From an optimization exercise on the open Yosys and OpenROAD flow, aimed at small area, a short achievable clock period and few clock cycles per item; shortcuts taken in it are not production practice. RTL that was checked went through simulation tests only; none was proved equivalent to the original. The series may have gaps, and a smaller design here may also do less where the tests do not look. For runs 2, 9 and 10, only the layout was checked, not whether the RTL still works.

run_1/util_map.png
The die is cut into 37 by 37 equal tiles; black is low, pale yellow is high, 0 to 100% covered.
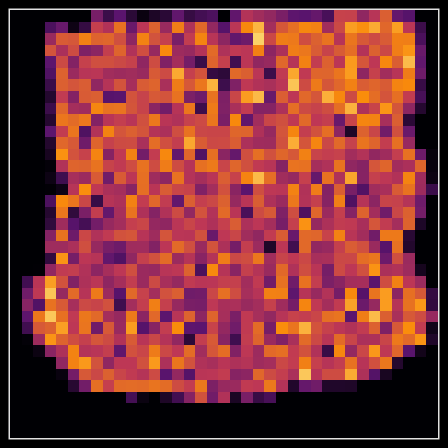
run_1/top_view.png
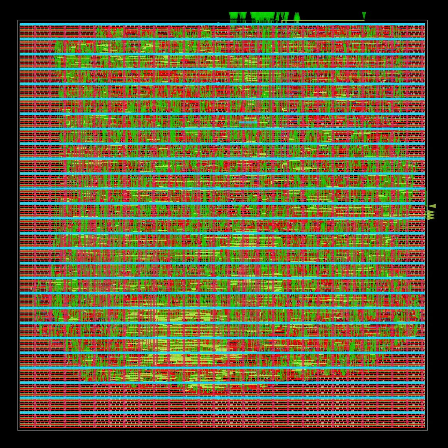
run_1/port_trees.png
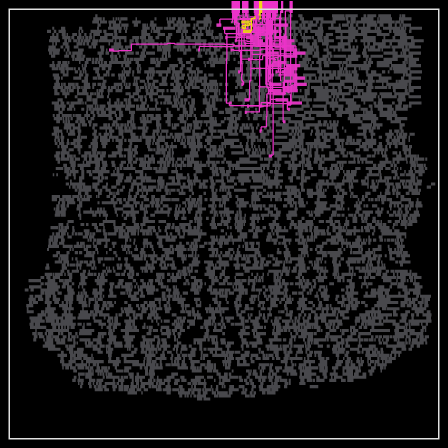
run_1/blocks.png
Other cells in gray.
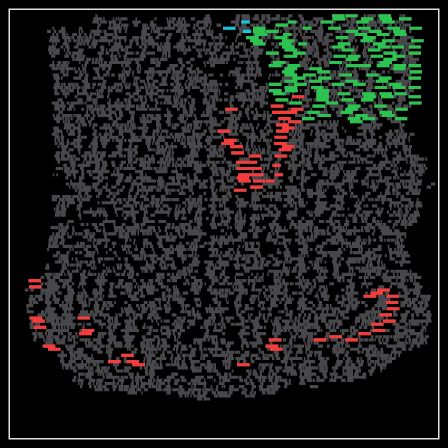
## flow/design.v

```verilog
module isEvenNumber(
	output reg result,
	output reg[1:0] stuckState,
	input wire clock,
	input wire reset,
	input wire go_i,
	input wire[31:0] number
);
localparam STATE_Initial = 2'd0,
			  STATE_1 = 2'd1,
			  STATE_2 = 2'd2,
			  STATE_3 = 2'd3;
reg[1:0] currentState;
reg[1:0] nextState;
reg[31:0] number_reg;
always @ (posedge clock) begin
	if (reset)
		currentState <= STATE_Initial;
	else
		currentState <= nextState;
end
always @ (posedge clock) begin
	if (currentState == STATE_Initial && go_i)
		number_reg <= number;
end
always @ (*) begin
	nextState = currentState;
	stuckState = currentState;
	result = 1'b0;
	case (currentState)
		STATE_Initial: begin
			if (go_i)
				nextState = STATE_1;
		end
		STATE_1: begin
			if (number_reg % 2 == 0) 
				nextState = STATE_2;
			else
				nextState = STATE_3;
		end
		STATE_2: begin
			result = 1'b1;
			nextState = STATE_Initial;
		end
		STATE_3: begin
			result = 1'b0;
			nextState = STATE_Initial;
		end
	endcase
end
endmodule
module isFibonacci(
	output reg result,
	output reg[3:0] stuckState,
	input wire clock,
	input wire reset,
	input wire go_i,
	input wire[31:0] number
);
localparam STATE_Initial = 4'd0,
			  STATE_1 = 4'd1,
			  STATE_2 = 4'd2,
			  STATE_3 = 4'd3,
			  STATE_4 = 4'd4,
			  STATE_5 = 4'd5,
			  STATE_6 = 4'd6,
			  STATE_7 = 4'd7,
			  STATE_8 = 4'd8;
reg[3:0] currentState;
reg[3:0] nextState;
reg[32:0] fib1;
reg[32:0] fib2;
reg[32:0] res;
reg[31:0] number_reg;
always @ (posedge clock) begin
	if (reset)
		currentState <= STATE_Initial;
	else
		currentState <= nextState;
end
always @ (posedge clock) begin
	case (currentState)
		STATE_Initial: begin
			if (go_i)
				number_reg <= number;
		end
		STATE_1: begin
			fib1 <= {33{1'b1}};
			fib2 <= 33'd1;
			res <= 33'd0;
		end
		STATE_3: begin
			res <= fib1 + fib2;
		end
		STATE_4: begin
			fib1 <= fib2;
		end
		STATE_5: begin
			fib2 <= res;
		end
		default: ;
	endcase
end
always @ (*) begin
	nextState = currentState;
	stuckState = currentState;
	result = 1'b0;
	case (currentState)
		STATE_Initial: begin
			if (go_i)
				nextState = STATE_1;
		end
		STATE_1: begin
			nextState = STATE_2;
		end
		STATE_2: begin
			nextState = STATE_3;
		end
		STATE_3: begin
			nextState = STATE_4;
		end
		STATE_4: begin
			nextState = STATE_5;
		end
		STATE_5: begin
			nextState = STATE_6;
		end
		STATE_6: begin
			if (res == {1'b0, number_reg})
				nextState = STATE_7;
			else if (res > {1'b0, number_reg})
				nextState = STATE_8;
			else
				nextState = STATE_2;
		end
		STATE_7: begin
			result = 1'b1;
			nextState = STATE_Initial;
		end
		STATE_8: begin
			result = 1'b0;
			nextState = STATE_Initial;
		end
		default: ;
	endcase
end
endmodule
module isPalindrome(
	output reg result,
	output reg[3:0] stuckState,
	input wire clock,
	input wire reset,
	input wire go_i,
	input wire[31:0] number
);
localparam STATE_Initial = 4'd0,
			  STATE_1 = 4'd1,
			  STATE_2 = 4'd2,
			  STATE_3 = 4'd3,
			  STATE_4 = 4'd4,
			  STATE_5 = 4'd5,
			  STATE_6 = 4'd6,
			  STATE_7 = 4'd7,
			  STATE_8 = 4'd8,	
			  STATE_9 = 4'd9;
reg[3:0] currentState;
reg[3:0] nextState;
reg[31:0] divisor;
wire[31:0] leading;
wire[31:0] trailing;
reg[31:0] number_reg;
assign leading = number_reg / divisor;
assign trailing = number_reg % 10;
always @ (posedge clock) begin
	if (reset)
		currentState <= STATE_Initial;
	else
		currentState <= nextState;
end
always @ (posedge clock) begin
	case (currentState)
		STATE_Initial: begin
			if (go_i)
				number_reg <= number;
		end
		STATE_1: begin
			divisor <= 1;
		end
		STATE_3: begin
			divisor <= divisor * 10;
		end
		STATE_7: begin
			number_reg <= (number_reg % divisor) / 10;
		end
		STATE_8: begin
			divisor <= divisor / 100;
		end
		default: ;
	endcase
end
always @ (*) begin
	nextState = currentState;
	stuckState = currentState;
	result = 1'b0;
	case (currentState)
		STATE_Initial: begin
			if (go_i)
				nextState = STATE_1;
		end
		STATE_1: begin
			nextState = STATE_2;
		end
		STATE_2: begin
			if (leading >= 10)
				nextState = STATE_3;
			else
				nextState = STATE_4;
		end
		STATE_3: begin
			nextState = STATE_2;
		end
		STATE_4: begin
			if (number_reg != 0)
				nextState = STATE_5;
			else
				nextState = STATE_9;
		end
		STATE_5: begin
			if (leading != trailing)
				nextState = STATE_6;
			else
				nextState = STATE_7;
		end
		STATE_6: begin
			result = 0;
			nextState = STATE_Initial;
		end
		STATE_7: begin
			nextState = STATE_8;
		end
		STATE_8: begin
			nextState = STATE_4;
		end
		STATE_9: begin
			result = 1;
			nextState = STATE_Initial;
		end
		default: ;
	endcase
end
endmodule
module numberAnalyzer(isEven, isFibonacci, isPalindrome, stuckStateEven, stuckStateFibonacci, stuckStatePalindrome, inp, reset, go_i, clk);
	output isEven;
	output isFibonacci;
	output isPalindrome;
	output[1:0] stuckStateEven;
	output[3:0] stuckStateFibonacci;
	output[3:0] stuckStatePalindrome;
	input[31:0] inp;
	input reset;
	input go_i;
	input clk;
	wire[1:0] stuckStateEven;
	wire[3:0] stuckStateFibonacci;
	wire[3:0] stuckStatePalindrome;
	isEvenNumber ien(isEven, stuckStateEven, clk, reset, go_i, inp);
	isFibonacci  ifn(isFibonacci, stuckStateFibonacci, clk, reset, go_i, inp);
	isPalindrome ipn(isPalindrome, stuckStatePalindrome, clk, reset, go_i, inp);
endmodule
```

## flow/run.sh

```bash
#!/bin/bash
# synth_recipe.tcl (not shown) runs the flow's synth.tcl, then flattens the netlist and writes it again
# the make line also repeats each setting of config.mk as NAME=value (left out here)
make -C /OpenROAD-flow-scripts/flow DESIGN_CONFIG=/design/flow/config.mk WORK_HOME=/design/flow/orfs CLKGATE_MAP_FILE= SYNTH_SCRIPT=/design/flow/synth_recipe.tcl finish
```

## flow/config.mk

```make
export PLATFORM = sky130hd
export DESIGN_NAME = numberAnalyzer
export DESIGN_NICKNAME = numberAnalyzer
export VERILOG_FILES = /design/flow/design.v
export SDC_FILE = /design/flow/constraint.sdc
export NUM_CORES = 4
export LEC_CHECK = 0
export CAP_MARGIN = 20
export CORE_MARGIN = 2
export CORE_UTILIZATION = 40
export PLACE_DENSITY = 0.6
export SLEW_MARGIN = 20
```

## flow/constraint.sdc

```tcl
create_clock -name core_clock -period 130.0 [get_ports {clk}]
set_input_delay 26.0000 -clock core_clock [delete_from_list [all_inputs] [get_ports {clk}]]
set_output_delay 26.0000 -clock core_clock [all_outputs]
set_load 0.01 [all_outputs]
```

==> impl_metrics.env, run 1 <==
export IMPL_clk_pin_slew_worst_paths_ps=70
export IMPL_area_delta_synth_final_pct=4.689
export IMPL_use_met2=0.4215
export IMPL_arrival_ps=104180
export IMPL_top_regs="ifn.fib1 (33), ifn.fib2 (33), ifn.res (33)"
export IMPL_cts_resized=0
export IMPL_seq_cell_count=206
export IMPL_cts_buffers=25
export IMPL_die_height_um=373.6
export IMPL_critPathMaxStageDelay_ps=920
export IMPL_hold_class="reg -> reg"
export IMPL_grt_pass1_wl_mm=300.3
export IMPL_synth_warnings=3
export IMPL_clkLatencyLatePin_ps=610
export IMPL_antenna_found_initial=5
export IMPL_status="finished clean"
export IMPL_layout_commonest_cell="nor2_1"
export IMPL_htreeDepth=1
export IMPL_grt_util_met1=0.3629
export IMPL_sh_seq_area=0.1064
export IMPL_portBuffers=47
export IMPL_setup_worst_path_class="reg -> reg"
export IMPL_rrSetupSlack_ps=26170
export IMPL_ant_nets=0
export IMPL_seqCellArea_mm2=0.006086
export IMPL_fin_nets=7875
export IMPL_mostFrequentLayoutCells="nor2_1, nand2_1, ha_1, a21oi_1, o21ai_0"
export IMPL_ys_seq_area_frac=0.1114
export IMPL_n_all_buffers=150
export IMPL_cp_depth=404
export IMPL_overflow=0
export IMPL_max_freq_mhz=9.631
export IMPL_yosys_top_cells_area="ha_1, edfxtp_1, a21oi_1"
export IMPL_cap_violations=0
export IMPL_synth_edff_count=196
export IMPL_core_region_area_mm2=0.1355
export IMPL_yosysMostFrequentCell="nor2_1"
export IMPL_n_all_inverters=298
export IMPL_skew_ps=25.62
export IMPL_min_period_ps=103830
export IMPL_place_congestion=0.9753
export IMPL_cpMostUsedCell="o21a_1"
export IMPL_multi_input_area_share=0.7994
export IMPL_fin_ws_ps=26170
export IMPL_vias_per_cell=6.336
export IMPL_dieWidth_um=373.6
export IMPL_crit_slowest_cell="a41o_1"
export IMPL_routed_wl_met2_mm=85.38
export IMPL_netlist_area_leader_share=0.1493
export IMPL_cts_tree="built"
export IMPL_setup_violations=0
export IMPL_final_clk_cell_share=0.01387
Testbench counts for the RTL of run 1, summed over its fixed seeds: cycles 254,525, items 2,400.
-- util_map.png (at the start) --
nearly empty tiles: 20%
mean over tiles: 39%
fullest tile: 90%
tiles over 75% full: 3.7%

-- top_view.png (at the start) --
die area: 0.1396 mm^2
final core occ: 0.4223
Final Non-Filler Cells: 8,984
I/O pins: 48

-- port_trees.png (at the start) --
legend:
  magenta:
    port: `inp`
    bits: 32
    direction: input
    edge: top
    end_cells: 65
    buffers: 32
    wire: 2,750 um
  yellow:
    port: `stuckStateEven`
    bits: 2
    direction: output
    edge: top
    end_cells: 2
    buffers: 2
    wire: 65.0 um

-- blocks.png (at the start) --
legend:
  red:
    scope: `ipn`
    sequential_cells: 68
  green:
    scope: `ifn`
    sequential_cells: 135
    where: top right
  cyan:
    scope: `ien`
    sequential_cells: 3

## Run 2: what changed since run 1
==> flow/design.v (replaced) <==
module isEvenNumber(
	output wire result,
	input wire[31:0] number
);
assign result = ~number[0];
endmodule
module isFibonacci(
	output wire result,
	input wire[31:0] number
);
function fib_member(input [31:0] n);
	reg [33:0] a, b, t;
	integer i;
	begin
		fib_member = 1'b0;
		a = 34'd0;
		b = 34'd1;
		for (i = 0; i < 48; i = i + 1) begin
			if ({2'b00, n} == a)
				fib_member = 1'b1;
			t = a + b;
			a = b;
			b = t;
		end
	end
endfunction
assign result = fib_member(number);
endmodule
module isPalindrome(
	output wire result,
	input wire[31:0] number
);
function pal(input [31:0] n);
	reg [71:0] s;
	reg [39:0] d;
	reg sym;
	integer i, j, k;
	begin
		s = {40'd0, n};
		for (i = 0; i < 32; i = i + 1) begin
			for (j = 0; j < 10; j = j + 1)
				if (s[32 + 4 * j +: 4] >= 4'd5)
					s[32 + 4 * j +: 4] = s[32 + 4 * j +: 4] + 4'd3;
			s = s << 1;
		end
		d = s[71:32];
		pal = 1'b1;  
		for (k = 2; k <= 10; k = k + 1) begin
			sym = 1'b1;
			for (i = 0; i < k / 2; i = i + 1)
				if (d[4 * i +: 4] != d[4 * (k - 1 - i) +: 4])
					sym = 1'b0;
			if (d[4 * (k - 1) +: 4] != 4'd0)
				pal = sym;
		end
	end
endfunction
assign result = pal(number);
endmodule
module numberAnalyzer(isEven, isFibonacci, isPalindrome, stuckStateEven, stuckStateFibonacci, stuckStatePalindrome, inp, reset, go_i, clk);
	output isEven;
	output isFibonacci;
	output isPalindrome;
	output[1:0] stuckStateEven;
	output[3:0] stuckStateFibonacci;
	output[3:0] stuckStatePalindrome;
	input[31:0] inp;
	input reset;
	input go_i;
	input clk;
	wire even_w, fib_w, pal_w;
	isEvenNumber ien(even_w, inp);
	isFibonacci  ifn(fib_w, inp);
	isPalindrome ipn(pal_w, inp);
	reg done;
	reg even_r, fib_r, pal_r;
	always @(posedge clk) begin
		done <= ~reset & ~done & go_i;
		even_r <= even_w;
		fib_r <= fib_w;
		pal_r <= pal_w;
	end
	assign isEven = done & even_r;
	assign isFibonacci = done & fib_r;
	assign isPalindrome = done & pal_r;
	assign stuckStateEven = {done, done & ~even_r};
	assign stuckStateFibonacci = {done & ~fib_r, {3{done & fib_r}}};
	assign stuckStatePalindrome = {done & pal_r, {2{done & ~pal_r}}, done & pal_r};
endmodule
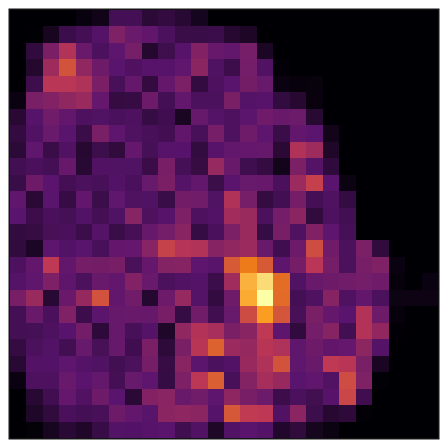
run_2/route_heat.png
The die is cut into 26 by 26 equal tiles; black is low, pale yellow is high, scaled to the fullest tile. Values are wire area over tile area, all layers added.
densest ninth of the die: bottom middle
fullest tile: 0.88
tiles over half the peak: 4.1%
emptiest ninth of the die: top right

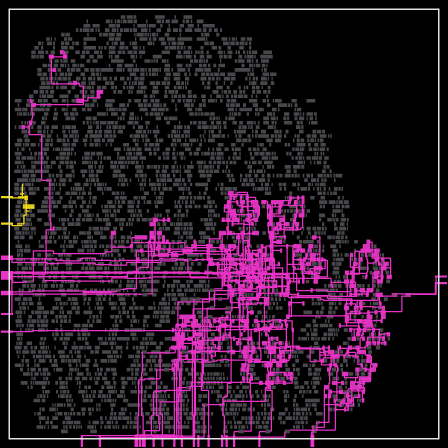
run_2/port_trees.png
legend:
  magenta:
    port: `inp`
    bits: 32
    direction: input
    edge: 20 bottom, 10 left, 2 right
    end_cells: 485
    buffers: 41
    wire: 8,260 um
  yellow:
    port: `stuckStateEven`
    bits: 2
    direction: output
    edge: left
    end_cells: 2
    buffers: 2
    wire: 64.7 um

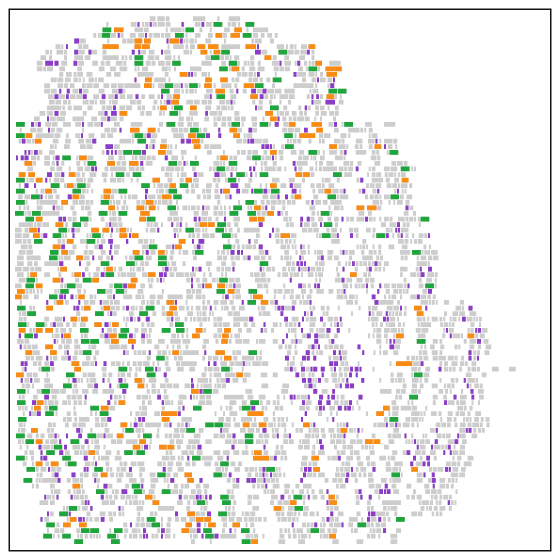
run_2/gates.png
legend:
  purple:
    family: nand cells
    cells: 589
    where: spread over the die
  green:
    family: fa/ha/maj cells
    cells: 228
  orange:
    family: mux cells
    cells: 227

==> run 2 against run 1 <==
  * Global-route usage shrank 4.7 points
  * Fmax grew 64%
  * Register-to-register slack gained 100000 ps
  * Via count shrank 48%
  * Design area shrank 51%
  * Die area shrank 50%
  * Synthesized cell count shrank 46%
  * Count of clock-buffer cells in the layout shrank 25
  * Worst hold slack gained 17 ps
==> impl_metrics.env, run 2 <==
export IMPL_status="finished clean"
export IMPL_cp_depth=172
export IMPL_dieWidth_um=264.0
export IMPL_dominant_cell_class="multi-input gates"
export IMPL_routed_wl_met2_mm=34.77
export IMPL_clkLatencyLatePin_ps=230
export IMPL_cts_tree="built"
export IMPL_yosys_top_cells_area="ha_1, nor2_1, mux2i_1"
export IMPL_arrival_ps=63450
export IMPL_htreeDepth=1
export IMPL_synth_simple_area_share=0.2969
export IMPL_grt_util_met1=0.3109
export IMPL_drt_met1_wl_mm=39.03
export IMPL_post_cts_buffers=0
export IMPL_layout_commonest_cell="nor2_1"
export IMPL_clk_pin_slew_worst_paths_ps=40
export IMPL_tightest_slew_ps=992.9
export IMPL_synth_commonest_cells="nor2_1, nand2_1, inv_1"
export IMPL_antenna_found_initial=5
export IMPL_max_freq_mhz=15.80
export IMPL_synth_warnings=3
export IMPL_die_height_um=264.0
export IMPL_cts_sinks=4
export IMPL_setup_worst_path_class="in -> reg"
export IMPL_drc=0
export IMPL_rrSetupSlack_ps=129390
export IMPL_fin_nets=4162
export IMPL_multi_input_area_share=0.8911
export IMPL_clockBufferDepth=2
export IMPL_n_all_buffers=73
export IMPL_hold_violations=0
export IMPL_final_clk_cell_share=0.002660
export IMPL_synth_ff_type="dfxtp_1"
export IMPL_n_antenna_cell=4
export IMPL_synthAdderAreaFrac=0.1055
export IMPL_cpMostUsedCell="ha_1"
export IMPL_vias_per_cell=6.202
export IMPL_final_cells=4774
export IMPL_n_all_inverters=306
export IMPL_mostFrequentLayoutCells="nor2_1, nand2_1, inv_1, ha_1, a21oi_1"
export IMPL_min_from="done$_DFF_P_"
export IMPL_synth_largest_area_cell="ha_1"
export IMPL_overflow=0
export IMPL_path_buf_inv=27
export IMPL_cap_violations=0
export IMPL_cts_root_buffer="clkbuf_16"
export IMPL_seq_cell_count=4
export IMPL_wl_mm=78.98
export IMPL_ys_ff_latch=4
export IMPL_cts_resized=0
export IMPL_use_met3=0.02321
export IMPL_core_region_area_mm2=0.06704
export IMPL_crit_family="simple AND/OR/NAND/NOR gates"
export IMPL_endpoint="pal_r$_DFF_P_"
export IMPL_place_congestion=0.9484
export IMPL_ant_nets=0
export IMPL_crit_path_start_kind="input pin"
export IMPL_ios=48
export IMPL_hold_worst_slack_ps=529.9
export IMPL_utilization=0.4210
export IMPL_setup_violations=0
export IMPL_critPathMaxStageDelay_ps=800
export IMPL_sh_seq_area=0.002838
export IMPL_drv_slew=0
export IMPL_skew_ps=0
export IMPL_cp_max_fo=12
export IMPL_reg2reg_from="done$_DFF_P_"
export IMPL_use_met2=0.3595
export IMPL_grt_pass1_wl_mm=133.2
export IMPL_placed_cell_area_mm2=0.02813
export IMPL_min_period_ps=63290
export IMPL_area_delta_synth_final_pct=4.334
export IMPL_hold_class="reg -> reg"
export IMPL_netlist_area_leader_share=0.1055
export IMPL_dieArea_mm2=0.06972
export IMPL_cts_buffers=3
export IMPL_ys_seq_area_frac=0.002960
export IMPL_yosysMostFrequentCell="nor2_1"
export IMPL_synth_edff_count=0
export IMPL_seqCellArea_um2=80.08
export IMPL_grt_max_degree=30
export IMPL_portBuffers=47
export IMPL_crit_slowest_cell="a311oi_1"
export IMPL_fin_ws_ps=66710
==> run 3: a larger rewrite; changed files in full <==
removed: flow/run.sh
==> flow/design.v <==
module isEvenNumber(
	output wire result,
	input wire lsb
);
	assign result = ~lsb;
endmodule
module isFibonacci(
	output wire result,
	input wire [31:0] number
);
	function fib_member(input [31:0] n);
		reg [33:0] a, b, t;
		integer i;
		begin
			fib_member = 1'b0;
			a = 34'd0;
			b = 34'd1;
			for (i = 0; i < 48; i = i + 1) begin
				if ({2'b00, n} == a)
					fib_member = 1'b1;
				t = a + b;
				a = b;
				b = t;
			end
		end
	endfunction
	assign result = fib_member(number);
endmodule
module add3(input wire [3:0] a, output wire [3:0] o);
	wire g = a[3] | a[2] & (a[1] | a[0]);
	assign o[3] = g;
	assign o[2] = ~g & a[2] | a[3] & a[0];
	assign o[1] = a[1] ^ (g & ~a[0]);
	assign o[0] = a[0] ^ g;
endmodule
module palFront(
	output wire [36:0] state,
	input wire [31:0] number
);
	wire [3:0] f1_v;
	add3 f1_u(.a({1'b0, number[31], number[30], number[29]}), .o(f1_v));
	wire [3:0] f5_v;
	add3 f5_u(.a({f1_v[2], f1_v[1], f1_v[0], number[28]}), .o(f5_v));
	wire [3:0] f9_v;
	add3 f9_u(.a({f5_v[2], f5_v[1], f5_v[0], number[27]}), .o(f9_v));
	wire [3:0] f13_v;
	add3 f13_u(.a({f9_v[2], f9_v[1], f9_v[0], number[26]}), .o(f13_v));
	wire [3:0] f17_v;
	add3 f17_u(.a({1'b0, f1_v[3], f5_v[3], f9_v[3]}), .o(f17_v));
	wire [3:0] f21_v;
	add3 f21_u(.a({f13_v[2], f13_v[1], f13_v[0], number[25]}), .o(f21_v));
	wire [3:0] f25_v;
	add3 f25_u(.a({f17_v[2], f17_v[1], f17_v[0], f13_v[3]}), .o(f25_v));
	wire [3:0] f29_v;
	add3 f29_u(.a({f21_v[2], f21_v[1], f21_v[0], number[24]}), .o(f29_v));
	wire [3:0] f33_v;
	add3 f33_u(.a({f25_v[2], f25_v[1], f25_v[0], f21_v[3]}), .o(f33_v));
	wire [3:0] f37_v;
	add3 f37_u(.a({f29_v[2], f29_v[1], f29_v[0], number[23]}), .o(f37_v));
	wire [3:0] f41_v;
	add3 f41_u(.a({f33_v[2], f33_v[1], f33_v[0], f29_v[3]}), .o(f41_v));
	wire [3:0] f45_v;
	add3 f45_u(.a({1'b0, f17_v[3], f25_v[3], f33_v[3]}), .o(f45_v));
	wire [3:0] f49_v;
	add3 f49_u(.a({f37_v[2], f37_v[1], f37_v[0], number[22]}), .o(f49_v));
	wire [3:0] f53_v;
	add3 f53_u(.a({f41_v[2], f41_v[1], f41_v[0], f37_v[3]}), .o(f53_v));
	wire [3:0] f57_v;
	add3 f57_u(.a({f45_v[2], f45_v[1], f45_v[0], f41_v[3]}), .o(f57_v));
	wire [3:0] f61_v;
	add3 f61_u(.a({f49_v[2], f49_v[1], f49_v[0], number[21]}), .o(f61_v));
	wire [3:0] f65_v;
	add3 f65_u(.a({f53_v[2], f53_v[1], f53_v[0], f49_v[3]}), .o(f65_v));
	wire [3:0] f69_v;
	add3 f69_u(.a({f57_v[2], f57_v[1], f57_v[0], f53_v[3]}), .o(f69_v));
	wire [3:0] f73_v;
	add3 f73_u(.a({f61_v[2], f61_v[1], f61_v[0], number[20]}), .o(f73_v));
	wire [3:0] f77_v;
	add3 f77_u(.a({f65_v[2], f65_v[1], f65_v[0], f61_v[3]}), .o(f77_v));
	wire [3:0] f81_v;
	add3 f81_u(.a({f69_v[2], f69_v[1], f69_v[0], f65_v[3]}), .o(f81_v));
	wire [3:0] f85_v;
	add3 f85_u(.a({f73_v[2], f73_v[1], f73_v[0], number[19]}), .o(f85_v));
	wire [3:0] f89_v;
	add3 f89_u(.a({f77_v[2], f77_v[1], f77_v[0], f73_v[3]}), .o(f89_v));
	wire [3:0] f93_v;
	add3 f93_u(.a({f81_v[2], f81_v[1], f81_v[0], f77_v[3]}), .o(f93_v));
	wire [3:0] f97_v;
	add3 f97_u(.a({f45_v[3], f57_v[3], f69_v[3], f81_v[3]}), .o(f97_v));
	wire [3:0] f101_v;
	add3 f101_u(.a({f85_v[2], f85_v[1], f85_v[0], number[18]}), .o(f101_v));
	wire [3:0] f105_v;
	add3 f105_u(.a({f89_v[2], f89_v[1], f89_v[0], f85_v[3]}), .o(f105_v));
	wire [3:0] f109_v;
	add3 f109_u(.a({f93_v[2], f93_v[1], f93_v[0], f89_v[3]}), .o(f109_v));
	wire [3:0] f113_v;
	add3 f113_u(.a({f97_v[2], f97_v[1], f97_v[0], f93_v[3]}), .o(f113_v));
	wire [3:0] f117_v;
	add3 f117_u(.a({f101_v[2], f101_v[1], f101_v[0], number[17]}), .o(f117_v));
	wire [3:0] f121_v;
	add3 f121_u(.a({f105_v[2], f105_v[1], f105_v[0], f101_v[3]}), .o(f121_v));
	wire [3:0] f125_v;
	add3 f125_u(.a({f109_v[2], f109_v[1], f109_v[0], f105_v[3]}), .o(f125_v));
	wire [3:0] f129_v;
	add3 f129_u(.a({f113_v[2], f113_v[1], f113_v[0], f109_v[3]}), .o(f129_v));
	wire [3:0] f133_v;
	add3 f133_u(.a({f117_v[2], f117_v[1], f117_v[0], number[16]}), .o(f133_v));
	wire [3:0] f137_v;
	add3 f137_u(.a({f121_v[2], f121_v[1], f121_v[0], f117_v[3]}), .o(f137_v));
	wire [3:0] f141_v;
	add3 f141_u(.a({f125_v[2], f125_v[1], f125_v[0], f121_v[3]}), .o(f141_v));
	wire [3:0] f145_v;
	add3 f145_u(.a({f129_v[2], f129_v[1], f129_v[0], f125_v[3]}), .o(f145_v));
	wire [3:0] f149_v;
	add3 f149_u(.a({1'b0, f97_v[3], f113_v[3], f129_v[3]}), .o(f149_v));
	wire [3:0] f153_v;
	add3 f153_u(.a({f133_v[2], f133_v[1], f133_v[0], number[15]}), .o(f153_v));
	wire [3:0] f157_v;
	add3 f157_u(.a({f137_v[2], f137_v[1], f137_v[0], f133_v[3]}), .o(f157_v));
	wire [3:0] f161_v;
	add3 f161_u(.a({f141_v[2], f141_v[1], f141_v[0], f137_v[3]}), .o(f161_v));
	wire [3:0] f165_v;
	add3 f165_u(.a({f145_v[2], f145_v[1], f145_v[0], f141_v[3]}), .o(f165_v));
	wire [3:0] f169_v;
	add3 f169_u(.a({f149_v[2], f149_v[1], f149_v[0], f145_v[3]}), .o(f169_v));
	wire [3:0] f173_v;
	add3 f173_u(.a({f153_v[2], f153_v[1], f153_v[0], number[14]}), .o(f173_v));
	wire [3:0] f177_v;
	add3 f177_u(.a({f157_v[2], f157_v[1], f157_v[0], f153_v[3]}), .o(f177_v));
	wire [3:0] f181_v;
	add3 f181_u(.a({f161_v[2], f161_v[1], f161_v[0], f157_v[3]}), .o(f181_v));
	wire [3:0] f185_v;
	add3 f185_u(.a({f165_v[2], f165_v[1], f165_v[0], f161_v[3]}), .o(f185_v));
	wire [3:0] f189_v;
	add3 f189_u(.a({f169_v[2], f169_v[1], f169_v[0], f165_v[3]}), .o(f189_v));
	wire [3:0] f193_v;
	add3 f193_u(.a({f173_v[2], f173_v[1], f173_v[0], number[13]}), .o(f193_v));
	wire [3:0] f197_v;
	add3 f197_u(.a({f177_v[2], f177_v[1], f177_v[0], f173_v[3]}), .o(f197_v));
	wire [3:0] f201_v;
	add3 f201_u(.a({f181_v[2], f181_v[1], f181_v[0], f177_v[3]}), .o(f201_v));
	wire [3:0] f205_v;
	add3 f205_u(.a({f185_v[2], f185_v[1], f185_v[0], f181_v[3]}), .o(f205_v));
	wire [3:0] f209_v;
	add3 f209_u(.a({f189_v[2], f189_v[1], f189_v[0], f185_v[3]}), .o(f209_v));
	wire [3:0] f213_v;
	add3 f213_u(.a({1'b0, f149_v[3], f169_v[3], f189_v[3]}), .o(f213_v));
	assign state = {f213_v[3], f213_v[2], f213_v[1], f213_v[0], f209_v[3], f209_v[2], f209_v[1], f209_v[0], f205_v[3], f205_v[2], f205_v[1], f205_v[0], f201_v[3], f201_v[2], f201_v[1], f201_v[0], f197_v[3], f197_v[2], f197_v[1], f197_v[0], f193_v[3], f193_v[2], f193_v[1], f193_v[0], number[12], number[11], number[10], number[9], number[8], number[7], number[6], number[5], number[4], number[3], number[2], number[1], number[0]};
endmodule
module palBack(
	output wire result,
	input wire [36:0] state
);
	wire [39:0] d;
	wire [3:0] b1_v;
	add3 b1_u(.a({state[15], state[14], state[13], state[12]}), .o(b1_v));
	wire [3:0] b5_v;
	add3 b5_u(.a({state[19], state[18], state[17], state[16]}), .o(b5_v));
	wire [3:0] b9_v;
	add3 b9_u(.a({state[23], state[22], state[21], state[20]}), .o(b9_v));
	wire [3:0] b13_v;
	add3 b13_u(.a({state[27], state[26], state[25], state[24]}), .o(b13_v));
	wire [3:0] b17_v;
	add3 b17_u(.a({state[31], state[30], state[29], state[28]}), .o(b17_v));
	wire [3:0] b21_v;
	add3 b21_u(.a({state[35], state[34], state[33], state[32]}), .o(b21_v));
	wire [3:0] b25_v;
	add3 b25_u(.a({b1_v[2], b1_v[1], b1_v[0], state[11]}), .o(b25_v));
	wire [3:0] b29_v;
	add3 b29_u(.a({b5_v[2], b5_v[1], b5_v[0], b1_v[3]}), .o(b29_v));
	wire [3:0] b33_v;
	add3 b33_u(.a({b9_v[2], b9_v[1], b9_v[0], b5_v[3]}), .o(b33_v));
	wire [3:0] b37_v;
	add3 b37_u(.a({b13_v[2], b13_v[1], b13_v[0], b9_v[3]}), .o(b37_v));
	wire [3:0] b41_v;
	add3 b41_u(.a({b17_v[2], b17_v[1], b17_v[0], b13_v[3]}), .o(b41_v));
	wire [3:0] b45_v;
	add3 b45_u(.a({b21_v[2], b21_v[1], b21_v[0], b17_v[3]}), .o(b45_v));
	wire [3:0] b49_v;
	add3 b49_u(.a({b25_v[2], b25_v[1], b25_v[0], state[10]}), .o(b49_v));
	wire [3:0] b53_v;
	add3 b53_u(.a({b29_v[2], b29_v[1], b29_v[0], b25_v[3]}), .o(b53_v));
	wire [3:0] b57_v;
	add3 b57_u(.a({b33_v[2], b33_v[1], b33_v[0], b29_v[3]}), .o(b57_v));
	wire [3:0] b61_v;
	add3 b61_u(.a({b37_v[2], b37_v[1], b37_v[0], b33_v[3]}), .o(b61_v));
	wire [3:0] b65_v;
	add3 b65_u(.a({b41_v[2], b41_v[1], b41_v[0], b37_v[3]}), .o(b65_v));
	wire [3:0] b69_v;
	add3 b69_u(.a({b45_v[2], b45_v[1], b45_v[0], b41_v[3]}), .o(b69_v));
	wire [3:0] b73_v;
	add3 b73_u(.a({b49_v[2], b49_v[1], b49_v[0], state[9]}), .o(b73_v));
	wire [3:0] b77_v;
	add3 b77_u(.a({b53_v[2], b53_v[1], b53_v[0], b49_v[3]}), .o(b77_v));
	wire [3:0] b81_v;
	add3 b81_u(.a({b57_v[2], b57_v[1], b57_v[0], b53_v[3]}), .o(b81_v));
	wire [3:0] b85_v;
	add3 b85_u(.a({b61_v[2], b61_v[1], b61_v[0], b57_v[3]}), .o(b85_v));
	wire [3:0] b89_v;
	add3 b89_u(.a({b65_v[2], b65_v[1], b65_v[0], b61_v[3]}), .o(b89_v));
	wire [3:0] b93_v;
	add3 b93_u(.a({b69_v[2], b69_v[1], b69_v[0], b65_v[3]}), .o(b93_v));
	wire [3:0] b97_v;
	add3 b97_u(.a({state[36], b21_v[3], b45_v[3], b69_v[3]}), .o(b97_v));
	wire [3:0] b101_v;
	add3 b101_u(.a({b73_v[2], b73_v[1], b73_v[0], state[8]}), .o(b101_v));
	wire [3:0] b105_v;
	add3 b105_u(.a({b77_v[2], b77_v[1], b77_v[0], b73_v[3]}), .o(b105_v));
	wire [3:0] b109_v;
	add3 b109_u(.a({b81_v[2], b81_v[1], b81_v[0], b77_v[3]}), .o(b109_v));
	wire [3:0] b113_v;
	add3 b113_u(.a({b85_v[2], b85_v[1], b85_v[0], b81_v[3]}), .o(b113_v));
	wire [3:0] b117_v;
	add3 b117_u(.a({b89_v[2], b89_v[1], b89_v[0], b85_v[3]}), .o(b117_v));
	wire [3:0] b121_v;
	add3 b121_u(.a({b93_v[2], b93_v[1], b93_v[0], b89_v[3]}), .o(b121_v));
	wire [3:0] b125_v;
	add3 b125_u(.a({b97_v[2], b97_v[1], b97_v[0], b93_v[3]}), .o(b125_v));
	wire [3:0] b129_v;
	add3 b129_u(.a({b101_v[2], b101_v[1], b101_v[0], state[7]}), .o(b129_v));
	wire [3:0] b133_v;
	add3 b133_u(.a({b105_v[2], b105_v[1], b105_v[0], b101_v[3]}), .o(b133_v));
	wire [3:0] b137_v;
	add3 b137_u(.a({b109_v[2], b109_v[1], b109_v[0], b105_v[3]}), .o(b137_v));
	wire [3:0] b141_v;
	add3 b141_u(.a({b113_v[2], b113_v[1], b113_v[0], b109_v[3]}), .o(b141_v));
	wire [3:0] b145_v;
	add3 b145_u(.a({b117_v[2], b117_v[1], b117_v[0], b113_v[3]}), .o(b145_v));
	wire [3:0] b149_v;
	add3 b149_u(.a({b121_v[2], b121_v[1], b121_v[0], b117_v[3]}), .o(b149_v));
	wire [3:0] b153_v;
	add3 b153_u(.a({b125_v[2], b125_v[1], b125_v[0], b121_v[3]}), .o(b153_v));
	wire [3:0] b157_v;
	add3 b157_u(.a({b129_v[2], b129_v[1], b129_v[0], state[6]}), .o(b157_v));
	wire [3:0] b161_v;
	add3 b161_u(.a({b133_v[2], b133_v[1], b133_v[0], b129_v[3]}), .o(b161_v));
	wire [3:0] b165_v;
	add3 b165_u(.a({b137_v[2], b137_v[1], b137_v[0], b133_v[3]}), .o(b165_v));
	wire [3:0] b169_v;
	add3 b169_u(.a({b141_v[2], b141_v[1], b141_v[0], b137_v[3]}), .o(b169_v));
	wire [3:0] b173_v;
	add3 b173_u(.a({b145_v[2], b145_v[1], b145_v[0], b141_v[3]}), .o(b173_v));
	wire [3:0] b177_v;
	add3 b177_u(.a({b149_v[2], b149_v[1], b149_v[0], b145_v[3]}), .o(b177_v));
	wire [3:0] b181_v;
	add3 b181_u(.a({b153_v[2], b153_v[1], b153_v[0], b149_v[3]}), .o(b181_v));
	wire [3:0] b185_v;
	add3 b185_u(.a({1'b0, b97_v[3], b125_v[3], b153_v[3]}), .o(b185_v));
	wire [3:0] b189_v;
	add3 b189_u(.a({b157_v[2], b157_v[1], b157_v[0], state[5]}), .o(b189_v));
	wire [3:0] b193_v;
	add3 b193_u(.a({b161_v[2], b161_v[1], b161_v[0], b157_v[3]}), .o(b193_v));
	wire [3:0] b197_v;
	add3 b197_u(.a({b165_v[2], b165_v[1], b165_v[0], b161_v[3]}), .o(b197_v));
	wire [3:0] b201_v;
	add3 b201_u(.a({b169_v[2], b169_v[1], b169_v[0], b165_v[3]}), .o(b201_v));
	wire [3:0] b205_v;
	add3 b205_u(.a({b173_v[2], b173_v[1], b173_v[0], b169_v[3]}), .o(b205_v));
	wire [3:0] b209_v;
	add3 b209_u(.a({b177_v[2], b177_v[1], b177_v[0], b173_v[3]}), .o(b209_v));
	wire [3:0] b213_v;
	add3 b213_u(.a({b181_v[2], b181_v[1], b181_v[0], b177_v[3]}), .o(b213_v));
	wire [3:0] b217_v;
	add3 b217_u(.a({b185_v[2], b185_v[1], b185_v[0], b181_v[3]}), .o(b217_v));
	wire [3:0] b221_v;
	add3 b221_u(.a({b189_v[2], b189_v[1], b189_v[0], state[4]}), .o(b221_v));
	wire [3:0] b225_v;
	add3 b225_u(.a({b193_v[2], b193_v[1], b193_v[0], b189_v[3]}), .o(b225_v));
	wire [3:0] b229_v;
	add3 b229_u(.a({b197_v[2], b197_v[1], b197_v[0], b193_v[3]}), .o(b229_v));
	wire [3:0] b233_v;
	add3 b233_u(.a({b201_v[2], b201_v[1], b201_v[0], b197_v[3]}), .o(b233_v));
	wire [3:0] b237_v;
	add3 b237_u(.a({b205_v[2], b205_v[1], b205_v[0], b201_v[3]}), .o(b237_v));
	wire [3:0] b241_v;
	add3 b241_u(.a({b209_v[2], b209_v[1], b209_v[0], b205_v[3]}), .o(b241_v));
	wire [3:0] b245_v;
	add3 b245_u(.a({b213_v[2], b213_v[1], b213_v[0], b209_v[3]}), .o(b245_v));
	wire [3:0] b249_v;
	add3 b249_u(.a({b217_v[2], b217_v[1], b217_v[0], b213_v[3]}), .o(b249_v));
	wire [3:0] b253_v;
	add3 b253_u(.a({b221_v[2], b221_v[1], b221_v[0], state[3]}), .o(b253_v));
	wire [3:0] b257_v;
	add3 b257_u(.a({b225_v[2], b225_v[1], b225_v[0], b221_v[3]}), .o(b257_v));
	wire [3:0] b261_v;
	add3 b261_u(.a({b229_v[2], b229_v[1], b229_v[0], b225_v[3]}), .o(b261_v));
	wire [3:0] b265_v;
	add3 b265_u(.a({b233_v[2], b233_v[1], b233_v[0], b229_v[3]}), .o(b265_v));
	wire [3:0] b269_v;
	add3 b269_u(.a({b237_v[2], b237_v[1], b237_v[0], b233_v[3]}), .o(b269_v));
	wire [3:0] b273_v;
	add3 b273_u(.a({b241_v[2], b241_v[1], b241_v[0], b237_v[3]}), .o(b273_v));
	wire [3:0] b277_v;
	add3 b277_u(.a({b245_v[2], b245_v[1], b245_v[0], b241_v[3]}), .o(b277_v));
	wire [3:0] b281_v;
	add3 b281_u(.a({b249_v[2], b249_v[1], b249_v[0], b245_v[3]}), .o(b281_v));
	wire [3:0] b285_v;
	add3 b285_u(.a({1'b0, b185_v[3], b217_v[3], b249_v[3]}), .o(b285_v));
	wire [3:0] b289_v;
	add3 b289_u(.a({b253_v[2], b253_v[1], b253_v[0], state[2]}), .o(b289_v));
	wire [3:0] b293_v;
	add3 b293_u(.a({b257_v[2], b257_v[1], b257_v[0], b253_v[3]}), .o(b293_v));
	wire [3:0] b297_v;
	add3 b297_u(.a({b261_v[2], b261_v[1], b261_v[0], b257_v[3]}), .o(b297_v));
	wire [3:0] b301_v;
	add3 b301_u(.a({b265_v[2], b265_v[1], b265_v[0], b261_v[3]}), .o(b301_v));
	wire [3:0] b305_v;
	add3 b305_u(.a({b269_v[2], b269_v[1], b269_v[0], b265_v[3]}), .o(b305_v));
	wire [3:0] b309_v;
	add3 b309_u(.a({b273_v[2], b273_v[1], b273_v[0], b269_v[3]}), .o(b309_v));
	wire [3:0] b313_v;
	add3 b313_u(.a({b277_v[2], b277_v[1], b277_v[0], b273_v[3]}), .o(b313_v));
	wire [3:0] b317_v;
	add3 b317_u(.a({b281_v[2], b281_v[1], b281_v[0], b277_v[3]}), .o(b317_v));
	wire [3:0] b321_v;
	add3 b321_u(.a({b285_v[2], b285_v[1], b285_v[0], b281_v[3]}), .o(b321_v));
	wire [3:0] b325_v;
	add3 b325_u(.a({b289_v[2], b289_v[1], b289_v[0], state[1]}), .o(b325_v));
	wire [3:0] b329_v;
	add3 b329_u(.a({b293_v[2], b293_v[1], b293_v[0], b289_v[3]}), .o(b329_v));
	wire [3:0] b333_v;
	add3 b333_u(.a({b297_v[2], b297_v[1], b297_v[0], b293_v[3]}), .o(b333_v));
	wire [3:0] b337_v;
	add3 b337_u(.a({b301_v[2], b301_v[1], b301_v[0], b297_v[3]}), .o(b337_v));
	wire [3:0] b341_v;
	add3 b341_u(.a({b305_v[2], b305_v[1], b305_v[0], b301_v[3]}), .o(b341_v));
	wire [3:0] b345_v;
	add3 b345_u(.a({b309_v[2], b309_v[1], b309_v[0], b305_v[3]}), .o(b345_v));
	wire [3:0] b349_v;
	add3 b349_u(.a({b313_v[2], b313_v[1], b313_v[0], b309_v[3]}), .o(b349_v));
	wire [3:0] b353_v;
	add3 b353_u(.a({b317_v[2], b317_v[1], b317_v[0], b313_v[3]}), .o(b353_v));
	wire [3:0] b357_v;
	add3 b357_u(.a({b321_v[2], b321_v[1], b321_v[0], b317_v[3]}), .o(b357_v));
	assign d = {1'b0, b285_v[3], b321_v[3], b357_v[3], b357_v[2], b357_v[1], b357_v[0], b353_v[3], b353_v[2], b353_v[1], b353_v[0], b349_v[3], b349_v[2], b349_v[1], b349_v[0], b345_v[3], b345_v[2], b345_v[1], b345_v[0], b341_v[3], b341_v[2], b341_v[1], b341_v[0], b337_v[3], b337_v[2], b337_v[1], b337_v[0], b333_v[3], b333_v[2], b333_v[1], b333_v[0], b329_v[3], b329_v[2], b329_v[1], b329_v[0], b325_v[3], b325_v[2], b325_v[1], b325_v[0], state[0]};
	function pal(input [39:0] d);
		reg sym;
		integer i, k;
		begin
			pal = 1'b1;
			for (k = 2; k <= 10; k = k + 1) begin
				sym = 1'b1;
				for (i = 0; i < k / 2; i = i + 1)
					if (d[4 * i +: 4] != d[4 * (k - 1 - i) +: 4])
						sym = 1'b0;
				if (d[4 * (k - 1) +: 4] != 4'd0)
					pal = sym;
			end
		end
	endfunction
	assign result = pal(d);
endmodule
module numberAnalyzer(isEven, isFibonacci, isPalindrome, stuckStateEven, stuckStateFibonacci, stuckStatePalindrome, inp, reset, go_i, clk);
	output isEven;
	output isFibonacci;
	output isPalindrome;
	output[1:0] stuckStateEven;
	output[3:0] stuckStateFibonacci;
	output[3:0] stuckStatePalindrome;
	input[31:0] inp;
	input reset;
	input go_i;
	input clk;
	wire fib_w;
	wire [36:0] pal_w;
	isFibonacci ifn(fib_w, inp);
	palFront pf(pal_w, inp);
	reg done;
	reg fib_r;
	reg [36:0] pal_s;
	always @(posedge clk) begin
		done <= ~reset & ~done & go_i;
		fib_r <= fib_w;
		pal_s <= pal_w;
	end
	wire even_r, pal_r;
	isEvenNumber ien(even_r, pal_s[0]);
	palBack pb(pal_r, pal_s);
	assign isEven = done & even_r;
	assign isFibonacci = done & fib_r;
	assign isPalindrome = done & pal_r;
	assign stuckStateEven = {done, done & ~even_r};
	assign stuckStateFibonacci = {done & ~fib_r, {3{done & fib_r}}};
	assign stuckStatePalindrome = {done & pal_r, {2{done & ~pal_r}}, done & pal_r};
endmodule
==> flow/flow/run.sh <==
#!/bin/bash
# Own layout flow: the standard synthesis, then the combinational logic is
# mapped again with an area-oriented ABC script (flip-flops are kept as the
# standard synthesis made them: same instances, names and cells), then the standard flow's
# standard layout from that netlist.  Each tool's output goes to a log here.
set -euo pipefail
W=$PWD
F=$W/flow
P=${FLOW_PLATFORM:-sky130hd}
R=$W/orfs/results/$P/numberAnalyzer/base
LOGS=$W/orfs/logs/$P/numberAnalyzer/base
YOSYS=${YOSYS_EXE:-$FLOW_HOME/../tools/install/yosys/bin/yosys}
[[ -x $YOSYS ]] || YOSYS=yosys

# 1. standard synthesis
bash standard.sh synth > $W/flow_synth.log 2>&1

# 2. re-map the combinational logic
cp $R/1_2_yosys.v $W/standard_1_2_yosys.v
printf 'set_driving_cell sky130_fd_sc_hd__buf_1\nset_load 5\n' > $W/remap.constr
export REMAP_IN=$W/standard_1_2_yosys.v
export REMAP_OUT=$W/remap_1_2_yosys.v
export REMAP_LIB=$FLOW_HOME/platforms/$P/lib/sky130_fd_sc_hd__tt_025C_1v80.lib
export REMAP_ABC=$F/area.abc
export REMAP_CONSTR=$W/remap.constr
export REMAP_TOP=$FLOW_TOP
export REMAP_DONTUSE="$(grep -o -- '-dont_use [^ ]*' $LOGS/1_2_yosys.log | sed 's/-dont_use //' | sort -u | tr '\n' ' ')"
$YOSYS -c $F/remap.tcl > $W/flow_remap.log 2>&1
cp $REMAP_OUT $R/1_2_yosys.v
rm -f $R/1_synth.odb $R/1_synth.sdc

# 3. standard layout from the re-mapped netlist
bash standard.sh BUFFER_PORTS_ARGS="-buffer_cell sky130_fd_sc_hd__buf_1" > $W/flow_layout.log 2>&1
==> flow/flow/area.abc <==
strash
dc2
dch -f
amap -m
topo
stime -c
==> flow/flow/remap.tcl <==
# Re-map the combinational logic of a synthesized netlist with an area-oriented ABC script.
# Flip-flop instances are kept as they are (same names and cell types).
# env: REMAP_IN, REMAP_OUT, REMAP_LIB, REMAP_ABC (script), REMAP_DONTUSE (list), REMAP_TOP
yosys -import
set lib $::env(REMAP_LIB)
read_liberty -ignore_miss_func $lib
# sequential cells stay as instances
read_verilog -defer $::env(REMAP_IN)
hierarchy -top $::env(REMAP_TOP)
setattr -mod -set keep_hierarchy 1 {=t:$_*FF*} %m
flatten
opt_clean -purge
set du {}
foreach c $::env(REMAP_DONTUSE) { lappend du -dont_use $c }
abc -script $::env(REMAP_ABC) -liberty $lib {*}$du -constr $::env(REMAP_CONSTR)
opt_clean -purge
setundef -zero
splitnets
opt_clean -purge
# nets named after the flattened cells' pins
yosys rename -hide w:*.*
hilomap -singleton -hicell sky130_fd_sc_hd__conb_1 HI -locell sky130_fd_sc_hd__conb_1 LO
insbuf -buf sky130_fd_sc_hd__buf_4 A X
opt_clean -purge
select -module $::env(REMAP_TOP)
tee -o $::env(REMAP_OUT).stat stat -liberty $lib
write_verilog -noattr -nohex -nodec -selected $::env(REMAP_OUT)
==> flow/standard.sh <==
#!/bin/bash
# synth_recipe.tcl (not shown) runs the flow's synth.tcl, then flattens the netlist and writes it again
# the make line also repeats each setting of config.mk as NAME=value (left out here)
make -C /OpenROAD-flow-scripts/flow DESIGN_CONFIG=/design/flow/config.mk WORK_HOME=/design/flow/orfs CLKGATE_MAP_FILE= SYNTH_SCRIPT=/design/flow/synth_recipe.tcl "${@:-finish}"
==> flow/config.mk <==
export PLATFORM = sky130hd
export DESIGN_NAME = numberAnalyzer
export DESIGN_NICKNAME = numberAnalyzer
export VERILOG_FILES = /design/flow/design.v
export SDC_FILE = /design/flow/constraint.sdc
export NUM_CORES = 4
export LEC_CHECK = 0
export CAP_MARGIN = 20
export CORE_MARGIN = 2
export CORE_UTILIZATION = 60
export PLACE_DENSITY = 0.75
export SLEW_MARGIN = 20
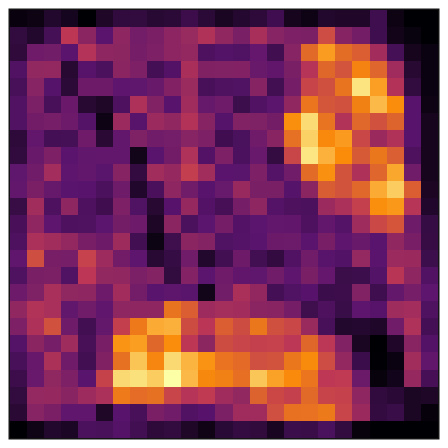
run_3/route_heat.png
The die is cut into 25 by 25 equal tiles; black is low, pale yellow is high, scaled to the fullest tile. Values are wire area over tile area, all layers added.
fullest tile: 0.92
emptiest ninth of the die: top left
tiles over half the peak: 20%

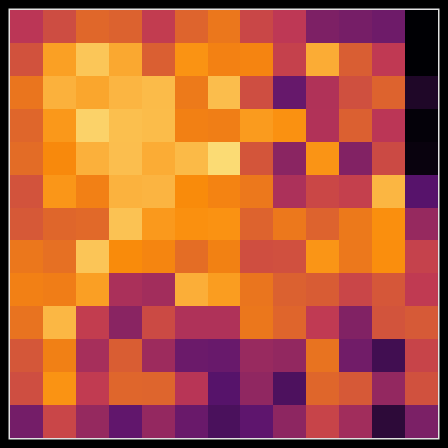
run_3/util_map.png
The die is cut into 13 by 13 equal tiles; black is low, pale yellow is high, 0 to 100% covered.
mean over tiles: 58%
nearly empty tiles: 1.8%
tiles over 75% full: 23%
fullest tile: 92%

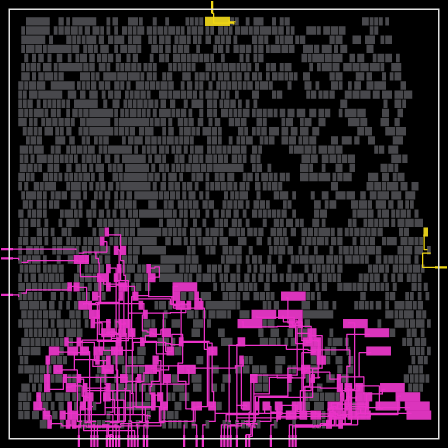
run_3/port_trees.png
legend:
  magenta:
    port: `inp`
    bits: 32
    direction: input
    edge: 29 bottom, 3 left
    end_cells: 167
    buffers: 32
    wire: 2,470 um
  yellow:
    port: `stuckStateEven`
    bits: 2
    direction: output
    edge: 1 right, 1 top
    end_cells: 2
    buffers: 2
    wire: 28.7 um

==> run 3 against run 2 <==
  * Global-route usage grew 14 points
  * Critical path depth decreased by 97
  * Sequential cell count rose by 35
  * Critical path type is now reg -> out
  * Largest cell class unchanged
  * Fmax increased by 50%
  * Highest routed layer is now met4
  * Synthesized cell count decreased by 56%
  * Die area is 77% lower
==> impl_metrics.env, run 3 <==
export IMPL_rrSetupSlack_ps=128960
export IMPL_antenna_found_initial=0
export IMPL_post_cts_buffers=0
export IMPL_placed_cell_area_mm2=0.009503
export IMPL_setup_violations=0
export IMPL_grt_pass1_wl_mm=49.16
export IMPL_skew_ps=0
export IMPL_core_region_area_mm2=0.01503
export IMPL_multi_input_area_share=0.7494
export IMPL_largest_register="pal_s"
export IMPL_cp_max_fo=7
export IMPL_routed_wl_met2_mm=13.52
export IMPL_crit_family="compound AO/OA/AOI/OAI gates"
export IMPL_slew_headroom=0.2330
export IMPL_cts_root_buffer="clkbuf_16"
export IMPL_drt_iter0_drc=1463
export IMPL_seqCellArea_um2=780.7
export IMPL_path_buf_inv=14
export IMPL_synth_warnings=3
export IMPL_cts_buffers=5
export IMPL_use_met3=0.07915
export IMPL_final_clk_cell_share=0.01543
export IMPL_wl_mm=30.31
export IMPL_min_period_ps=42100
export IMPL_drv_slew=0
export IMPL_ios=48
export IMPL_hold_violations=0
export IMPL_crit_slowest_cell="a21oi_1"
export IMPL_hold_worst_slack_ps=762.1
export IMPL_cpMostUsedCell="nor2_1"
export IMPL_vias_per_cell=6.424
export IMPL_ant_nets=0
export IMPL_max_freq_mhz=23.75
export IMPL_drt_met1_wl_mm=13.20
export IMPL_mostFrequentLayoutCells="nor2_1, clkinv_1, o21ai_0, nand2_1, a21oi_1"
export IMPL_endpoint="stuckStatePalindrome[3]"
export IMPL_final_cells=1987
export IMPL_n_all_buffers=53
export IMPL_crit_path_start_kind="flop"
export IMPL_dieArea_mm2=0.01617
export IMPL_sh_seq_area=0.08089
export IMPL_dieWidth_um=127.1
export IMPL_top_regs="pal_s (37), done (1), fib_r (1)"
export IMPL_drc=0
export IMPL_htreeDepth=2
export IMPL_cts_resized=0
export IMPL_fin_nets=1833
export IMPL_clk_pin_slew_worst_paths_ps=70
export IMPL_tightest_slew_ps=1151
export IMPL_cap_violations=0
export IMPL_layout_commonest_cell="nor2_1"
export IMPL_portBuffers=47
export IMPL_wl_met3_mm=2.762
export IMPL_seq_cell_count=39
export IMPL_status="finished clean"
export IMPL_grt_max_degree=15
export IMPL_grt_util_met1=0.4563
export IMPL_place_congestion=1.107
export IMPL_fin_ws_ps=87900
export IMPL_reg2reg_from="done$_DFF_P_"
export IMPL_cts_tree="built"
export IMPL_critPathRequiredTime_ps=104000
export IMPL_cp_depth=75
export IMPL_whs_path_depth=3
export IMPL_setup_worst_path_class="reg -> out"
export IMPL_clkLatencyLatePin_ps=300
export IMPL_use_met2=0.5996
export IMPL_dominant_cell_class="multi-input gates"
export IMPL_critPathMaxStageDelay_ps=740
export IMPL_clockBufferDepth=2
export IMPL_utilization=0.6420
export IMPL_n_antenna_cell=0
export IMPL_cts_sinks=39
export IMPL_hold_class="reg -> reg"
export IMPL_arrival_ps=16100
export IMPL_area_delta_synth_final_pct=6.078
export IMPL_min_from="done$_DFF_P_"
Testbench counts for the RTL of run 3, summed over its fixed seeds: cycles 4,800, items 2,400.
## Run 4: what changed since run 3
--- a/flow/flow/run.sh
+++ b/flow/flow/run.sh
@@ -32,2 +32,2 @@
 # 3. standard layout from the re-mapped netlist
-bash standard.sh BUFFER_PORTS_ARGS="-buffer_cell sky130_fd_sc_hd__buf_1" > $W/flow_layout.log 2>&1
+bash standard.sh > $W/flow_layout.log 2>&1
==> flow/flow/area.abc (replaced) <==
strash
dch -f
map -a
mfs -a
strash
dch -f
map -a
topo
stime -c
--- a/flow/config.mk
+++ b/flow/config.mk
@@ -9,4 +9,4 @@
 export CORE_MARGIN = 2
-export CORE_UTILIZATION = 60
-export PLACE_DENSITY = 0.75
+export CORE_UTILIZATION = 40
+export PLACE_DENSITY = 0.6
 export SLEW_MARGIN = 20
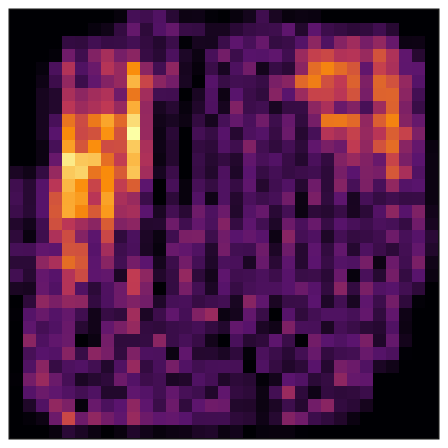
run_4/route_heat.png
The die is cut into 33 by 33 equal tiles; black is low, pale yellow is high, scaled to the fullest tile. Values are wire area over tile area, all layers added.
fullest tile: 0.87
mean over tiles: 0.19
tiles over half the peak: 8.9%
densest ninth of the die: left middle
nearly empty tiles: 13%

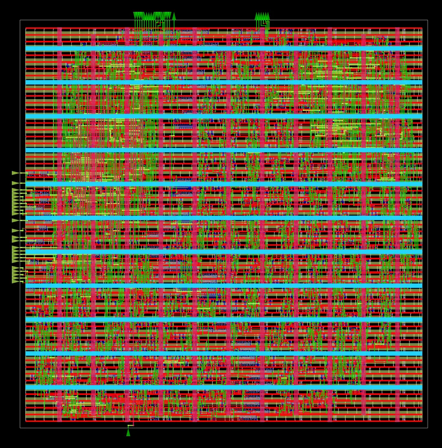
run_4/top_view.png
Die W: 163.7 um
Final Non-Filler Cells: 2,431
final core occ: 0.4476

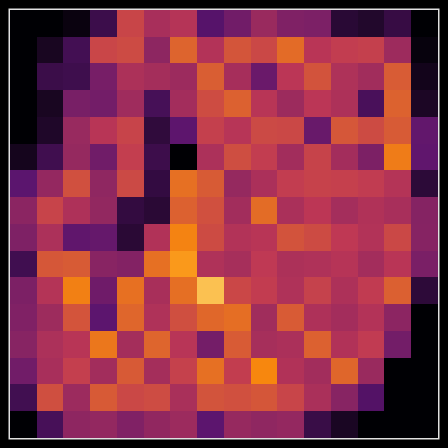
run_4/util_map.png
The die is cut into 16 by 16 equal tiles; black is low, pale yellow is high, 0 to 100% covered.
mean over tiles: 40%
nearly empty tiles: 7.0%
tiles over 75% full: 0.80%
emptiest ninth of the die: top left
fullest tile: 87%

==> run 4 against run 3 <==
  * Wire length grew 4.6%
  * Sequential cell count is the same
  * Still clean
  * Synthesized cell count grew 17%
  * Sequential share of layout area shrank 1.1 points
  * Worst setup slack gained 3100 ps
  * Critical endpoint is now stuckStatePalindrome[2]
  * Count of clock-buffer cells in the layout is the same
  * Worst hold slack lost 150 ps
  * Die area grew 66%
  * Clock skew is the same
  * Critical path depth grew 7
  * Core utilization shrank 19 points
==> impl_metrics.env, run 4 <==
export IMPL_hold_class="reg -> reg"
export IMPL_n_all_buffers=51
export IMPL_sh_seq_area=0.06947
export IMPL_n_fill_cell=2854
export IMPL_max_freq_mhz=25.62
export IMPL_cts_resized=0
export IMPL_status="finished clean"
export IMPL_n_all_inverters=430
export IMPL_use_met3=0.01641
export IMPL_final_clk_cell_share=0.01525
export IMPL_setup_violations=0
export IMPL_min_period_ps=39030
export IMPL_crit_family="simple AND/OR/NAND/NOR gates"
export IMPL_arrival_ps=13030
export IMPL_endpoint_kind="output port"
export IMPL_critPathMaxStageDelay_ps=670
export IMPL_grt_pass1_wl_mm=53.10
export IMPL_crit_slowest_cell="nor2_1"
export IMPL_cts_tree="built"
export IMPL_whs_path_depth=3
export IMPL_fin_ws_ps=90970
export IMPL_drt_met1_wl_mm=14.19
export IMPL_wl_mm=31.70
export IMPL_clkLatencyLatePin_ps=280
export IMPL_routed_wl_met2_mm=14.79
export IMPL_multi_input_comb_cells=1573
export IMPL_area_delta_synth_final_pct=10.11
export IMPL_seq_cell_count=39
export IMPL_critPathRequiredTime_ps=104000
export IMPL_setup_worst_path_class="reg -> out"
export IMPL_grt_util_met1=0.2811
export IMPL_nClkBuffers=5
export IMPL_largest_register="pal_s"
export IMPL_dominant_cell_class="multi-input gates"
export IMPL_cts_buffers=5
export IMPL_n_antenna_cell=0
export IMPL_place_congestion=0.9625
export IMPL_post_cts_buffers=0
export IMPL_reg2reg_from="done$_DFF_P_"
export IMPL_cap_violations=0
export IMPL_hold_worst_slack_ps=616.2
export IMPL_vias_per_cell=5.308
export IMPL_pre_cts_ws_ps=90780
export IMPL_synth_warnings=3
export IMPL_slew_headroom=0.4153
export IMPL_placed_cell_area_mm2=0.01107
export IMPL_dieArea_mm2=0.02681
export IMPL_cp_max_fo=9
export IMPL_tightest_slew_ps=873.8
export IMPL_skew_ps=0
export IMPL_core_region_area_mm2=0.02511
export IMPL_busiest_layer="met2"
export IMPL_seqCellArea_um2=780.7
export IMPL_layout_commonest_cell="nor2_1"
export IMPL_antenna_found_initial=0
export IMPL_use_met2=0.4274
export IMPL_hold_buffers=0
export IMPL_rrSetupSlack_ps=129220
export IMPL_top_regs="pal_s (37), done (1), fib_r (1)"
export IMPL_ant_nets=0
export IMPL_initial_utilization=0.4065
export IMPL_htreeDepth=2
export IMPL_drive_gt1_frac=0.01856
export IMPL_multiInputGateArea_mm2=0.007759
export IMPL_wl_met3_mm=1.225
export IMPL_path_buf_inv=21
export IMPL_drt_iter0_drc=798
export IMPL_synthCells=2049
export IMPL_ios=48
export IMPL_fin_nets=2135
export IMPL_clockBufferDepth=2
export IMPL_mostFrequentLayoutCells="nor2_1, clkinv_1, nand2_1, o21ai_0, a21oi_1"
export IMPL_cts_root_buffer="clkbuf_16"
export IMPL_cts_sinks=39
export IMPL_top_layer_used="met4"
export IMPL_period_share=0.3002
export IMPL_crit_path_start_kind="flop"
export IMPL_endpoint="stuckStatePalindrome[2]"
export IMPL_min_to="done$_DFF_P_"
export IMPL_grt_max_degree=15
export IMPL_cp_depth=82
export IMPL_clk_pin_slew_worst_paths_ps=60
export IMPL_drc=0
export IMPL_netlist_area_mm2=0.01021
export IMPL_multi_input_area_share=0.6904
export IMPL_portBuffers=47
export IMPL_hold_violations=0
export IMPL_min_from="done$_DFF_P_"
export IMPL_r2r_end="done$_DFF_P_"
export IMPL_drv_slew=0
## Run 5: what changed since run 4
--- a/flow/design.v
+++ b/flow/design.v
@@ -147,3 +147,15 @@
 	add3 f213_u(.a({1'b0, f149_v[3], f169_v[3], f189_v[3]}), .o(f213_v));
-	assign state = {f213_v[3], f213_v[2], f213_v[1], f213_v[0], f209_v[3], f209_v[2], f209_v[1], f209_v[0], f205_v[3], f205_v[2], f205_v[1], f205_v[0], f201_v[3], f201_v[2], f201_v[1], f201_v[0], f197_v[3], f197_v[2], f197_v[1], f197_v[0], f193_v[3], f193_v[2], f193_v[1], f193_v[0], number[12], number[11], number[10], number[9], number[8], number[7], number[6], number[5], number[4], number[3], number[2], number[1], number[0]};
+	wire [3:0] f217_v;
+	add3 f217_u(.a({f193_v[2], f193_v[1], f193_v[0], number[12]}), .o(f217_v));
+	wire [3:0] f221_v;
+	add3 f221_u(.a({f197_v[2], f197_v[1], f197_v[0], f193_v[3]}), .o(f221_v));
+	wire [3:0] f225_v;
+	add3 f225_u(.a({f201_v[2], f201_v[1], f201_v[0], f197_v[3]}), .o(f225_v));
+	wire [3:0] f229_v;
+	add3 f229_u(.a({f205_v[2], f205_v[1], f205_v[0], f201_v[3]}), .o(f229_v));
+	wire [3:0] f233_v;
+	add3 f233_u(.a({f209_v[2], f209_v[1], f209_v[0], f205_v[3]}), .o(f233_v));
+	wire [3:0] f237_v;
+	add3 f237_u(.a({f213_v[2], f213_v[1], f213_v[0], f209_v[3]}), .o(f237_v));
+	assign state = {f213_v[3], f237_v[3], f237_v[2], f237_v[1], f237_v[0], f233_v[3], f233_v[2], f233_v[1], f233_v[0], f229_v[3], f229_v[2], f229_v[1], f229_v[0], f225_v[3], f225_v[2], f225_v[1], f225_v[0], f221_v[3], f221_v[2], f221_v[1], f221_v[0], f217_v[3], f217_v[2], f217_v[1], f217_v[0], number[11], number[10], number[9], number[8], number[7], number[6], number[5], number[4], number[3], number[2], number[1], number[0]};
 endmodule
@@ -155,15 +167,15 @@
 	wire [3:0] b1_v;
-	add3 b1_u(.a({state[15], state[14], state[13], state[12]}), .o(b1_v));
+	add3 b1_u(.a({state[14], state[13], state[12], state[11]}), .o(b1_v));
 	wire [3:0] b5_v;
-	add3 b5_u(.a({state[19], state[18], state[17], state[16]}), .o(b5_v));
+	add3 b5_u(.a({state[18], state[17], state[16], state[15]}), .o(b5_v));
 	wire [3:0] b9_v;
-	add3 b9_u(.a({state[23], state[22], state[21], state[20]}), .o(b9_v));
+	add3 b9_u(.a({state[22], state[21], state[20], state[19]}), .o(b9_v));
 	wire [3:0] b13_v;
-	add3 b13_u(.a({state[27], state[26], state[25], state[24]}), .o(b13_v));
+	add3 b13_u(.a({state[26], state[25], state[24], state[23]}), .o(b13_v));
 	wire [3:0] b17_v;
-	add3 b17_u(.a({state[31], state[30], state[29], state[28]}), .o(b17_v));
+	add3 b17_u(.a({state[30], state[29], state[28], state[27]}), .o(b17_v));
 	wire [3:0] b21_v;
-	add3 b21_u(.a({state[35], state[34], state[33], state[32]}), .o(b21_v));
+	add3 b21_u(.a({state[34], state[33], state[32], state[31]}), .o(b21_v));
 	wire [3:0] b25_v;
-	add3 b25_u(.a({b1_v[2], b1_v[1], b1_v[0], state[11]}), .o(b25_v));
+	add3 b25_u(.a({b1_v[2], b1_v[1], b1_v[0], state[10]}), .o(b25_v));
 	wire [3:0] b29_v;
@@ -179,3 +191,3 @@
 	wire [3:0] b49_v;
-	add3 b49_u(.a({b25_v[2], b25_v[1], b25_v[0], state[10]}), .o(b49_v));
+	add3 b49_u(.a({b25_v[2], b25_v[1], b25_v[0], state[9]}), .o(b49_v));
 	wire [3:0] b53_v;
@@ -191,19 +203,19 @@
 	wire [3:0] b73_v;
-	add3 b73_u(.a({b49_v[2], b49_v[1], b49_v[0], state[9]}), .o(b73_v));
+	add3 b73_u(.a({state[36], state[35], b21_v[3], b45_v[3]}), .o(b73_v));
 	wire [3:0] b77_v;
-	add3 b77_u(.a({b53_v[2], b53_v[1], b53_v[0], b49_v[3]}), .o(b77_v));
+	add3 b77_u(.a({b49_v[2], b49_v[1], b49_v[0], state[8]}), .o(b77_v));
 	wire [3:0] b81_v;
-	add3 b81_u(.a({b57_v[2], b57_v[1], b57_v[0], b53_v[3]}), .o(b81_v));
+	add3 b81_u(.a({b53_v[2], b53_v[1], b53_v[0], b49_v[3]}), .o(b81_v));
 	wire [3:0] b85_v;
-	add3 b85_u(.a({b61_v[2], b61_v[1], b61_v[0], b57_v[3]}), .o(b85_v));
+	add3 b85_u(.a({b57_v[2], b57_v[1], b57_v[0], b53_v[3]}), .o(b85_v));
 	wire [3:0] b89_v;
-	add3 b89_u(.a({b65_v[2], b65_v[1], b65_v[0], b61_v[3]}), .o(b89_v));
+	add3 b89_u(.a({b61_v[2], b61_v[1], b61_v[0], b57_v[3]}), .o(b89_v));
 	wire [3:0] b93_v;
-	add3 b93_u(.a({b69_v[2], b69_v[1], b69_v[0], b65_v[3]}), .o(b93_v));
+	add3 b93_u(.a({b65_v[2], b65_v[1], b65_v[0], b61_v[3]}), .o(b93_v));
 	wire [3:0] b97_v;
-	add3 b97_u(.a({state[36], b21_v[3], b45_v[3], b69_v[3]}), .o(b97_v));
+	add3 b97_u(.a({b69_v[2], b69_v[1], b69_v[0], b65_v[3]}), .o(b97_v));
 	wire [3:0] b101_v;
-	add3 b101_u(.a({b73_v[2], b73_v[1], b73_v[0], state[8]}), .o(b101_v));
+	add3 b101_u(.a({b73_v[2], b73_v[1], b73_v[0], b69_v[3]}), .o(b101_v));
 	wire [3:0] b105_v;
-	add3 b105_u(.a({b77_v[2], b77_v[1], b77_v[0], b73_v[3]}), .o(b105_v));
+	add3 b105_u(.a({b77_v[2], b77_v[1], b77_v[0], state[7]}), .o(b105_v));
 	wire [3:0] b109_v;
@@ -219,5 +231,5 @@
 	wire [3:0] b129_v;
-	add3 b129_u(.a({b101_v[2], b101_v[1], b101_v[0], state[7]}), .o(b129_v));
+	add3 b129_u(.a({b101_v[2], b101_v[1], b101_v[0], b97_v[3]}), .o(b129_v));
 	wire [3:0] b133_v;
-	add3 b133_u(.a({b105_v[2], b105_v[1], b105_v[0], b101_v[3]}), .o(b133_v));
+	add3 b133_u(.a({b105_v[2], b105_v[1], b105_v[0], state[6]}), .o(b133_v));
 	wire [3:0] b137_v;
@@ -233,19 +245,19 @@
 	wire [3:0] b157_v;
-	add3 b157_u(.a({b129_v[2], b129_v[1], b129_v[0], state[6]}), .o(b157_v));
+	add3 b157_u(.a({b129_v[2], b129_v[1], b129_v[0], b125_v[3]}), .o(b157_v));
 	wire [3:0] b161_v;
-	add3 b161_u(.a({b133_v[2], b133_v[1], b133_v[0], b129_v[3]}), .o(b161_v));
+	add3 b161_u(.a({1'b0, b73_v[3], b101_v[3], b129_v[3]}), .o(b161_v));
 	wire [3:0] b165_v;
-	add3 b165_u(.a({b137_v[2], b137_v[1], b137_v[0], b133_v[3]}), .o(b165_v));
+	add3 b165_u(.a({b133_v[2], b133_v[1], b133_v[0], state[5]}), .o(b165_v));
 	wire [3:0] b169_v;
-	add3 b169_u(.a({b141_v[2], b141_v[1], b141_v[0], b137_v[3]}), .o(b169_v));
+	add3 b169_u(.a({b137_v[2], b137_v[1], b137_v[0], b133_v[3]}), .o(b169_v));
 	wire [3:0] b173_v;
-	add3 b173_u(.a({b145_v[2], b145_v[1], b145_v[0], b141_v[3]}), .o(b173_v));
+	add3 b173_u(.a({b141_v[2], b141_v[1], b141_v[0], b137_v[3]}), .o(b173_v));
 	wire [3:0] b177_v;
-	add3 b177_u(.a({b149_v[2], b149_v[1], b149_v[0], b145_v[3]}), .o(b177_v));
+	add3 b177_u(.a({b145_v[2], b145_v[1], b145_v[0], b141_v[3]}), .o(b177_v));
 	wire [3:0] b181_v;
-	add3 b181_u(.a({b153_v[2], b153_v[1], b153_v[0], b149_v[3]}), .o(b181_v));
+	add3 b181_u(.a({b149_v[2], b149_v[1], b149_v[0], b145_v[3]}), .o(b181_v));
 	wire [3:0] b185_v;
-	add3 b185_u(.a({1'b0, b97_v[3], b125_v[3], b153_v[3]}), .o(b185_v));
+	add3 b185_u(.a({b153_v[2], b153_v[1], b153_v[0], b149_v[3]}), .o(b185_v));
 	wire [3:0] b189_v;
-	add3 b189_u(.a({b157_v[2], b157_v[1], b157_v[0], state[5]}), .o(b189_v));
+	add3 b189_u(.a({b157_v[2], b157_v[1], b157_v[0], b153_v[3]}), .o(b189_v));
 	wire [3:0] b193_v;
@@ -253,3 +265,3 @@
 	wire [3:0] b197_v;
-	add3 b197_u(.a({b165_v[2], b165_v[1], b165_v[0], b161_v[3]}), .o(b197_v));
+	add3 b197_u(.a({b165_v[2], b165_v[1], b165_v[0], state[4]}), .o(b197_v));
 	wire [3:0] b201_v;
@@ -265,3 +277,3 @@
 	wire [3:0] b221_v;
-	add3 b221_u(.a({b189_v[2], b189_v[1], b189_v[0], state[4]}), .o(b221_v));
+	add3 b221_u(.a({b189_v[2], b189_v[1], b189_v[0], b185_v[3]}), .o(b221_v));
 	wire [3:0] b225_v;
@@ -269,3 +281,3 @@
 	wire [3:0] b229_v;
-	add3 b229_u(.a({b197_v[2], b197_v[1], b197_v[0], b193_v[3]}), .o(b229_v));
+	add3 b229_u(.a({b197_v[2], b197_v[1], b197_v[0], state[3]}), .o(b229_v));
 	wire [3:0] b233_v;
@@ -281,3 +293,3 @@
 	wire [3:0] b253_v;
-	add3 b253_u(.a({b221_v[2], b221_v[1], b221_v[0], state[3]}), .o(b253_v));
+	add3 b253_u(.a({b221_v[2], b221_v[1], b221_v[0], b217_v[3]}), .o(b253_v));
 	wire [3:0] b257_v;
@@ -285,17 +297,17 @@
 	wire [3:0] b261_v;
-	add3 b261_u(.a({b229_v[2], b229_v[1], b229_v[0], b225_v[3]}), .o(b261_v));
+	add3 b261_u(.a({1'b0, b161_v[3], b193_v[3], b225_v[3]}), .o(b261_v));
 	wire [3:0] b265_v;
-	add3 b265_u(.a({b233_v[2], b233_v[1], b233_v[0], b229_v[3]}), .o(b265_v));
+	add3 b265_u(.a({b229_v[2], b229_v[1], b229_v[0], state[2]}), .o(b265_v));
 	wire [3:0] b269_v;
-	add3 b269_u(.a({b237_v[2], b237_v[1], b237_v[0], b233_v[3]}), .o(b269_v));
+	add3 b269_u(.a({b233_v[2], b233_v[1], b233_v[0], b229_v[3]}), .o(b269_v));
 	wire [3:0] b273_v;
-	add3 b273_u(.a({b241_v[2], b241_v[1], b241_v[0], b237_v[3]}), .o(b273_v));
+	add3 b273_u(.a({b237_v[2], b237_v[1], b237_v[0], b233_v[3]}), .o(b273_v));
 	wire [3:0] b277_v;
-	add3 b277_u(.a({b245_v[2], b245_v[1], b245_v[0], b241_v[3]}), .o(b277_v));
+	add3 b277_u(.a({b241_v[2], b241_v[1], b241_v[0], b237_v[3]}), .o(b277_v));
 	wire [3:0] b281_v;
-	add3 b281_u(.a({b249_v[2], b249_v[1], b249_v[0], b245_v[3]}), .o(b281_v));
+	add3 b281_u(.a({b245_v[2], b245_v[1], b245_v[0], b241_v[3]}), .o(b281_v));
 	wire [3:0] b285_v;
-	add3 b285_u(.a({1'b0, b185_v[3], b217_v[3], b249_v[3]}), .o(b285_v));
+	add3 b285_u(.a({b249_v[2], b249_v[1], b249_v[0], b245_v[3]}), .o(b285_v));
 	wire [3:0] b289_v;
-	add3 b289_u(.a({b253_v[2], b253_v[1], b253_v[0], state[2]}), .o(b289_v));
+	add3 b289_u(.a({b253_v[2], b253_v[1], b253_v[0], b249_v[3]}), .o(b289_v));
 	wire [3:0] b293_v;
@@ -305,3 +317,3 @@
 	wire [3:0] b301_v;
-	add3 b301_u(.a({b265_v[2], b265_v[1], b265_v[0], b261_v[3]}), .o(b301_v));
+	add3 b301_u(.a({b265_v[2], b265_v[1], b265_v[0], state[1]}), .o(b301_v));
 	wire [3:0] b305_v;
@@ -317,3 +329,3 @@
 	wire [3:0] b325_v;
-	add3 b325_u(.a({b289_v[2], b289_v[1], b289_v[0], state[1]}), .o(b325_v));
+	add3 b325_u(.a({b289_v[2], b289_v[1], b289_v[0], b285_v[3]}), .o(b325_v));
 	wire [3:0] b329_v;
@@ -322,15 +334,3 @@
 	add3 b333_u(.a({b297_v[2], b297_v[1], b297_v[0], b293_v[3]}), .o(b333_v));
-	wire [3:0] b337_v;
-	add3 b337_u(.a({b301_v[2], b301_v[1], b301_v[0], b297_v[3]}), .o(b337_v));
-	wire [3:0] b341_v;
-	add3 b341_u(.a({b305_v[2], b305_v[1], b305_v[0], b301_v[3]}), .o(b341_v));
-	wire [3:0] b345_v;
-	add3 b345_u(.a({b309_v[2], b309_v[1], b309_v[0], b305_v[3]}), .o(b345_v));
-	wire [3:0] b349_v;
-	add3 b349_u(.a({b313_v[2], b313_v[1], b313_v[0], b309_v[3]}), .o(b349_v));
-	wire [3:0] b353_v;
-	add3 b353_u(.a({b317_v[2], b317_v[1], b317_v[0], b313_v[3]}), .o(b353_v));
-	wire [3:0] b357_v;
-	add3 b357_u(.a({b321_v[2], b321_v[1], b321_v[0], b317_v[3]}), .o(b357_v));
-	assign d = {1'b0, b285_v[3], b321_v[3], b357_v[3], b357_v[2], b357_v[1], b357_v[0], b353_v[3], b353_v[2], b353_v[1], b353_v[0], b349_v[3], b349_v[2], b349_v[1], b349_v[0], b345_v[3], b345_v[2], b345_v[1], b345_v[0], b341_v[3], b341_v[2], b341_v[1], b341_v[0], b337_v[3], b337_v[2], b337_v[1], b337_v[0], b333_v[3], b333_v[2], b333_v[1], b333_v[0], b329_v[3], b329_v[2], b329_v[1], b329_v[0], b325_v[3], b325_v[2], b325_v[1], b325_v[0], state[0]};
+	assign d = {1'b0, b261_v[3], b297_v[3], b333_v[3], b333_v[2], b333_v[1], b333_v[0], b329_v[3], b329_v[2], b329_v[1], b329_v[0], b325_v[3], b325_v[2], b325_v[1], b325_v[0], b321_v[3], b321_v[2], b321_v[1], b321_v[0], b317_v[3], b317_v[2], b317_v[1], b317_v[0], b313_v[3], b313_v[2], b313_v[1], b313_v[0], b309_v[3], b309_v[2], b309_v[1], b309_v[0], b305_v[3], b305_v[2], b305_v[1], b305_v[0], b301_v[3], b301_v[2], b301_v[1], b301_v[0], state[0]};
 	function pal(input [39:0] d);
--- a/flow/flow/run.sh
+++ b/flow/flow/run.sh
@@ -32,2 +32,2 @@
 # 3. standard layout from the re-mapped netlist
-bash standard.sh > $W/flow_layout.log 2>&1
+bash standard.sh BUFFER_PORTS_ARGS="-buffer_cell sky130_fd_sc_hd__buf_1" SETUP_SLACK_MARGIN=91.5 > $W/flow_layout.log 2>&1
==> flow/flow/area.abc (replaced) <==
strash
dc2
dch -f
amap -m
topo
stime -c
--- a/flow/config.mk
+++ b/flow/config.mk
@@ -9,4 +9,5 @@
 export CORE_MARGIN = 2
-export CORE_UTILIZATION = 40
-export PLACE_DENSITY = 0.6
+export CORE_UTILIZATION = 70
+export CTS_BUF_LIST = sky130_fd_sc_hd__clkbuf_4
+export PLACE_DENSITY = 0.8
 export SLEW_MARGIN = 20
==> run 5 against run 4 <==
  * The run now fails in 5_1_grt
  * Synthesized area down 10%
  * Synthesized cell count is 14% lower
==> impl_metrics.env, run 5 <==
export IMPL_ios=48
export IMPL_dieWidth_um=118.3
export IMPL_failing_step="5_1_grt"
export IMPL_cts_resized=167
export IMPL_cts_buffers=5
export IMPL_busiest_layer="met2"
export IMPL_tool_error="[ERROR GRT-0232] Routing congestion too high. Check the congestion heatmap in the GUI."
export IMPL_use_met3=0.5251
export IMPL_worstEndpointGrtRepair="pal_s[21]$_DFF_P_/D"
export IMPL_grt_max_degree=15
export IMPL_grt_util_all_layers=0.7250
export IMPL_grt_util_met1=0.7051
export IMPL_htreeDepth=2
export IMPL_synthCells=1767
export IMPL_avgSynthCellArea_um2=5.180
export IMPL_use_met2=0.9411
export IMPL_post_cts_buffers=6
export IMPL_place_congestion=1.094
export IMPL_clockBufferDepth=2
export IMPL_syn_nets=1802
export IMPL_hpwl_mm=23.74
export IMPL_synth_warnings=3
export IMPL_dp_cells=1989
export IMPL_die_height_um=118.3
export IMPL_netlist_area_mm2=0.009153
export IMPL_pre_cts_ws_ps=88700
export IMPL_worstEndpointType="sequential cell input"
export IMPL_rows=41
export IMPL_status="aborted with a tool error"
export IMPL_initial_utilization=0.7223
export IMPL_placed_cell_area_mm2=0.009567
export IMPL_hold_buffers=0
export IMPL_cts_root_buffer="clkbuf_4"
export IMPL_overflow=76
export IMPL_portBuffers=47
Testbench counts for the RTL of run 5, summed over its fixed seeds: cycles 4,800, items 2,400.
## Run 6: what changed since run 5
--- a/flow/flow/run.sh
+++ b/flow/flow/run.sh
@@ -32,2 +32,2 @@
 # 3. standard layout from the re-mapped netlist
-bash standard.sh BUFFER_PORTS_ARGS="-buffer_cell sky130_fd_sc_hd__buf_1" SETUP_SLACK_MARGIN=91.5 > $W/flow_layout.log 2>&1
+bash standard.sh BUFFER_PORTS_ARGS="-buffer_cell sky130_fd_sc_hd__buf_1" SETUP_SLACK_MARGIN=90 > $W/flow_layout.log 2>&1
==> flow/flow/area.abc (replaced) <==
strash
&get -n
&deepsyn -J 10 -T 600
&put
dch -f
amap -m
topo
stime -c
--- a/flow/config.mk
+++ b/flow/config.mk
@@ -9,5 +9,5 @@
 export CORE_MARGIN = 2
-export CORE_UTILIZATION = 70
-export CTS_BUF_LIST = sky130_fd_sc_hd__clkbuf_4
-export PLACE_DENSITY = 0.8
+export CORE_UTILIZATION = 60
+export CTS_BUF_LIST = sky130_fd_sc_hd__clkbuf_8
+export PLACE_DENSITY = 0.75
 export SLEW_MARGIN = 20
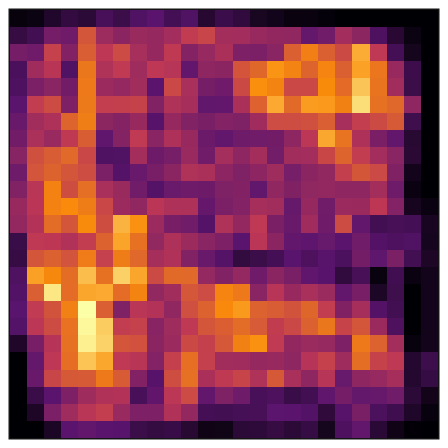
run_6/route_heat.png
The die is cut into 25 by 25 equal tiles; black is low, pale yellow is high, scaled to the fullest tile. Values are wire area over tile area, all layers added.
tiles over half the peak: 31%
densest ninth of the die: left middle
nearly empty tiles: 4.5%
mean over tiles: 0.41

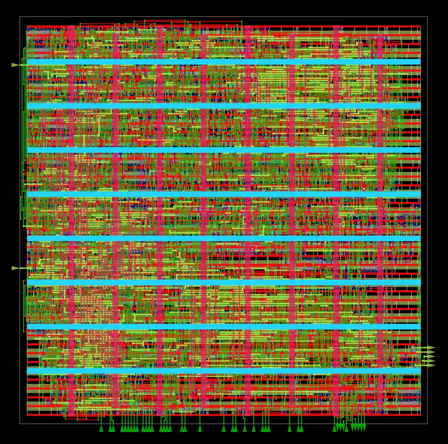
run_6/top_view.png
Post-Route WL: 36.25 mm
Die W: 125.5 um
die area: 0.01574 mm^2

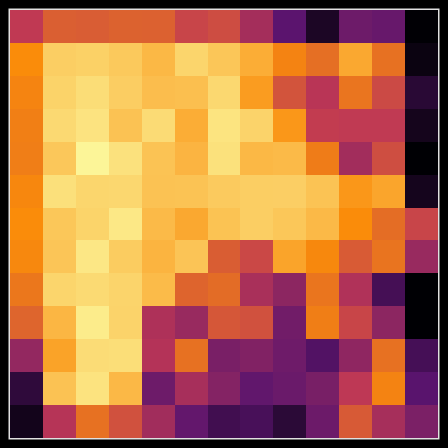
run_6/util_map.png
The die is cut into 13 by 13 equal tiles; black is low, pale yellow is high, 0 to 100% covered.
CORE AREA: 0.01448 mm^2
final core occ: 0.7011
initial core utilization: 0.6113

==> run 6 against run 5 <==
  * Now clean on timing, DRC and antenna
  * Synthesized area decreased by 3.3%
  * Synthesized cell count shrank 6.8%
==> impl_metrics.env, run 6 <==
export IMPL_use_met3=0.07360
export IMPL_ios=48
export IMPL_busiest_layer="met2"
export IMPL_grt_max_degree=14
export IMPL_dominant_cell_class="multi-input gates"
export IMPL_tap_cells=184
export IMPL_setup_violations=0
export IMPL_pre_cts_ws_ps=87180
export IMPL_slew_headroom=0.2442
export IMPL_avgSynthCellArea_um2=5.374
export IMPL_netlist_area_mm2=0.008851
export IMPL_final_cells=1908
export IMPL_overflow=0
export IMPL_post_route_cell_area_mm2=0.01015
export IMPL_wl_met3_mm=4.195
export IMPL_setup_worst_path_class="in -> reg"
export IMPL_grt_util_met1=0.5117
export IMPL_hold_buffers=0
export IMPL_endpoint="pal_s[16]$_DFF_P_"
export IMPL_r2r_end="done$_DFF_P_"
export IMPL_multi_input_comb_cells=1313
export IMPL_crit_slowest_cell="or3_1"
export IMPL_ant_nets=0
export IMPL_hold_class="reg -> reg"
export IMPL_place_congestion=1.025
export IMPL_vias_per_cell=7.125
export IMPL_hold_worst_slack_ps=609.6
export IMPL_crit_path_start_kind="input pin"
export IMPL_rrSetupSlack_ps=129240
export IMPL_area_delta_synth_final_pct=14.69
export IMPL_routed_wl_met2_mm=15.80
export IMPL_cts_buffers=5
export IMPL_dp_cells=1884
export IMPL_clkLatencyLatePin_ps=330
export IMPL_critPathMaxStageDelay_ps=360
export IMPL_path_buf_inv=18
export IMPL_n_antenna_cell=0
export IMPL_drt_iter0_drc=2315
export IMPL_use_met2=0.6350
export IMPL_critPathRequiredTime_ps=130260
export IMPL_min_period_ps=40450
export IMPL_grt_pass1_wl_mm=52.47
export IMPL_r2r_cells=3
export IMPL_clk_pin_slew_worst_paths_ps=90
export IMPL_crit_family="compound AO/OA/AOI/OAI gates"
export IMPL_seq_cell_count=39
export IMPL_avgRoutedWirePerCell_um=19.00
export IMPL_portBuffers=47
export IMPL_cp_max_fo=7
export IMPL_endpoint_kind="flop"
export IMPL_seqCellArea_um2=780.7
export IMPL_mostFrequentLayoutCells="nor2_1, clkinv_1, nand2_1, a21oi_1, o21ai_0"
export IMPL_cts_sinks=39
export IMPL_nClkBuffers=5
export IMPL_top_regs="pal_s (37), done (1), fib_r (1)"
export IMPL_antenna_found_initial=0
export IMPL_cap_violations=0
export IMPL_whs_path_depth=3
export IMPL_synthCells=1647
export IMPL_synth_warnings=3
export IMPL_n_all_buffers=76
export IMPL_arrival_ps=40710
export IMPL_post_cts_buffers=0
export IMPL_status="finished clean"
export IMPL_clockBufferDepth=2
export IMPL_largest_register="pal_s"
export IMPL_placed_cell_area_mm2=0.009303
export IMPL_drc=0
export IMPL_rows=44
export IMPL_multiInputGateArea_mm2=0.007523
export IMPL_rsz0062_at_grt="true"
export IMPL_cts_root_buffer="clkbuf_8"
export IMPL_min_to="done$_DFF_P_"
export IMPL_reg2reg_from="done$_DFF_P_"
export IMPL_drive_gt1_frac=0.09687
export IMPL_final_clk_cell_share=0.01109
export IMPL_min_from="done$_DFF_P_"
export IMPL_cp_depth=87
export IMPL_syn_nets=1682
export IMPL_max_freq_mhz=24.72
export IMPL_top_layer_used="met4"
export IMPL_htreeDepth=2
export IMPL_hpwl_mm=25.07
export IMPL_vias=13600
export IMPL_hold_violations=0
export IMPL_cts_resized=53
export IMPL_grt_util_all_layers=0.3894
## Run 7: what changed since run 6
==> flow/flow/area.abc (replaced) <==
strash
dc2
dch -f
amap -m
topo
stime -c
--- a/flow/config.mk
+++ b/flow/config.mk
@@ -10,3 +10,2 @@
 export CORE_UTILIZATION = 60
-export CTS_BUF_LIST = sky130_fd_sc_hd__clkbuf_8
 export PLACE_DENSITY = 0.75
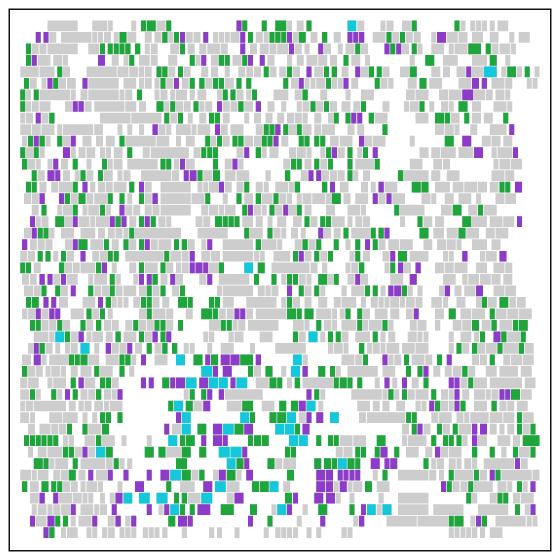
run_7/gates.png
legend:
  purple:
    family: nand cells
    cells: 240
    where: spread over the die
  green:
    family: nor cells
    cells: 481
    where: spread over the die
  cyan:
    family: and/or cells
    cells: 43

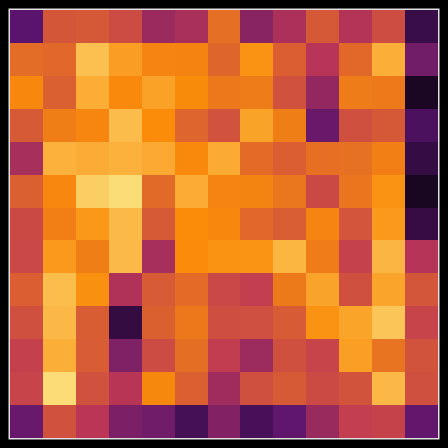
run_7/util_map.png
The die is cut into 13 by 13 equal tiles; black is low, pale yellow is high, 0 to 100% covered.
mean over tiles: 61%
fullest tile: 93%
tiles over 75% full: 24%

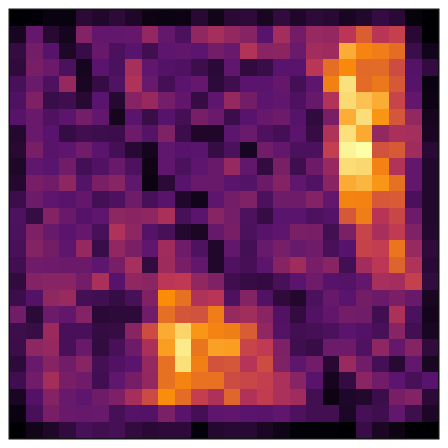
run_7/route_heat.png
The die is cut into 26 by 26 equal tiles; black is low, pale yellow is high, scaled to the fullest tile. Values are wire area over tile area, all layers added.
nearly empty tiles: 1.9%
densest ninth of the die: bottom middle
mean over tiles: 0.31
fullest tile: 1.0

==> run 7 against run 6 <==
  * Highest routed layer unchanged
  * Wire length shrank 17%
  * Sequential cell count is the same
  * Worst setup slack gained 1800 ps
==> impl_metrics.env, run 7 <==
export IMPL_cap_violations=0
export IMPL_cts_root_buffer="clkbuf_16"
export IMPL_dominant_cell_class="multi-input gates"
export IMPL_top_layer_used="met4"
export IMPL_antenna_found_initial=0
export IMPL_multiInputGateArea_mm2=0.007635
export IMPL_vias=12940
export IMPL_use_met2=0.6090
export IMPL_avgRoutedWirePerCell_um=14.86
export IMPL_hold_class="reg -> reg"
export IMPL_rsz0062_at_grt="false"
export IMPL_cts_buffers=5
export IMPL_dp_cells=2006
export IMPL_final_clk_cell_share=0.01659
export IMPL_endpoint="stuckStatePalindrome[3]"
export IMPL_drt_iter0_drc=1264
export IMPL_grt_pass1_wl_mm=49.29
export IMPL_final_cells=2020
export IMPL_tap_cells=188
export IMPL_reg2reg_from="done$_DFF_P_"
export IMPL_ios=48
export IMPL_r2r_cells=3
export IMPL_critPathRequiredTime_ps=104000
export IMPL_portBuffers=47
export IMPL_rows=45
export IMPL_rrSetupSlack_ps=129100
export IMPL_arrival_ps=12640
export IMPL_vias_per_cell=6.405
export IMPL_cp_max_fo=10
export IMPL_cts_sinks=39
export IMPL_synthCells=1767
export IMPL_overflow=0
export IMPL_synth_warnings=3
export IMPL_hold_worst_slack_ps=713.0
export IMPL_busiest_layer="met2"
export IMPL_crit_path_start_kind="flop"
export IMPL_max_freq_mhz=25.88
export IMPL_nClkBuffers=5
export IMPL_wl_met3_mm=2.261
export IMPL_initial_utilization=0.6088
export IMPL_netlist_area_mm2=0.009153
export IMPL_grt_max_degree=14
export IMPL_post_cts_buffers=0
export IMPL_core_region_area_mm2=0.01503
export IMPL_status="finished clean"
export IMPL_ant_nets=0
export IMPL_largest_register="pal_s"
export IMPL_drc=0
export IMPL_n_antenna_cell=0
export IMPL_min_from="done$_DFF_P_"
export IMPL_multi_input_comb_cells=1443
export IMPL_area_delta_synth_final_pct=11.25
export IMPL_min_period_ps=38640
export IMPL_min_to="done$_DFF_P_"
export IMPL_crit_slowest_cell="a22oi_2"
export IMPL_setup_worst_path_class="reg -> out"
export IMPL_syn_nets=1802
export IMPL_hpwl_mm=23.38
export IMPL_drive_gt1_frac=0.06332
export IMPL_n_all_buffers=64
export IMPL_endpoint_kind="output port"
export IMPL_routed_wl_met2_mm=13.93
export IMPL_crit_family="compound AO/OA/AOI/OAI gates"
export IMPL_critPathMaxStageDelay_ps=530
export IMPL_clk_pin_slew_worst_paths_ps=60
export IMPL_grt_util_all_layers=0.3538
export IMPL_place_congestion=1.084
export IMPL_top_regs="pal_s (37), done (1), fib_r (1)"
export IMPL_slew_headroom=0.3648
export IMPL_wl_mm=30.03
export IMPL_avgSynthCellArea_um2=5.180
export IMPL_grt_util_met1=0.4467
## Run 8: what changed since run 7
--- a/flow/flow/run.sh
+++ b/flow/flow/run.sh
@@ -32,2 +32,2 @@
 # 3. standard layout from the re-mapped netlist
-bash standard.sh BUFFER_PORTS_ARGS="-buffer_cell sky130_fd_sc_hd__buf_1" SETUP_SLACK_MARGIN=90 > $W/flow_layout.log 2>&1
+bash standard.sh BUFFER_PORTS_ARGS="-buffer_cell sky130_fd_sc_hd__buf_1" SETUP_SLACK_MARGIN=89 > $W/flow_layout.log 2>&1
==> flow/flow/area.abc (replaced) <==
strash
&get -n
&deepsyn -J 10 -T 600
&put
dch -f
amap -m
topo
stime -c
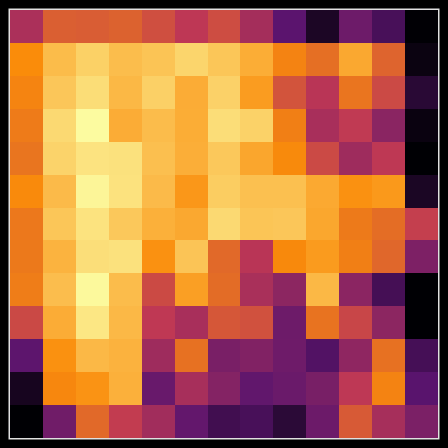
run_8/util_map.png
The die is cut into 13 by 13 equal tiles; black is low, pale yellow is high, 0 to 100% covered.
mean over tiles: 61%
nearly empty tiles: 3.0%
tiles over 75% full: 40%
densest ninth of the die: left middle
fullest tile: 99%

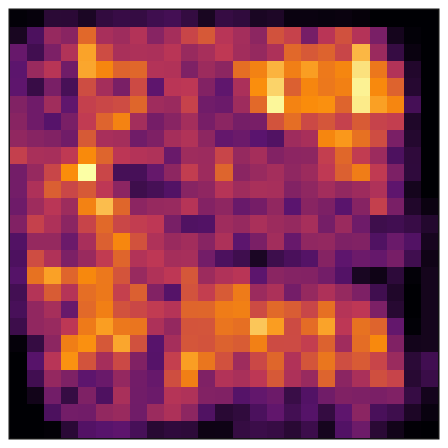
run_8/route_heat.png
The die is cut into 25 by 25 equal tiles; black is low, pale yellow is high, scaled to the fullest tile. Values are wire area over tile area, all layers added.
fullest tile: 0.97
densest ninth of the die: left middle
mean over tiles: 0.38
emptiest ninth of the die: right middle
tiles over half the peak: 30%
nearly empty tiles: 5.3%

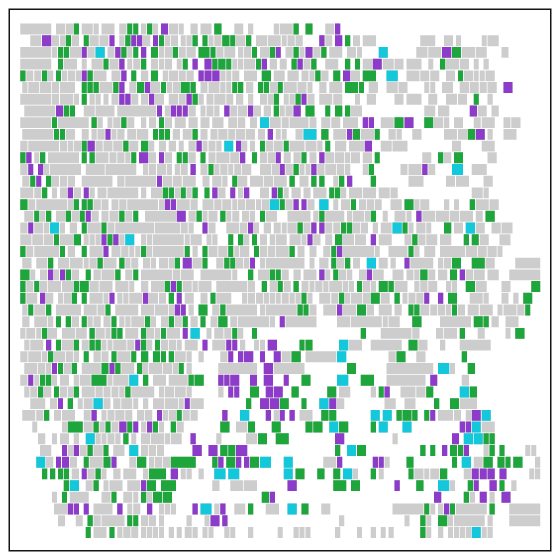
run_8/gates.png
legend:
  purple:
    family: nand cells
    cells: 203
    where: spread over the die
  cyan:
    family: and/or cells
    cells: 49
    where: spread over the die
  green:
    family: nor cells
    cells: 410
    where: spread over the die

==> run 8 against run 7 <==
  * Still clean on timing, DRC and antenna
  * Synthesized area shrank 3.3%
  * Core utilization grew 0.31 points
  * Die area shrank 3.2%
  * Clock skew is the same
  * Wire length grew 14%
  * Count of clock-buffer cells in the layout is the same
  * Critical endpoint is now pal_s[21]$_DFF_P_
  * Sequential cell count is the same
  * Critical path depth grew 14
  * Fmax shrank 4.9%
  * Worst hold slack lost 110 ps
  * Worst setup slack lost 2000 ps
==> impl_metrics.env, run 8 <==
export IMPL_status="finished clean"
export IMPL_n_antenna_cell=0
export IMPL_final_clk_cell_share=0.01715
export IMPL_min_from="done$_DFF_P_"
export IMPL_busiest_layer="met2"
export IMPL_post_cts_buffers=0
export IMPL_hold_class="reg -> reg"
export IMPL_multiInputGateArea_mm2=0.007262
export IMPL_netlist_area_mm2=0.008851
export IMPL_ios=48
export IMPL_cap_violations=0
export IMPL_rsz0062_at_grt="false"
export IMPL_reg2reg_from="done$_DFF_P_"
export IMPL_setup_worst_path_class="in -> reg"
export IMPL_r2r_cells=3
export IMPL_cts_buffers=5
export IMPL_critPathRequiredTime_ps=130160
export IMPL_min_period_ps=40620
export IMPL_cts_root_buffer="clkbuf_16"
export IMPL_grt_util_met1=0.5098
export IMPL_clk_pin_slew_worst_paths_ps=60
export IMPL_overflow=0
export IMPL_endpoint_kind="flop"
export IMPL_final_cells=1897
export IMPL_synthCells=1647
export IMPL_n_all_buffers=65
export IMPL_multi_input_comb_cells=1313
export IMPL_wl_mm=34.27
export IMPL_portBuffers=47
export IMPL_top_layer_used="met4"
export IMPL_core_region_area_mm2=0.01448
export IMPL_max_freq_mhz=24.62
export IMPL_cp_max_fo=8
export IMPL_dp_cells=1884
export IMPL_drive_gt1_frac=0.05954
export IMPL_hpwl_mm=25.07
export IMPL_arrival_ps=40780
export IMPL_tap_cells=184
export IMPL_vias_per_cell=6.981
export IMPL_ant_nets=0
export IMPL_dominant_cell_class="multi-input gates"
export IMPL_min_to="done$_DFF_P_"
export IMPL_routed_wl_met2_mm=15.15
export IMPL_crit_slowest_cell="a21oi_1"
export IMPL_endpoint="pal_s[21]$_DFF_P_"
export IMPL_avgSynthCellArea_um2=5.374
export IMPL_grt_pass1_wl_mm=52.30
export IMPL_wl_met3_mm=3.775
export IMPL_hold_worst_slack_ps=605.5
export IMPL_largest_register="pal_s"
export IMPL_drt_iter0_drc=2012
export IMPL_crit_family="compound AO/OA/AOI/OAI gates"
export IMPL_vias=13240
export IMPL_grt_util_all_layers=0.3899
export IMPL_critPathMaxStageDelay_ps=320
## Run 9: large edit since run 8, in outline
flow/design.v: 385 -> 639 lines; modules unchanged: 2
  qstep: new, 8 lines
  palFront: edited, 126 -> 153 lines
  palBack: edited, 191 -> 417 lines
  numberAnalyzer: edited, 33 -> 33 lines
  removed: add3
==> module numberAnalyzer as of run 9 <==
module numberAnalyzer(isEven, isFibonacci, isPalindrome, stuckStateEven, stuckStateFibonacci, stuckStatePalindrome, inp, reset, go_i, clk);
	output isEven;
	output isFibonacci;
	output isPalindrome;
	output[1:0] stuckStateEven;
	output[3:0] stuckStateFibonacci;
	output[3:0] stuckStatePalindrome;
	input[31:0] inp;
	input reset;
	input go_i;
	input clk;
	wire fib_w;
	wire [44:0] pal_w;
	isFibonacci ifn(fib_w, inp);
	palFront pf(pal_w, inp);
	reg done;
	reg fib_r;
	reg [44:0] pal_s;
	always @(posedge clk) begin
		done <= ~reset & ~done & go_i;
		fib_r <= fib_w;
		pal_s <= pal_w;
	end
	wire even_r, pal_r;
	isEvenNumber ien(even_r, pal_s[0]);
	palBack pb(pal_r, pal_s);
	assign isEven = done & even_r;
	assign isFibonacci = done & fib_r;
	assign isPalindrome = done & pal_r;
	assign stuckStateEven = {done, done & ~even_r};
	assign stuckStateFibonacci = {done & ~fib_r, {3{done & fib_r}}};
	assign stuckStatePalindrome = {done & pal_r, {2{done & ~pal_r}}, done & pal_r};
endmodule
==> module qstep as of run 9 <==
module qstep(input wire p, input wire [4:0] q, output wire [4:0] m, output wire c);
	assign m[0] = q[0] & ~p | q[2] & p;
	assign m[1] = q[0] & p | q[3] & ~p;
	assign m[2] = q[1] & ~p | q[3] & p;
	assign m[3] = q[1] & p | q[4] & ~p;
	assign m[4] = q[2] & ~p | q[4] & p;
	assign c = q[3] | q[4] | q[2] & p;
endmodule
--- a/flow/flow/run.sh
+++ b/flow/flow/run.sh
@@ -31,3 +31,3 @@
 
 # 3. standard layout from the re-mapped netlist
-bash standard.sh BUFFER_PORTS_ARGS="-buffer_cell sky130_fd_sc_hd__buf_1" SETUP_SLACK_MARGIN=89 > $W/flow_layout.log 2>&1
+bash standard.sh BUFFER_PORTS_ARGS="-buffer_cell sky130_fd_sc_hd__buf_1" SETUP_SLACK_MARGIN=90 > $W/flow_layout.log 2>&1
==> flow/flow/area.abc (replaced) <==
strash
dc2
dch -f
amap -m
topo
stime -c
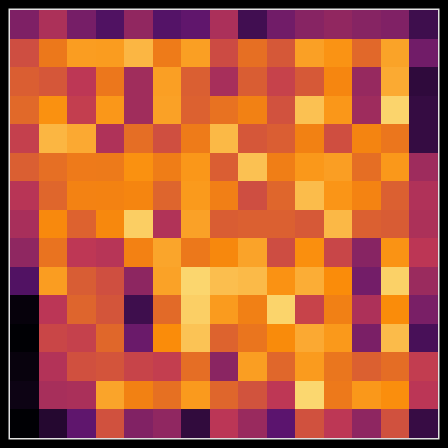
run_9/util_map.png
The die is cut into 15 by 15 equal tiles; black is low, pale yellow is high, 0 to 100% covered.
tiles over 75% full: 26%
fullest tile: 91%
densest ninth of the die: middle
nearly empty tiles: 1.3%
mean over tiles: 59%
emptiest ninth of the die: bottom left

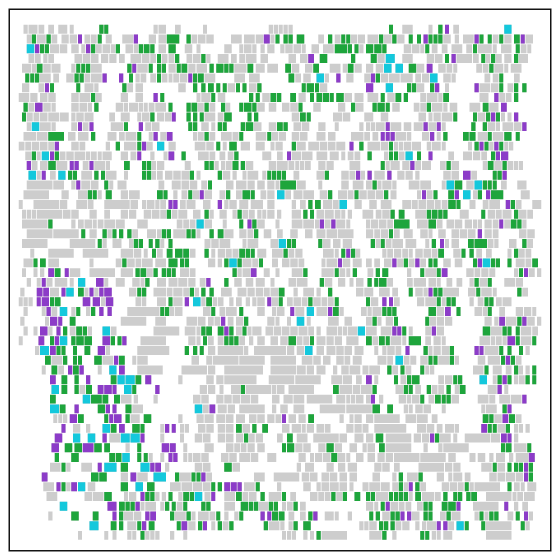
run_9/gates.png
legend:
  purple:
    family: nand cells
    cells: 216
    where: spread over the die
  cyan:
    family: and/or cells
    cells: 59
    where: spread over the die
  green:
    family: nor cells
    cells: 655
    where: spread over the die

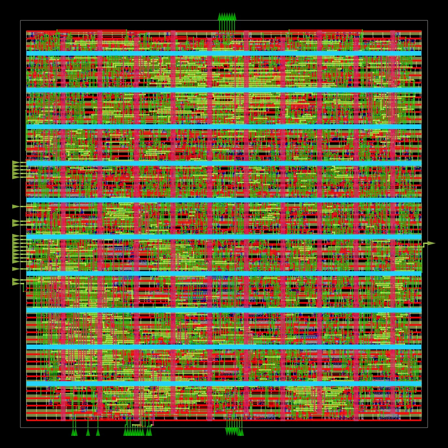
run_9/top_view.png
die height: 150.9 um
Std-Cell Rows: 53
Post-Route WL: 45.11 mm
final core occ: 0.6515

==> run 9 against run 8 <==
  * Sequential share of layout area is 1.1 points lower
  * Synthesized area rose by 46%
  * Count of clock-buffer cells in the layout unchanged
  * Highest routed layer unchanged
  * Critical path depth is 46 lower
  * Synthesized cell count is 42% higher
  * First-iteration DRC count is 30% higher
==> impl_metrics.env, run 9 <==
export IMPL_grt_util_met1=0.5065
export IMPL_status="finished clean"
export IMPL_clk_pin_slew_worst_paths_ps=70
export IMPL_path_buf_inv=8
export IMPL_largest_register_ffs=45
export IMPL_crit_slowest_cell="a211oi_1"
export IMPL_top_regs="pal_s (45), done (1), fib_r (1)"
export IMPL_portBuffers=47
export IMPL_critPathMaxStageDelay_ps=810
export IMPL_grt_pass1_wl_mm=73.93
export IMPL_reg2reg_from="done$_DFF_P_"
export IMPL_r2r_cells=3
export IMPL_avgRoutedWirePerCell_um=16.91
export IMPL_htreeDepth=2
export IMPL_endpoint="stuckStatePalindrome[0]"
export IMPL_setup_worst_path_class="reg -> out"
export IMPL_fin_nets=2427
export IMPL_crit_path_start_kind="flop"
export IMPL_use_met2=0.6155
export IMPL_busiest_layer="met2"
export IMPL_hold_violations=0
export IMPL_grt_max_degree=16
export IMPL_cp_max_fo=11
export IMPL_ant_nets=0
export IMPL_period_share=0.2953
export IMPL_seqCellArea_um2=940.9
export IMPL_post_cts_buffers=0
export IMPL_ios=48
export IMPL_mostFrequentLayoutCells="nor2_1, o22ai_1, clkinv_1, a21oi_1, nand2_1"
export IMPL_rrSetupSlack_ps=129060
export IMPL_min_period_ps=38390
export IMPL_dieWidth_um=150.9
export IMPL_n_antenna_cell=0
export IMPL_min_from="done$_DFF_P_"
export IMPL_overflow=0
export IMPL_cpMostUsedCell="nor2_1"
export IMPL_netlist_area_mm2=0.01295
export IMPL_hpwl_mm=35.01
export IMPL_hold_class="reg -> reg"
export IMPL_place_congestion=1.082
export IMPL_drc=0
export IMPL_cts_resized=0
export IMPL_hold_buffers=0
export IMPL_cts_sinks=47
export IMPL_grt_pass1_vias=15890
export IMPL_wl_met3_mm=4.616
export IMPL_core_region_area_mm2=0.02109
export IMPL_critPathRequiredTime_ps=104000
export IMPL_min_to="done$_DFF_P_"
export IMPL_clkLatencyLatePin_ps=290
export IMPL_drt_iter0_drc=2621
export IMPL_clockBufferDepth=2
export IMPL_hold_worst_slack_ps=701.7
export IMPL_dominant_cell_class="multi-input gates"
export IMPL_drv_slew=0
export IMPL_cts_root_buffer="clkbuf_16"
export IMPL_rsz0062_at_grt="false"
export IMPL_final_clk_cell_share=0.01229
export IMPL_top_layer_used="met4"
export IMPL_dp_cells=2660
export IMPL_cts_buffers=5
export IMPL_n_all_inverters=315
export IMPL_grt_util_all_layers=0.3780
export IMPL_multi_input_comb_cells=1963
export IMPL_multiInputGateArea_mm2=0.01083
export IMPL_synthCells=2332
export IMPL_cp_depth=44
export IMPL_drive_gt1_frac=0.01295
export IMPL_endpoint_kind="output port"
export IMPL_arrival_ps=12390
export IMPL_fin_ws_ps=91610
export IMPL_startpoint="pal_s[13]$_DFF_P_"
export IMPL_whs_path_depth=3
export IMPL_syn_nets=2367
export IMPL_seq_cell_count=47
export IMPL_cts_tree="built"
export IMPL_post_route_cell_area_mm2=0.01374
export IMPL_layout_commonest_cell="nor2_1"
export IMPL_n_fill_cell=1971
export IMPL_tap_cells=275
export IMPL_max_freq_mhz=26.05
export IMPL_nClkBuffers=5
export IMPL_use_met3=0.06837
export IMPL_slew_headroom=0.2589
export IMPL_largest_register="pal_s"
export IMPL_routed_wl_met2_mm=20.09
export IMPL_initial_utilization=0.6142
export IMPL_vias_per_cell=7.136
export IMPL_drt_pass1_iterations=9
export IMPL_skew_ps=0
export IMPL_n_all_buffers=60
export IMPL_antenna_found_initial=0
export IMPL_crit_family="compound AO/OA/AOI/OAI gates"
export IMPL_vias=19040
export IMPL_cap_violations=0
export IMPL_final_cells=2668
export IMPL_placed_cell_area_mm2=0.01352
export IMPL_avgSynthCellArea_um2=5.554
## Run 10: what changed since run 9
--- a/flow/flow/run.sh
+++ b/flow/flow/run.sh
@@ -1,6 +1,9 @@
 #!/bin/bash
-# Own layout flow: the standard synthesis, then the combinational logic is
-# mapped again with an area-oriented ABC script (flip-flops are kept as the
-# standard synthesis made them: same instances, names and cells), then the standard flow's
-# standard layout from that netlist.  Each tool's output goes to a log here.
+# Own layout flow: the standard synthesis with an area-oriented ABC script
+# (a copy of ORFS's scripts whose ABC script is flow/area.abc; every other
+# synthesis step, and so every register and its name, is as standard), then the
+# combinational logic is mapped once more with the same script (flip-flops kept
+# as they are: same instances, names and cells), then the standard layout
+# from that netlist with 1x port buffers and a setup repair margin.  Each tool's
+# output goes to a log of its own here.
 set -euo pipefail
@@ -14,9 +17,13 @@
 
-# 1. standard synthesis
-bash standard.sh synth > $W/flow_synth.log 2>&1
+# 1. standard synthesis, ABC script replaced
+rm -rf $W/scripts_area
+cp -r $FLOW_HOME/scripts $W/scripts_area
+cp $F/area.abc $W/scripts_area/abc_speed.script
+cp $F/area.abc $W/scripts_area/abc_area.script
+bash standard.sh SCRIPTS_DIR=$W/scripts_area synth > $W/flow_synth.log 2>&1
 
 # 2. re-map the combinational logic
-cp $R/1_2_yosys.v $W/standard_1_2_yosys.v
+cp $R/1_2_yosys.v $W/synth_1_2_yosys.v
 printf 'set_driving_cell sky130_fd_sc_hd__buf_1\nset_load 5\n' > $W/remap.constr
-export REMAP_IN=$W/standard_1_2_yosys.v
+export REMAP_IN=$W/synth_1_2_yosys.v
 export REMAP_OUT=$W/remap_1_2_yosys.v
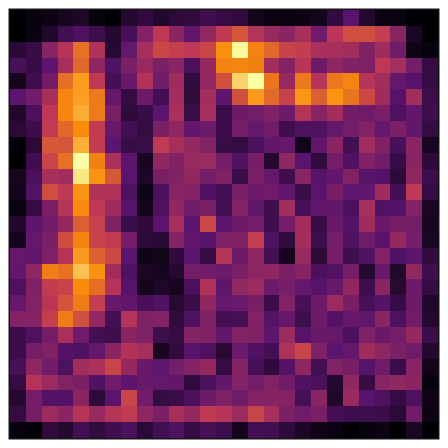
run_10/route_heat.png
The die is cut into 27 by 27 equal tiles; black is low, pale yellow is high, scaled to the fullest tile. Values are wire area over tile area, all layers added.
emptiest ninth of the die: bottom right
mean over tiles: 0.30
nearly empty tiles: 2.1%
tiles over half the peak: 14%
fullest tile: 0.95

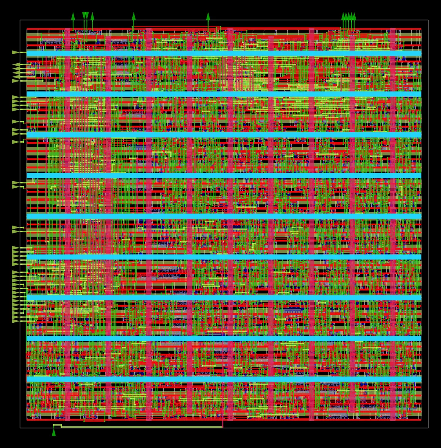
run_10/top_view.png
final instance area: 0.01107 mm^2
die height: 136.3 um
Post-Route WL: 33.01 mm

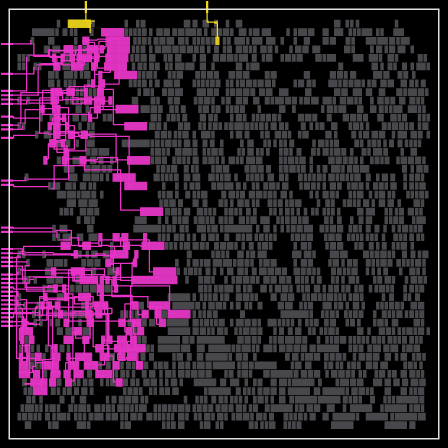
run_10/port_trees.png
I/O Buffers: 47

==> run 10 against run 9 <==
  * Die area down 18%
  * Core utilization down 0.71 points
  * Global-route usage down 3.4 points
  * First-iteration DRC count down 52%
  * Critical path depth down 8
  * Wire length down 27%
  * Non-clock buffer count down 12
  * Synthesized area down 19%
  * Worst hold slack worse by 32 ps
  * Critical path type unchanged
  * Critical endpoint is now isPalindrome
  * Largest cell class unchanged
  * Highest routed layer unchanged
==> impl_metrics.env, run 10 <==
export IMPL_seq_cell_count=47
export IMPL_overflow=0
export IMPL_avgSynthCellArea_um2=5.346
export IMPL_post_cts_buffers=0
export IMPL_cap_violations=0
export IMPL_vias_per_cell=6.647
export IMPL_final_cells=2238
export IMPL_max_freq_mhz=27.20
export IMPL_min_to="done$_DFF_P_"
export IMPL_top_layer_used="met4"
export IMPL_clockBufferDepth=2
export IMPL_hold_worst_slack_ps=669.7
export IMPL_final_clk_cell_share=0.01379
export IMPL_utilization=0.6444
export IMPL_endpoint="isPalindrome"
export IMPL_status="finished clean"
export IMPL_min_from="done$_DFF_P_"
export IMPL_core_region_area_mm2=0.01718
export IMPL_use_met3=0.03542
export IMPL_endpoint_kind="output port"
export IMPL_rrSetupSlack_ps=129120
export IMPL_layout_commonest_cell="nor2_1"
export IMPL_crit_family="simple AND/OR/NAND/NOR gates"
export IMPL_netlist_area_mm2=0.01050
export IMPL_drc=0
export IMPL_crit_slowest_cell="nor3_1"
export IMPL_hpwl_mm=26.78
export IMPL_hold_violations=0
export IMPL_n_antenna_cell=0
export IMPL_seqCellArea_um2=940.9
export IMPL_top_regs="pal_s (45), done (1), fib_r (1)"
export IMPL_drt_pass1_iterations=9
export IMPL_rsz0062_at_grt="false"
export IMPL_startpoint="pal_s[16]$_DFF_P_"
export IMPL_initial_utilization=0.6112
export IMPL_vias=14880
export IMPL_largest_register_ffs=45
export IMPL_mostFrequentLayoutCells="nor2_1, o22ai_1, clkinv_1, a21oi_1, nand2_1"
export IMPL_antenna_found_initial=0
export IMPL_cts_buffers=5
export IMPL_grt_util_met1=0.4071
export IMPL_fin_nets=2047
export IMPL_placed_cell_area_mm2=0.01091
export IMPL_avgRoutedWirePerCell_um=14.75
export IMPL_arrival_ps=10760
export IMPL_largest_register="pal_s"
export IMPL_critPathRequiredTime_ps=104000
export IMPL_setup_worst_path_class="reg -> out"
export IMPL_critPathMaxStageDelay_ps=580
export IMPL_dp_cells=2230
export IMPL_crit_path_start_kind="flop"
export IMPL_ant_nets=0
export IMPL_grt_util_all_layers=0.3435
export IMPL_tap_cells=225
export IMPL_fin_ws_ps=93240
export IMPL_nClkBuffers=5
export IMPL_whs_path_depth=3
export IMPL_multiInputGateArea_mm2=0.008542
export IMPL_wl_met3_mm=2.145
export IMPL_drive_gt1_frac=0.004968
export IMPL_dominant_cell_class="multi-input gates"
export IMPL_n_all_inverters=258
export IMPL_n_fill_cell=1657
export IMPL_multi_input_comb_cells=1652
export IMPL_period_share=0.2828
export IMPL_slew_headroom=0.2004
export IMPL_place_congestion=1.051
export IMPL_grt_pass1_wl_mm=54.32
export IMPL_htreeDepth=2
export IMPL_path_buf_inv=10
export IMPL_routed_wl_met2_mm=15.74
export IMPL_cts_root_buffer="clkbuf_16"
export IMPL_syn_nets=1999
export IMPL_n_all_buffers=48
export IMPL_cts_sinks=47
export IMPL_drv_slew=0
export IMPL_busiest_layer="met2"
export IMPL_cp_depth=36
export IMPL_reg2reg_from="done$_DFF_P_"
export IMPL_cts_tree="built"
export IMPL_synthCells=1964
--- run 11: outline of the changes from run 10 ---
flow/design.v: 639 -> 639 lines; modules unchanged: 3
  palFront: edited, 153 -> 249 lines
  palBack: edited, 417 -> 321 lines
  numberAnalyzer: edited, 33 -> 33 lines
==> module numberAnalyzer as of run 11 <==
module numberAnalyzer(isEven, isFibonacci, isPalindrome, stuckStateEven, stuckStateFibonacci, stuckStatePalindrome, inp, reset, go_i, clk);
	output isEven;
	output isFibonacci;
	output isPalindrome;
	output[1:0] stuckStateEven;
	output[3:0] stuckStateFibonacci;
	output[3:0] stuckStatePalindrome;
	input[31:0] inp;
	input reset;
	input go_i;
	input clk;
	wire fib_w;
	wire [49:0] pal_w;
	isFibonacci ifn(fib_w, inp);
	palFront pf(pal_w, inp);
	reg done;
	reg fib_r;
	reg [49:0] pal_s;
	always @(posedge clk) begin
		done <= ~reset & ~done & go_i;
		fib_r <= fib_w;
		pal_s <= pal_w;
	end
	wire even_r, pal_r;
	isEvenNumber ien(even_r, pal_s[0]);
	palBack pb(pal_r, pal_s);
	assign isEven = done & even_r;
	assign isFibonacci = done & fib_r;
	assign isPalindrome = done & pal_r;
	assign stuckStateEven = {done, done & ~even_r};
	assign stuckStateFibonacci = {done & ~fib_r, {3{done & fib_r}}};
	assign stuckStatePalindrome = {done & pal_r, {2{done & ~pal_r}}, done & pal_r};
endmodule
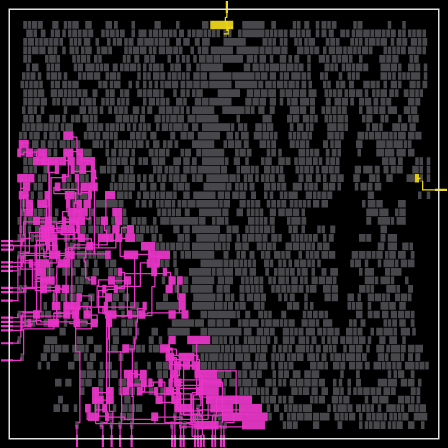
run_11/port_trees.png
legend:
  magenta:
    port: `inp`
    bits: 32
    direction: input
    edge: 17 bottom, 15 left
    end_cells: 201
    buffers: 32
    wire: 2,250 um
  yellow:
    port: `stuckStateEven`
    bits: 2
    direction: output
    edge: 1 right, 1 top
    end_cells: 2
    buffers: 2
    wire: 20.6 um

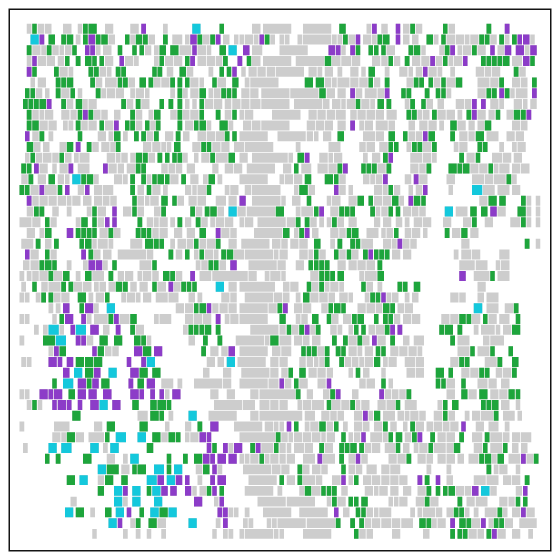
run_11/gates.png
legend:
  cyan:
    family: and/or cells
    cells: 46
  purple:
    family: nand cells
    cells: 187
    where: spread over the die
  green:
    family: nor cells
    cells: 618
    where: spread over the die

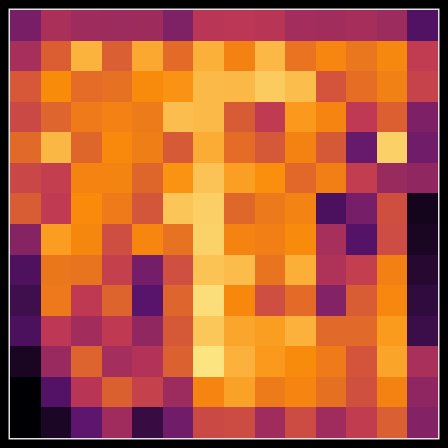
run_11/util_map.png
The die is cut into 14 by 14 equal tiles; black is low, pale yellow is high, 0 to 100% covered.
fullest tile: 94%
mean over tiles: 58%
tiles over 75% full: 19%

==> run 11 against run 10 <==
  * Register-to-register slack got worse by 70 ps
  * Sequential cell count rose by 5
  * Non-clock buffer count rose by 2
==> impl_metrics.env, run 11 <==
export IMPL_htreeDepth=2
export IMPL_ant_nets=0
export IMPL_cap_violations=0
export IMPL_crit_path_start_kind="flop"
export IMPL_min_from="done$_DFF_P_"
export IMPL_critPathMaxStageDelay_ps=640
export IMPL_layout_commonest_cell="nor2_1"
export IMPL_vias=14960
export IMPL_syn_nets=1989
export IMPL_placed_cell_area_mm2=0.01098
export IMPL_drv_slew=0
export IMPL_fin_ws_ps=95040
export IMPL_clockBufferDepth=2
export IMPL_drc=0
export IMPL_slew_headroom=0.2153
export IMPL_avgSynthCellArea_um2=5.405
export IMPL_hpwl_mm=27.23
export IMPL_seqCellArea_mm2=0.001041
export IMPL_cts_sinks=52
export IMPL_wl_mm=34.75
export IMPL_hold_violations=0
export IMPL_antenna_found_initial=0
export IMPL_crit_family="simple AND/OR/NAND/NOR gates"
export IMPL_drive_gt1_frac=0.005985
export IMPL_synthCells=1954
export IMPL_cp_depth=30
export IMPL_fin_nets=2039
export IMPL_largest_register="pal_s"
export IMPL_n_all_buffers=50
export IMPL_seq_cell_count=52
export IMPL_multiInputGateArea_mm2=0.008498
export IMPL_path_buf_inv=5
export IMPL_status="finished clean"
export IMPL_final_cells=2230
export IMPL_startpoint="pal_s[11]$_DFF_P_"
export IMPL_whs_path_depth=3
export IMPL_hold_worst_slack_ps=714.2
export IMPL_routed_wl_met2_mm=16.44
export IMPL_grt_util_all_layers=0.3609
export IMPL_arrival_ps=8960
export IMPL_grt_pass1_wl_mm=57.06
export IMPL_mostFrequentLayoutCells="nor2_1, o22ai_1, clkinv_1, a21oi_1, nand2_1"
Testbench counts for the RTL of run 11, summed over its fixed seeds: cycles 4,800, items 2,400.
## Run 12: what changed since run 11
--- a/flow/flow/run.sh
+++ b/flow/flow/run.sh
@@ -39,2 +39,2 @@
 # 3. standard layout from the re-mapped netlist
-bash standard.sh BUFFER_PORTS_ARGS="-buffer_cell sky130_fd_sc_hd__buf_1" SETUP_SLACK_MARGIN=90 > $W/flow_layout.log 2>&1
+bash standard.sh BUFFER_PORTS_ARGS="-buffer_cell sky130_fd_sc_hd__buf_1" SETUP_SLACK_MARGIN=96 > $W/flow_layout.log 2>&1
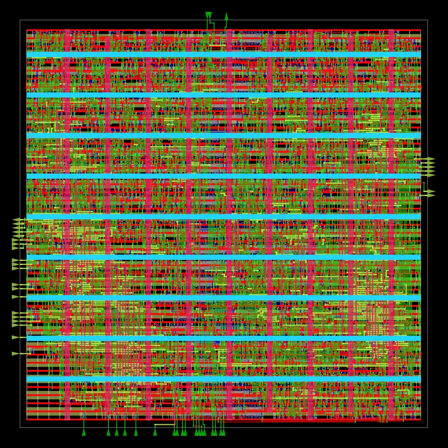
run_12/top_view.png
die height: 136.7 um
Std-Cell Rows: 48
Post-Route WL: 36.16 mm
die area: 0.01868 mm^2

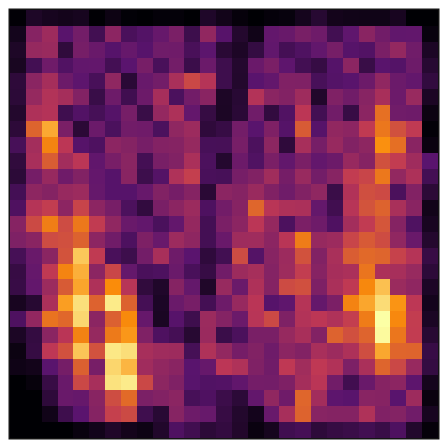
run_12/route_heat.png
The die is cut into 27 by 27 equal tiles; black is low, pale yellow is high, scaled to the fullest tile. Values are wire area over tile area, all layers added.
tiles over half the peak: 16%
fullest tile: 0.99
mean over tiles: 0.33
nearly empty tiles: 3.3%

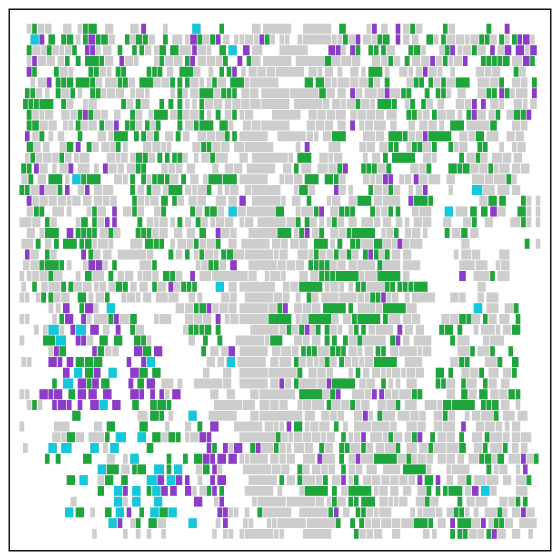
run_12/gates.png
legend:
  green:
    family: nor cells
    cells: 618
    where: spread over the die
  cyan:
    family: and/or cells
    cells: 46
  purple:
    family: nand cells
    cells: 187
    where: spread over the die

==> run 12 against run 11 <==
  * Fmax up 4.2%
  * Count of clock-buffer cells in the layout did not move
  * Register-to-register slack hardly changed
==> impl_metrics.env, run 12 <==
export IMPL_min_period_ps=33540
export IMPL_top_layer_used="met4"
export IMPL_busiest_layer="met2"
export IMPL_placed_cell_area_mm2=0.01098
export IMPL_cpMostUsedCell="clkinv_1"
export IMPL_startpoint="pal_s[17]$_DFF_P_"
export IMPL_cts_tree="built"
export IMPL_status="finished clean"
export IMPL_path_buf_inv=9
export IMPL_post_route_cell_area_mm2=0.01185
export IMPL_rrSetupSlack_ps=129040
export IMPL_multiInputGateArea_mm2=0.009104
export IMPL_pre_cts_ws_ps=95520
export IMPL_n_all_buffers=60
export IMPL_fin_nets=2049
export IMPL_layout_commonest_cell="nor2_1"
export IMPL_reg2reg_from="done$_DFF_P_"
export IMPL_routed_wl_met2_mm=17.50
export IMPL_hold_worst_slack_ps=718.7
export IMPL_cts_sinks=52
export IMPL_htreeDepth=2
export IMPL_area_delta_synth_final_pct=12.21
export IMPL_hold_buffers=0
export IMPL_n_antenna_cell=0
export IMPL_mostFrequentLayoutCells="nor2_1, o22ai_1, clkinv_1, a21oi_1, nand2_1"
export IMPL_vias=15250
export IMPL_largest_register_ffs=50
export IMPL_clockBufferDepth=2
export IMPL_final_cells=2240
export IMPL_hpwl_mm=27.23
export IMPL_grt_util_all_layers=0.3645
export IMPL_ios=48
export IMPL_tap_cells=225
export IMPL_seqCellArea_mm2=0.001041
export IMPL_grt_pass1_wl_mm=57.58
export IMPL_cp_depth=36
export IMPL_critPathMaxStageDelay_ps=430
export IMPL_dominant_cell_class="multi-input gates"
export IMPL_hold_class="reg -> reg"
export IMPL_slew_headroom=0.1667
export IMPL_min_from="done$_DFF_P_"
export IMPL_synthCells=1954
export IMPL_ant_nets=0
export IMPL_hold_violations=0
export IMPL_finalSetupTns_ps=0
export IMPL_dp_cells=2221
export IMPL_wl_met3_mm=2.482
export IMPL_whs_path_depth=3
export IMPL_utilization=0.6876
export IMPL_largest_register="pal_s"
export IMPL_avgSynthCellArea_um2=5.405
export IMPL_grt_max_degree=18
export IMPL_grt_pass1_vias=13090
export IMPL_dieWidth_um=136.7
export IMPL_seq_cell_count=52
export IMPL_tightest_slew_ps=1250
export IMPL_drv_slew=0
export IMPL_use_met3=0.05444
export IMPL_setup_violations=0
export IMPL_overflow=0
export IMPL_min_to="done$_DFF_P_"
export IMPL_arrival_ps=7540
export IMPL_vias_per_cell=6.808
export IMPL_cap_violations=0
export IMPL_fin_ws_ps=96460
export IMPL_n_fill_cell=1527
export IMPL_endpoint="stuckStatePalindrome[0]"
export IMPL_synth_warnings=3
export IMPL_crit_family="compound AO/OA/AOI/OAI gates"
export IMPL_initial_utilization=0.6127
export IMPL_syn_nets=1989
export IMPL_drt_met1_wl_mm=14.39
export IMPL_place_congestion=1.109
export IMPL_drive_gt1_frac=0.06303
export IMPL_avgRoutedWirePerCell_um=16.14
export IMPL_nClkBuffers=5
export IMPL_antenna_found_initial=0
export IMPL_multi_input_area_share=0.7682
export IMPL_rsz0062_at_grt="true"
export IMPL_drc=0
export IMPL_post_cts_buffers=0
export IMPL_max_freq_mhz=29.81
export IMPL_skew_ps=0
export IMPL_grt_util_met1=0.4195
export IMPL_use_met2=0.6539
export IMPL_clkLatencyLatePin_ps=290
export IMPL_crit_path_start_kind="flop"
export IMPL_cp_max_fo=6

==> what the ideal ports hide <==
Ports are ideal in the flow. The routed layouts listed here were re-timed in OpenROAD. Step 1 assumes that a clkbuf_16 drives the clock port and a buf_2 every other input. Step 2 adds t to the input delays and takes it off the output delays; t is the mean of the earliest and latest rising clock arrival at the registers after step 1. Input paths then give back, and output paths get back, about the clock's delay inside the block. a / b / c = no drivers / after step 1 / after step 2; a / b = the first two.
| run | shift t [ns] | setup WS [ns] | worst register clock-pin slew, ns | pins driven straight from the clock port |
|---|---|---|---|---|
| run 1 | 0.665 | 26.170 / 26.170 / 26.170 | 0.07 / 0.07 | 1 |
| run 2 | 0.263 | 66.712 / 66.673 / 66.410 | 0.04 / 0.04 | 1 |
| run 3 | 0.335 | 87.898 / 87.856 / 88.191 | 0.07 / 0.07 | 1 |
| run 4 | 0.322 | 90.974 / 90.932 / 90.736 | 0.06 / 0.06 | 1 |
| run 6 | 0.366 | 89.554 / 89.573 / 89.207 | 0.10 / 0.10 | 1 |
| run 7 | 0.332 | 91.364 / 91.324 / 91.314 | 0.06 / 0.06 | 1 |
| run 8 | 0.349 | 89.379 / 89.399 / 89.051 | 0.07 / 0.07 | 1 |
| run 9 | 0.337 | 91.610 / 91.564 / 91.901 | 0.07 / 0.07 | 1 |
| run 10 | 0.337 | 93.235 / 93.195 / 93.532 | 0.07 / 0.07 | 1 |
| run 11 | 0.325 | 95.043 / 95.007 / 95.331 | 0.07 / 0.07 | 1 |
| run 12 | 0.326 | 96.460 / 96.423 / 96.481 | 0.07 / 0.07 | 1 |
After both steps every run listed still meets setup and hold. For run 6, which loses most, drivers alone change the setup slack by +0.019 ns; drivers and shift together by -0.347 ns.
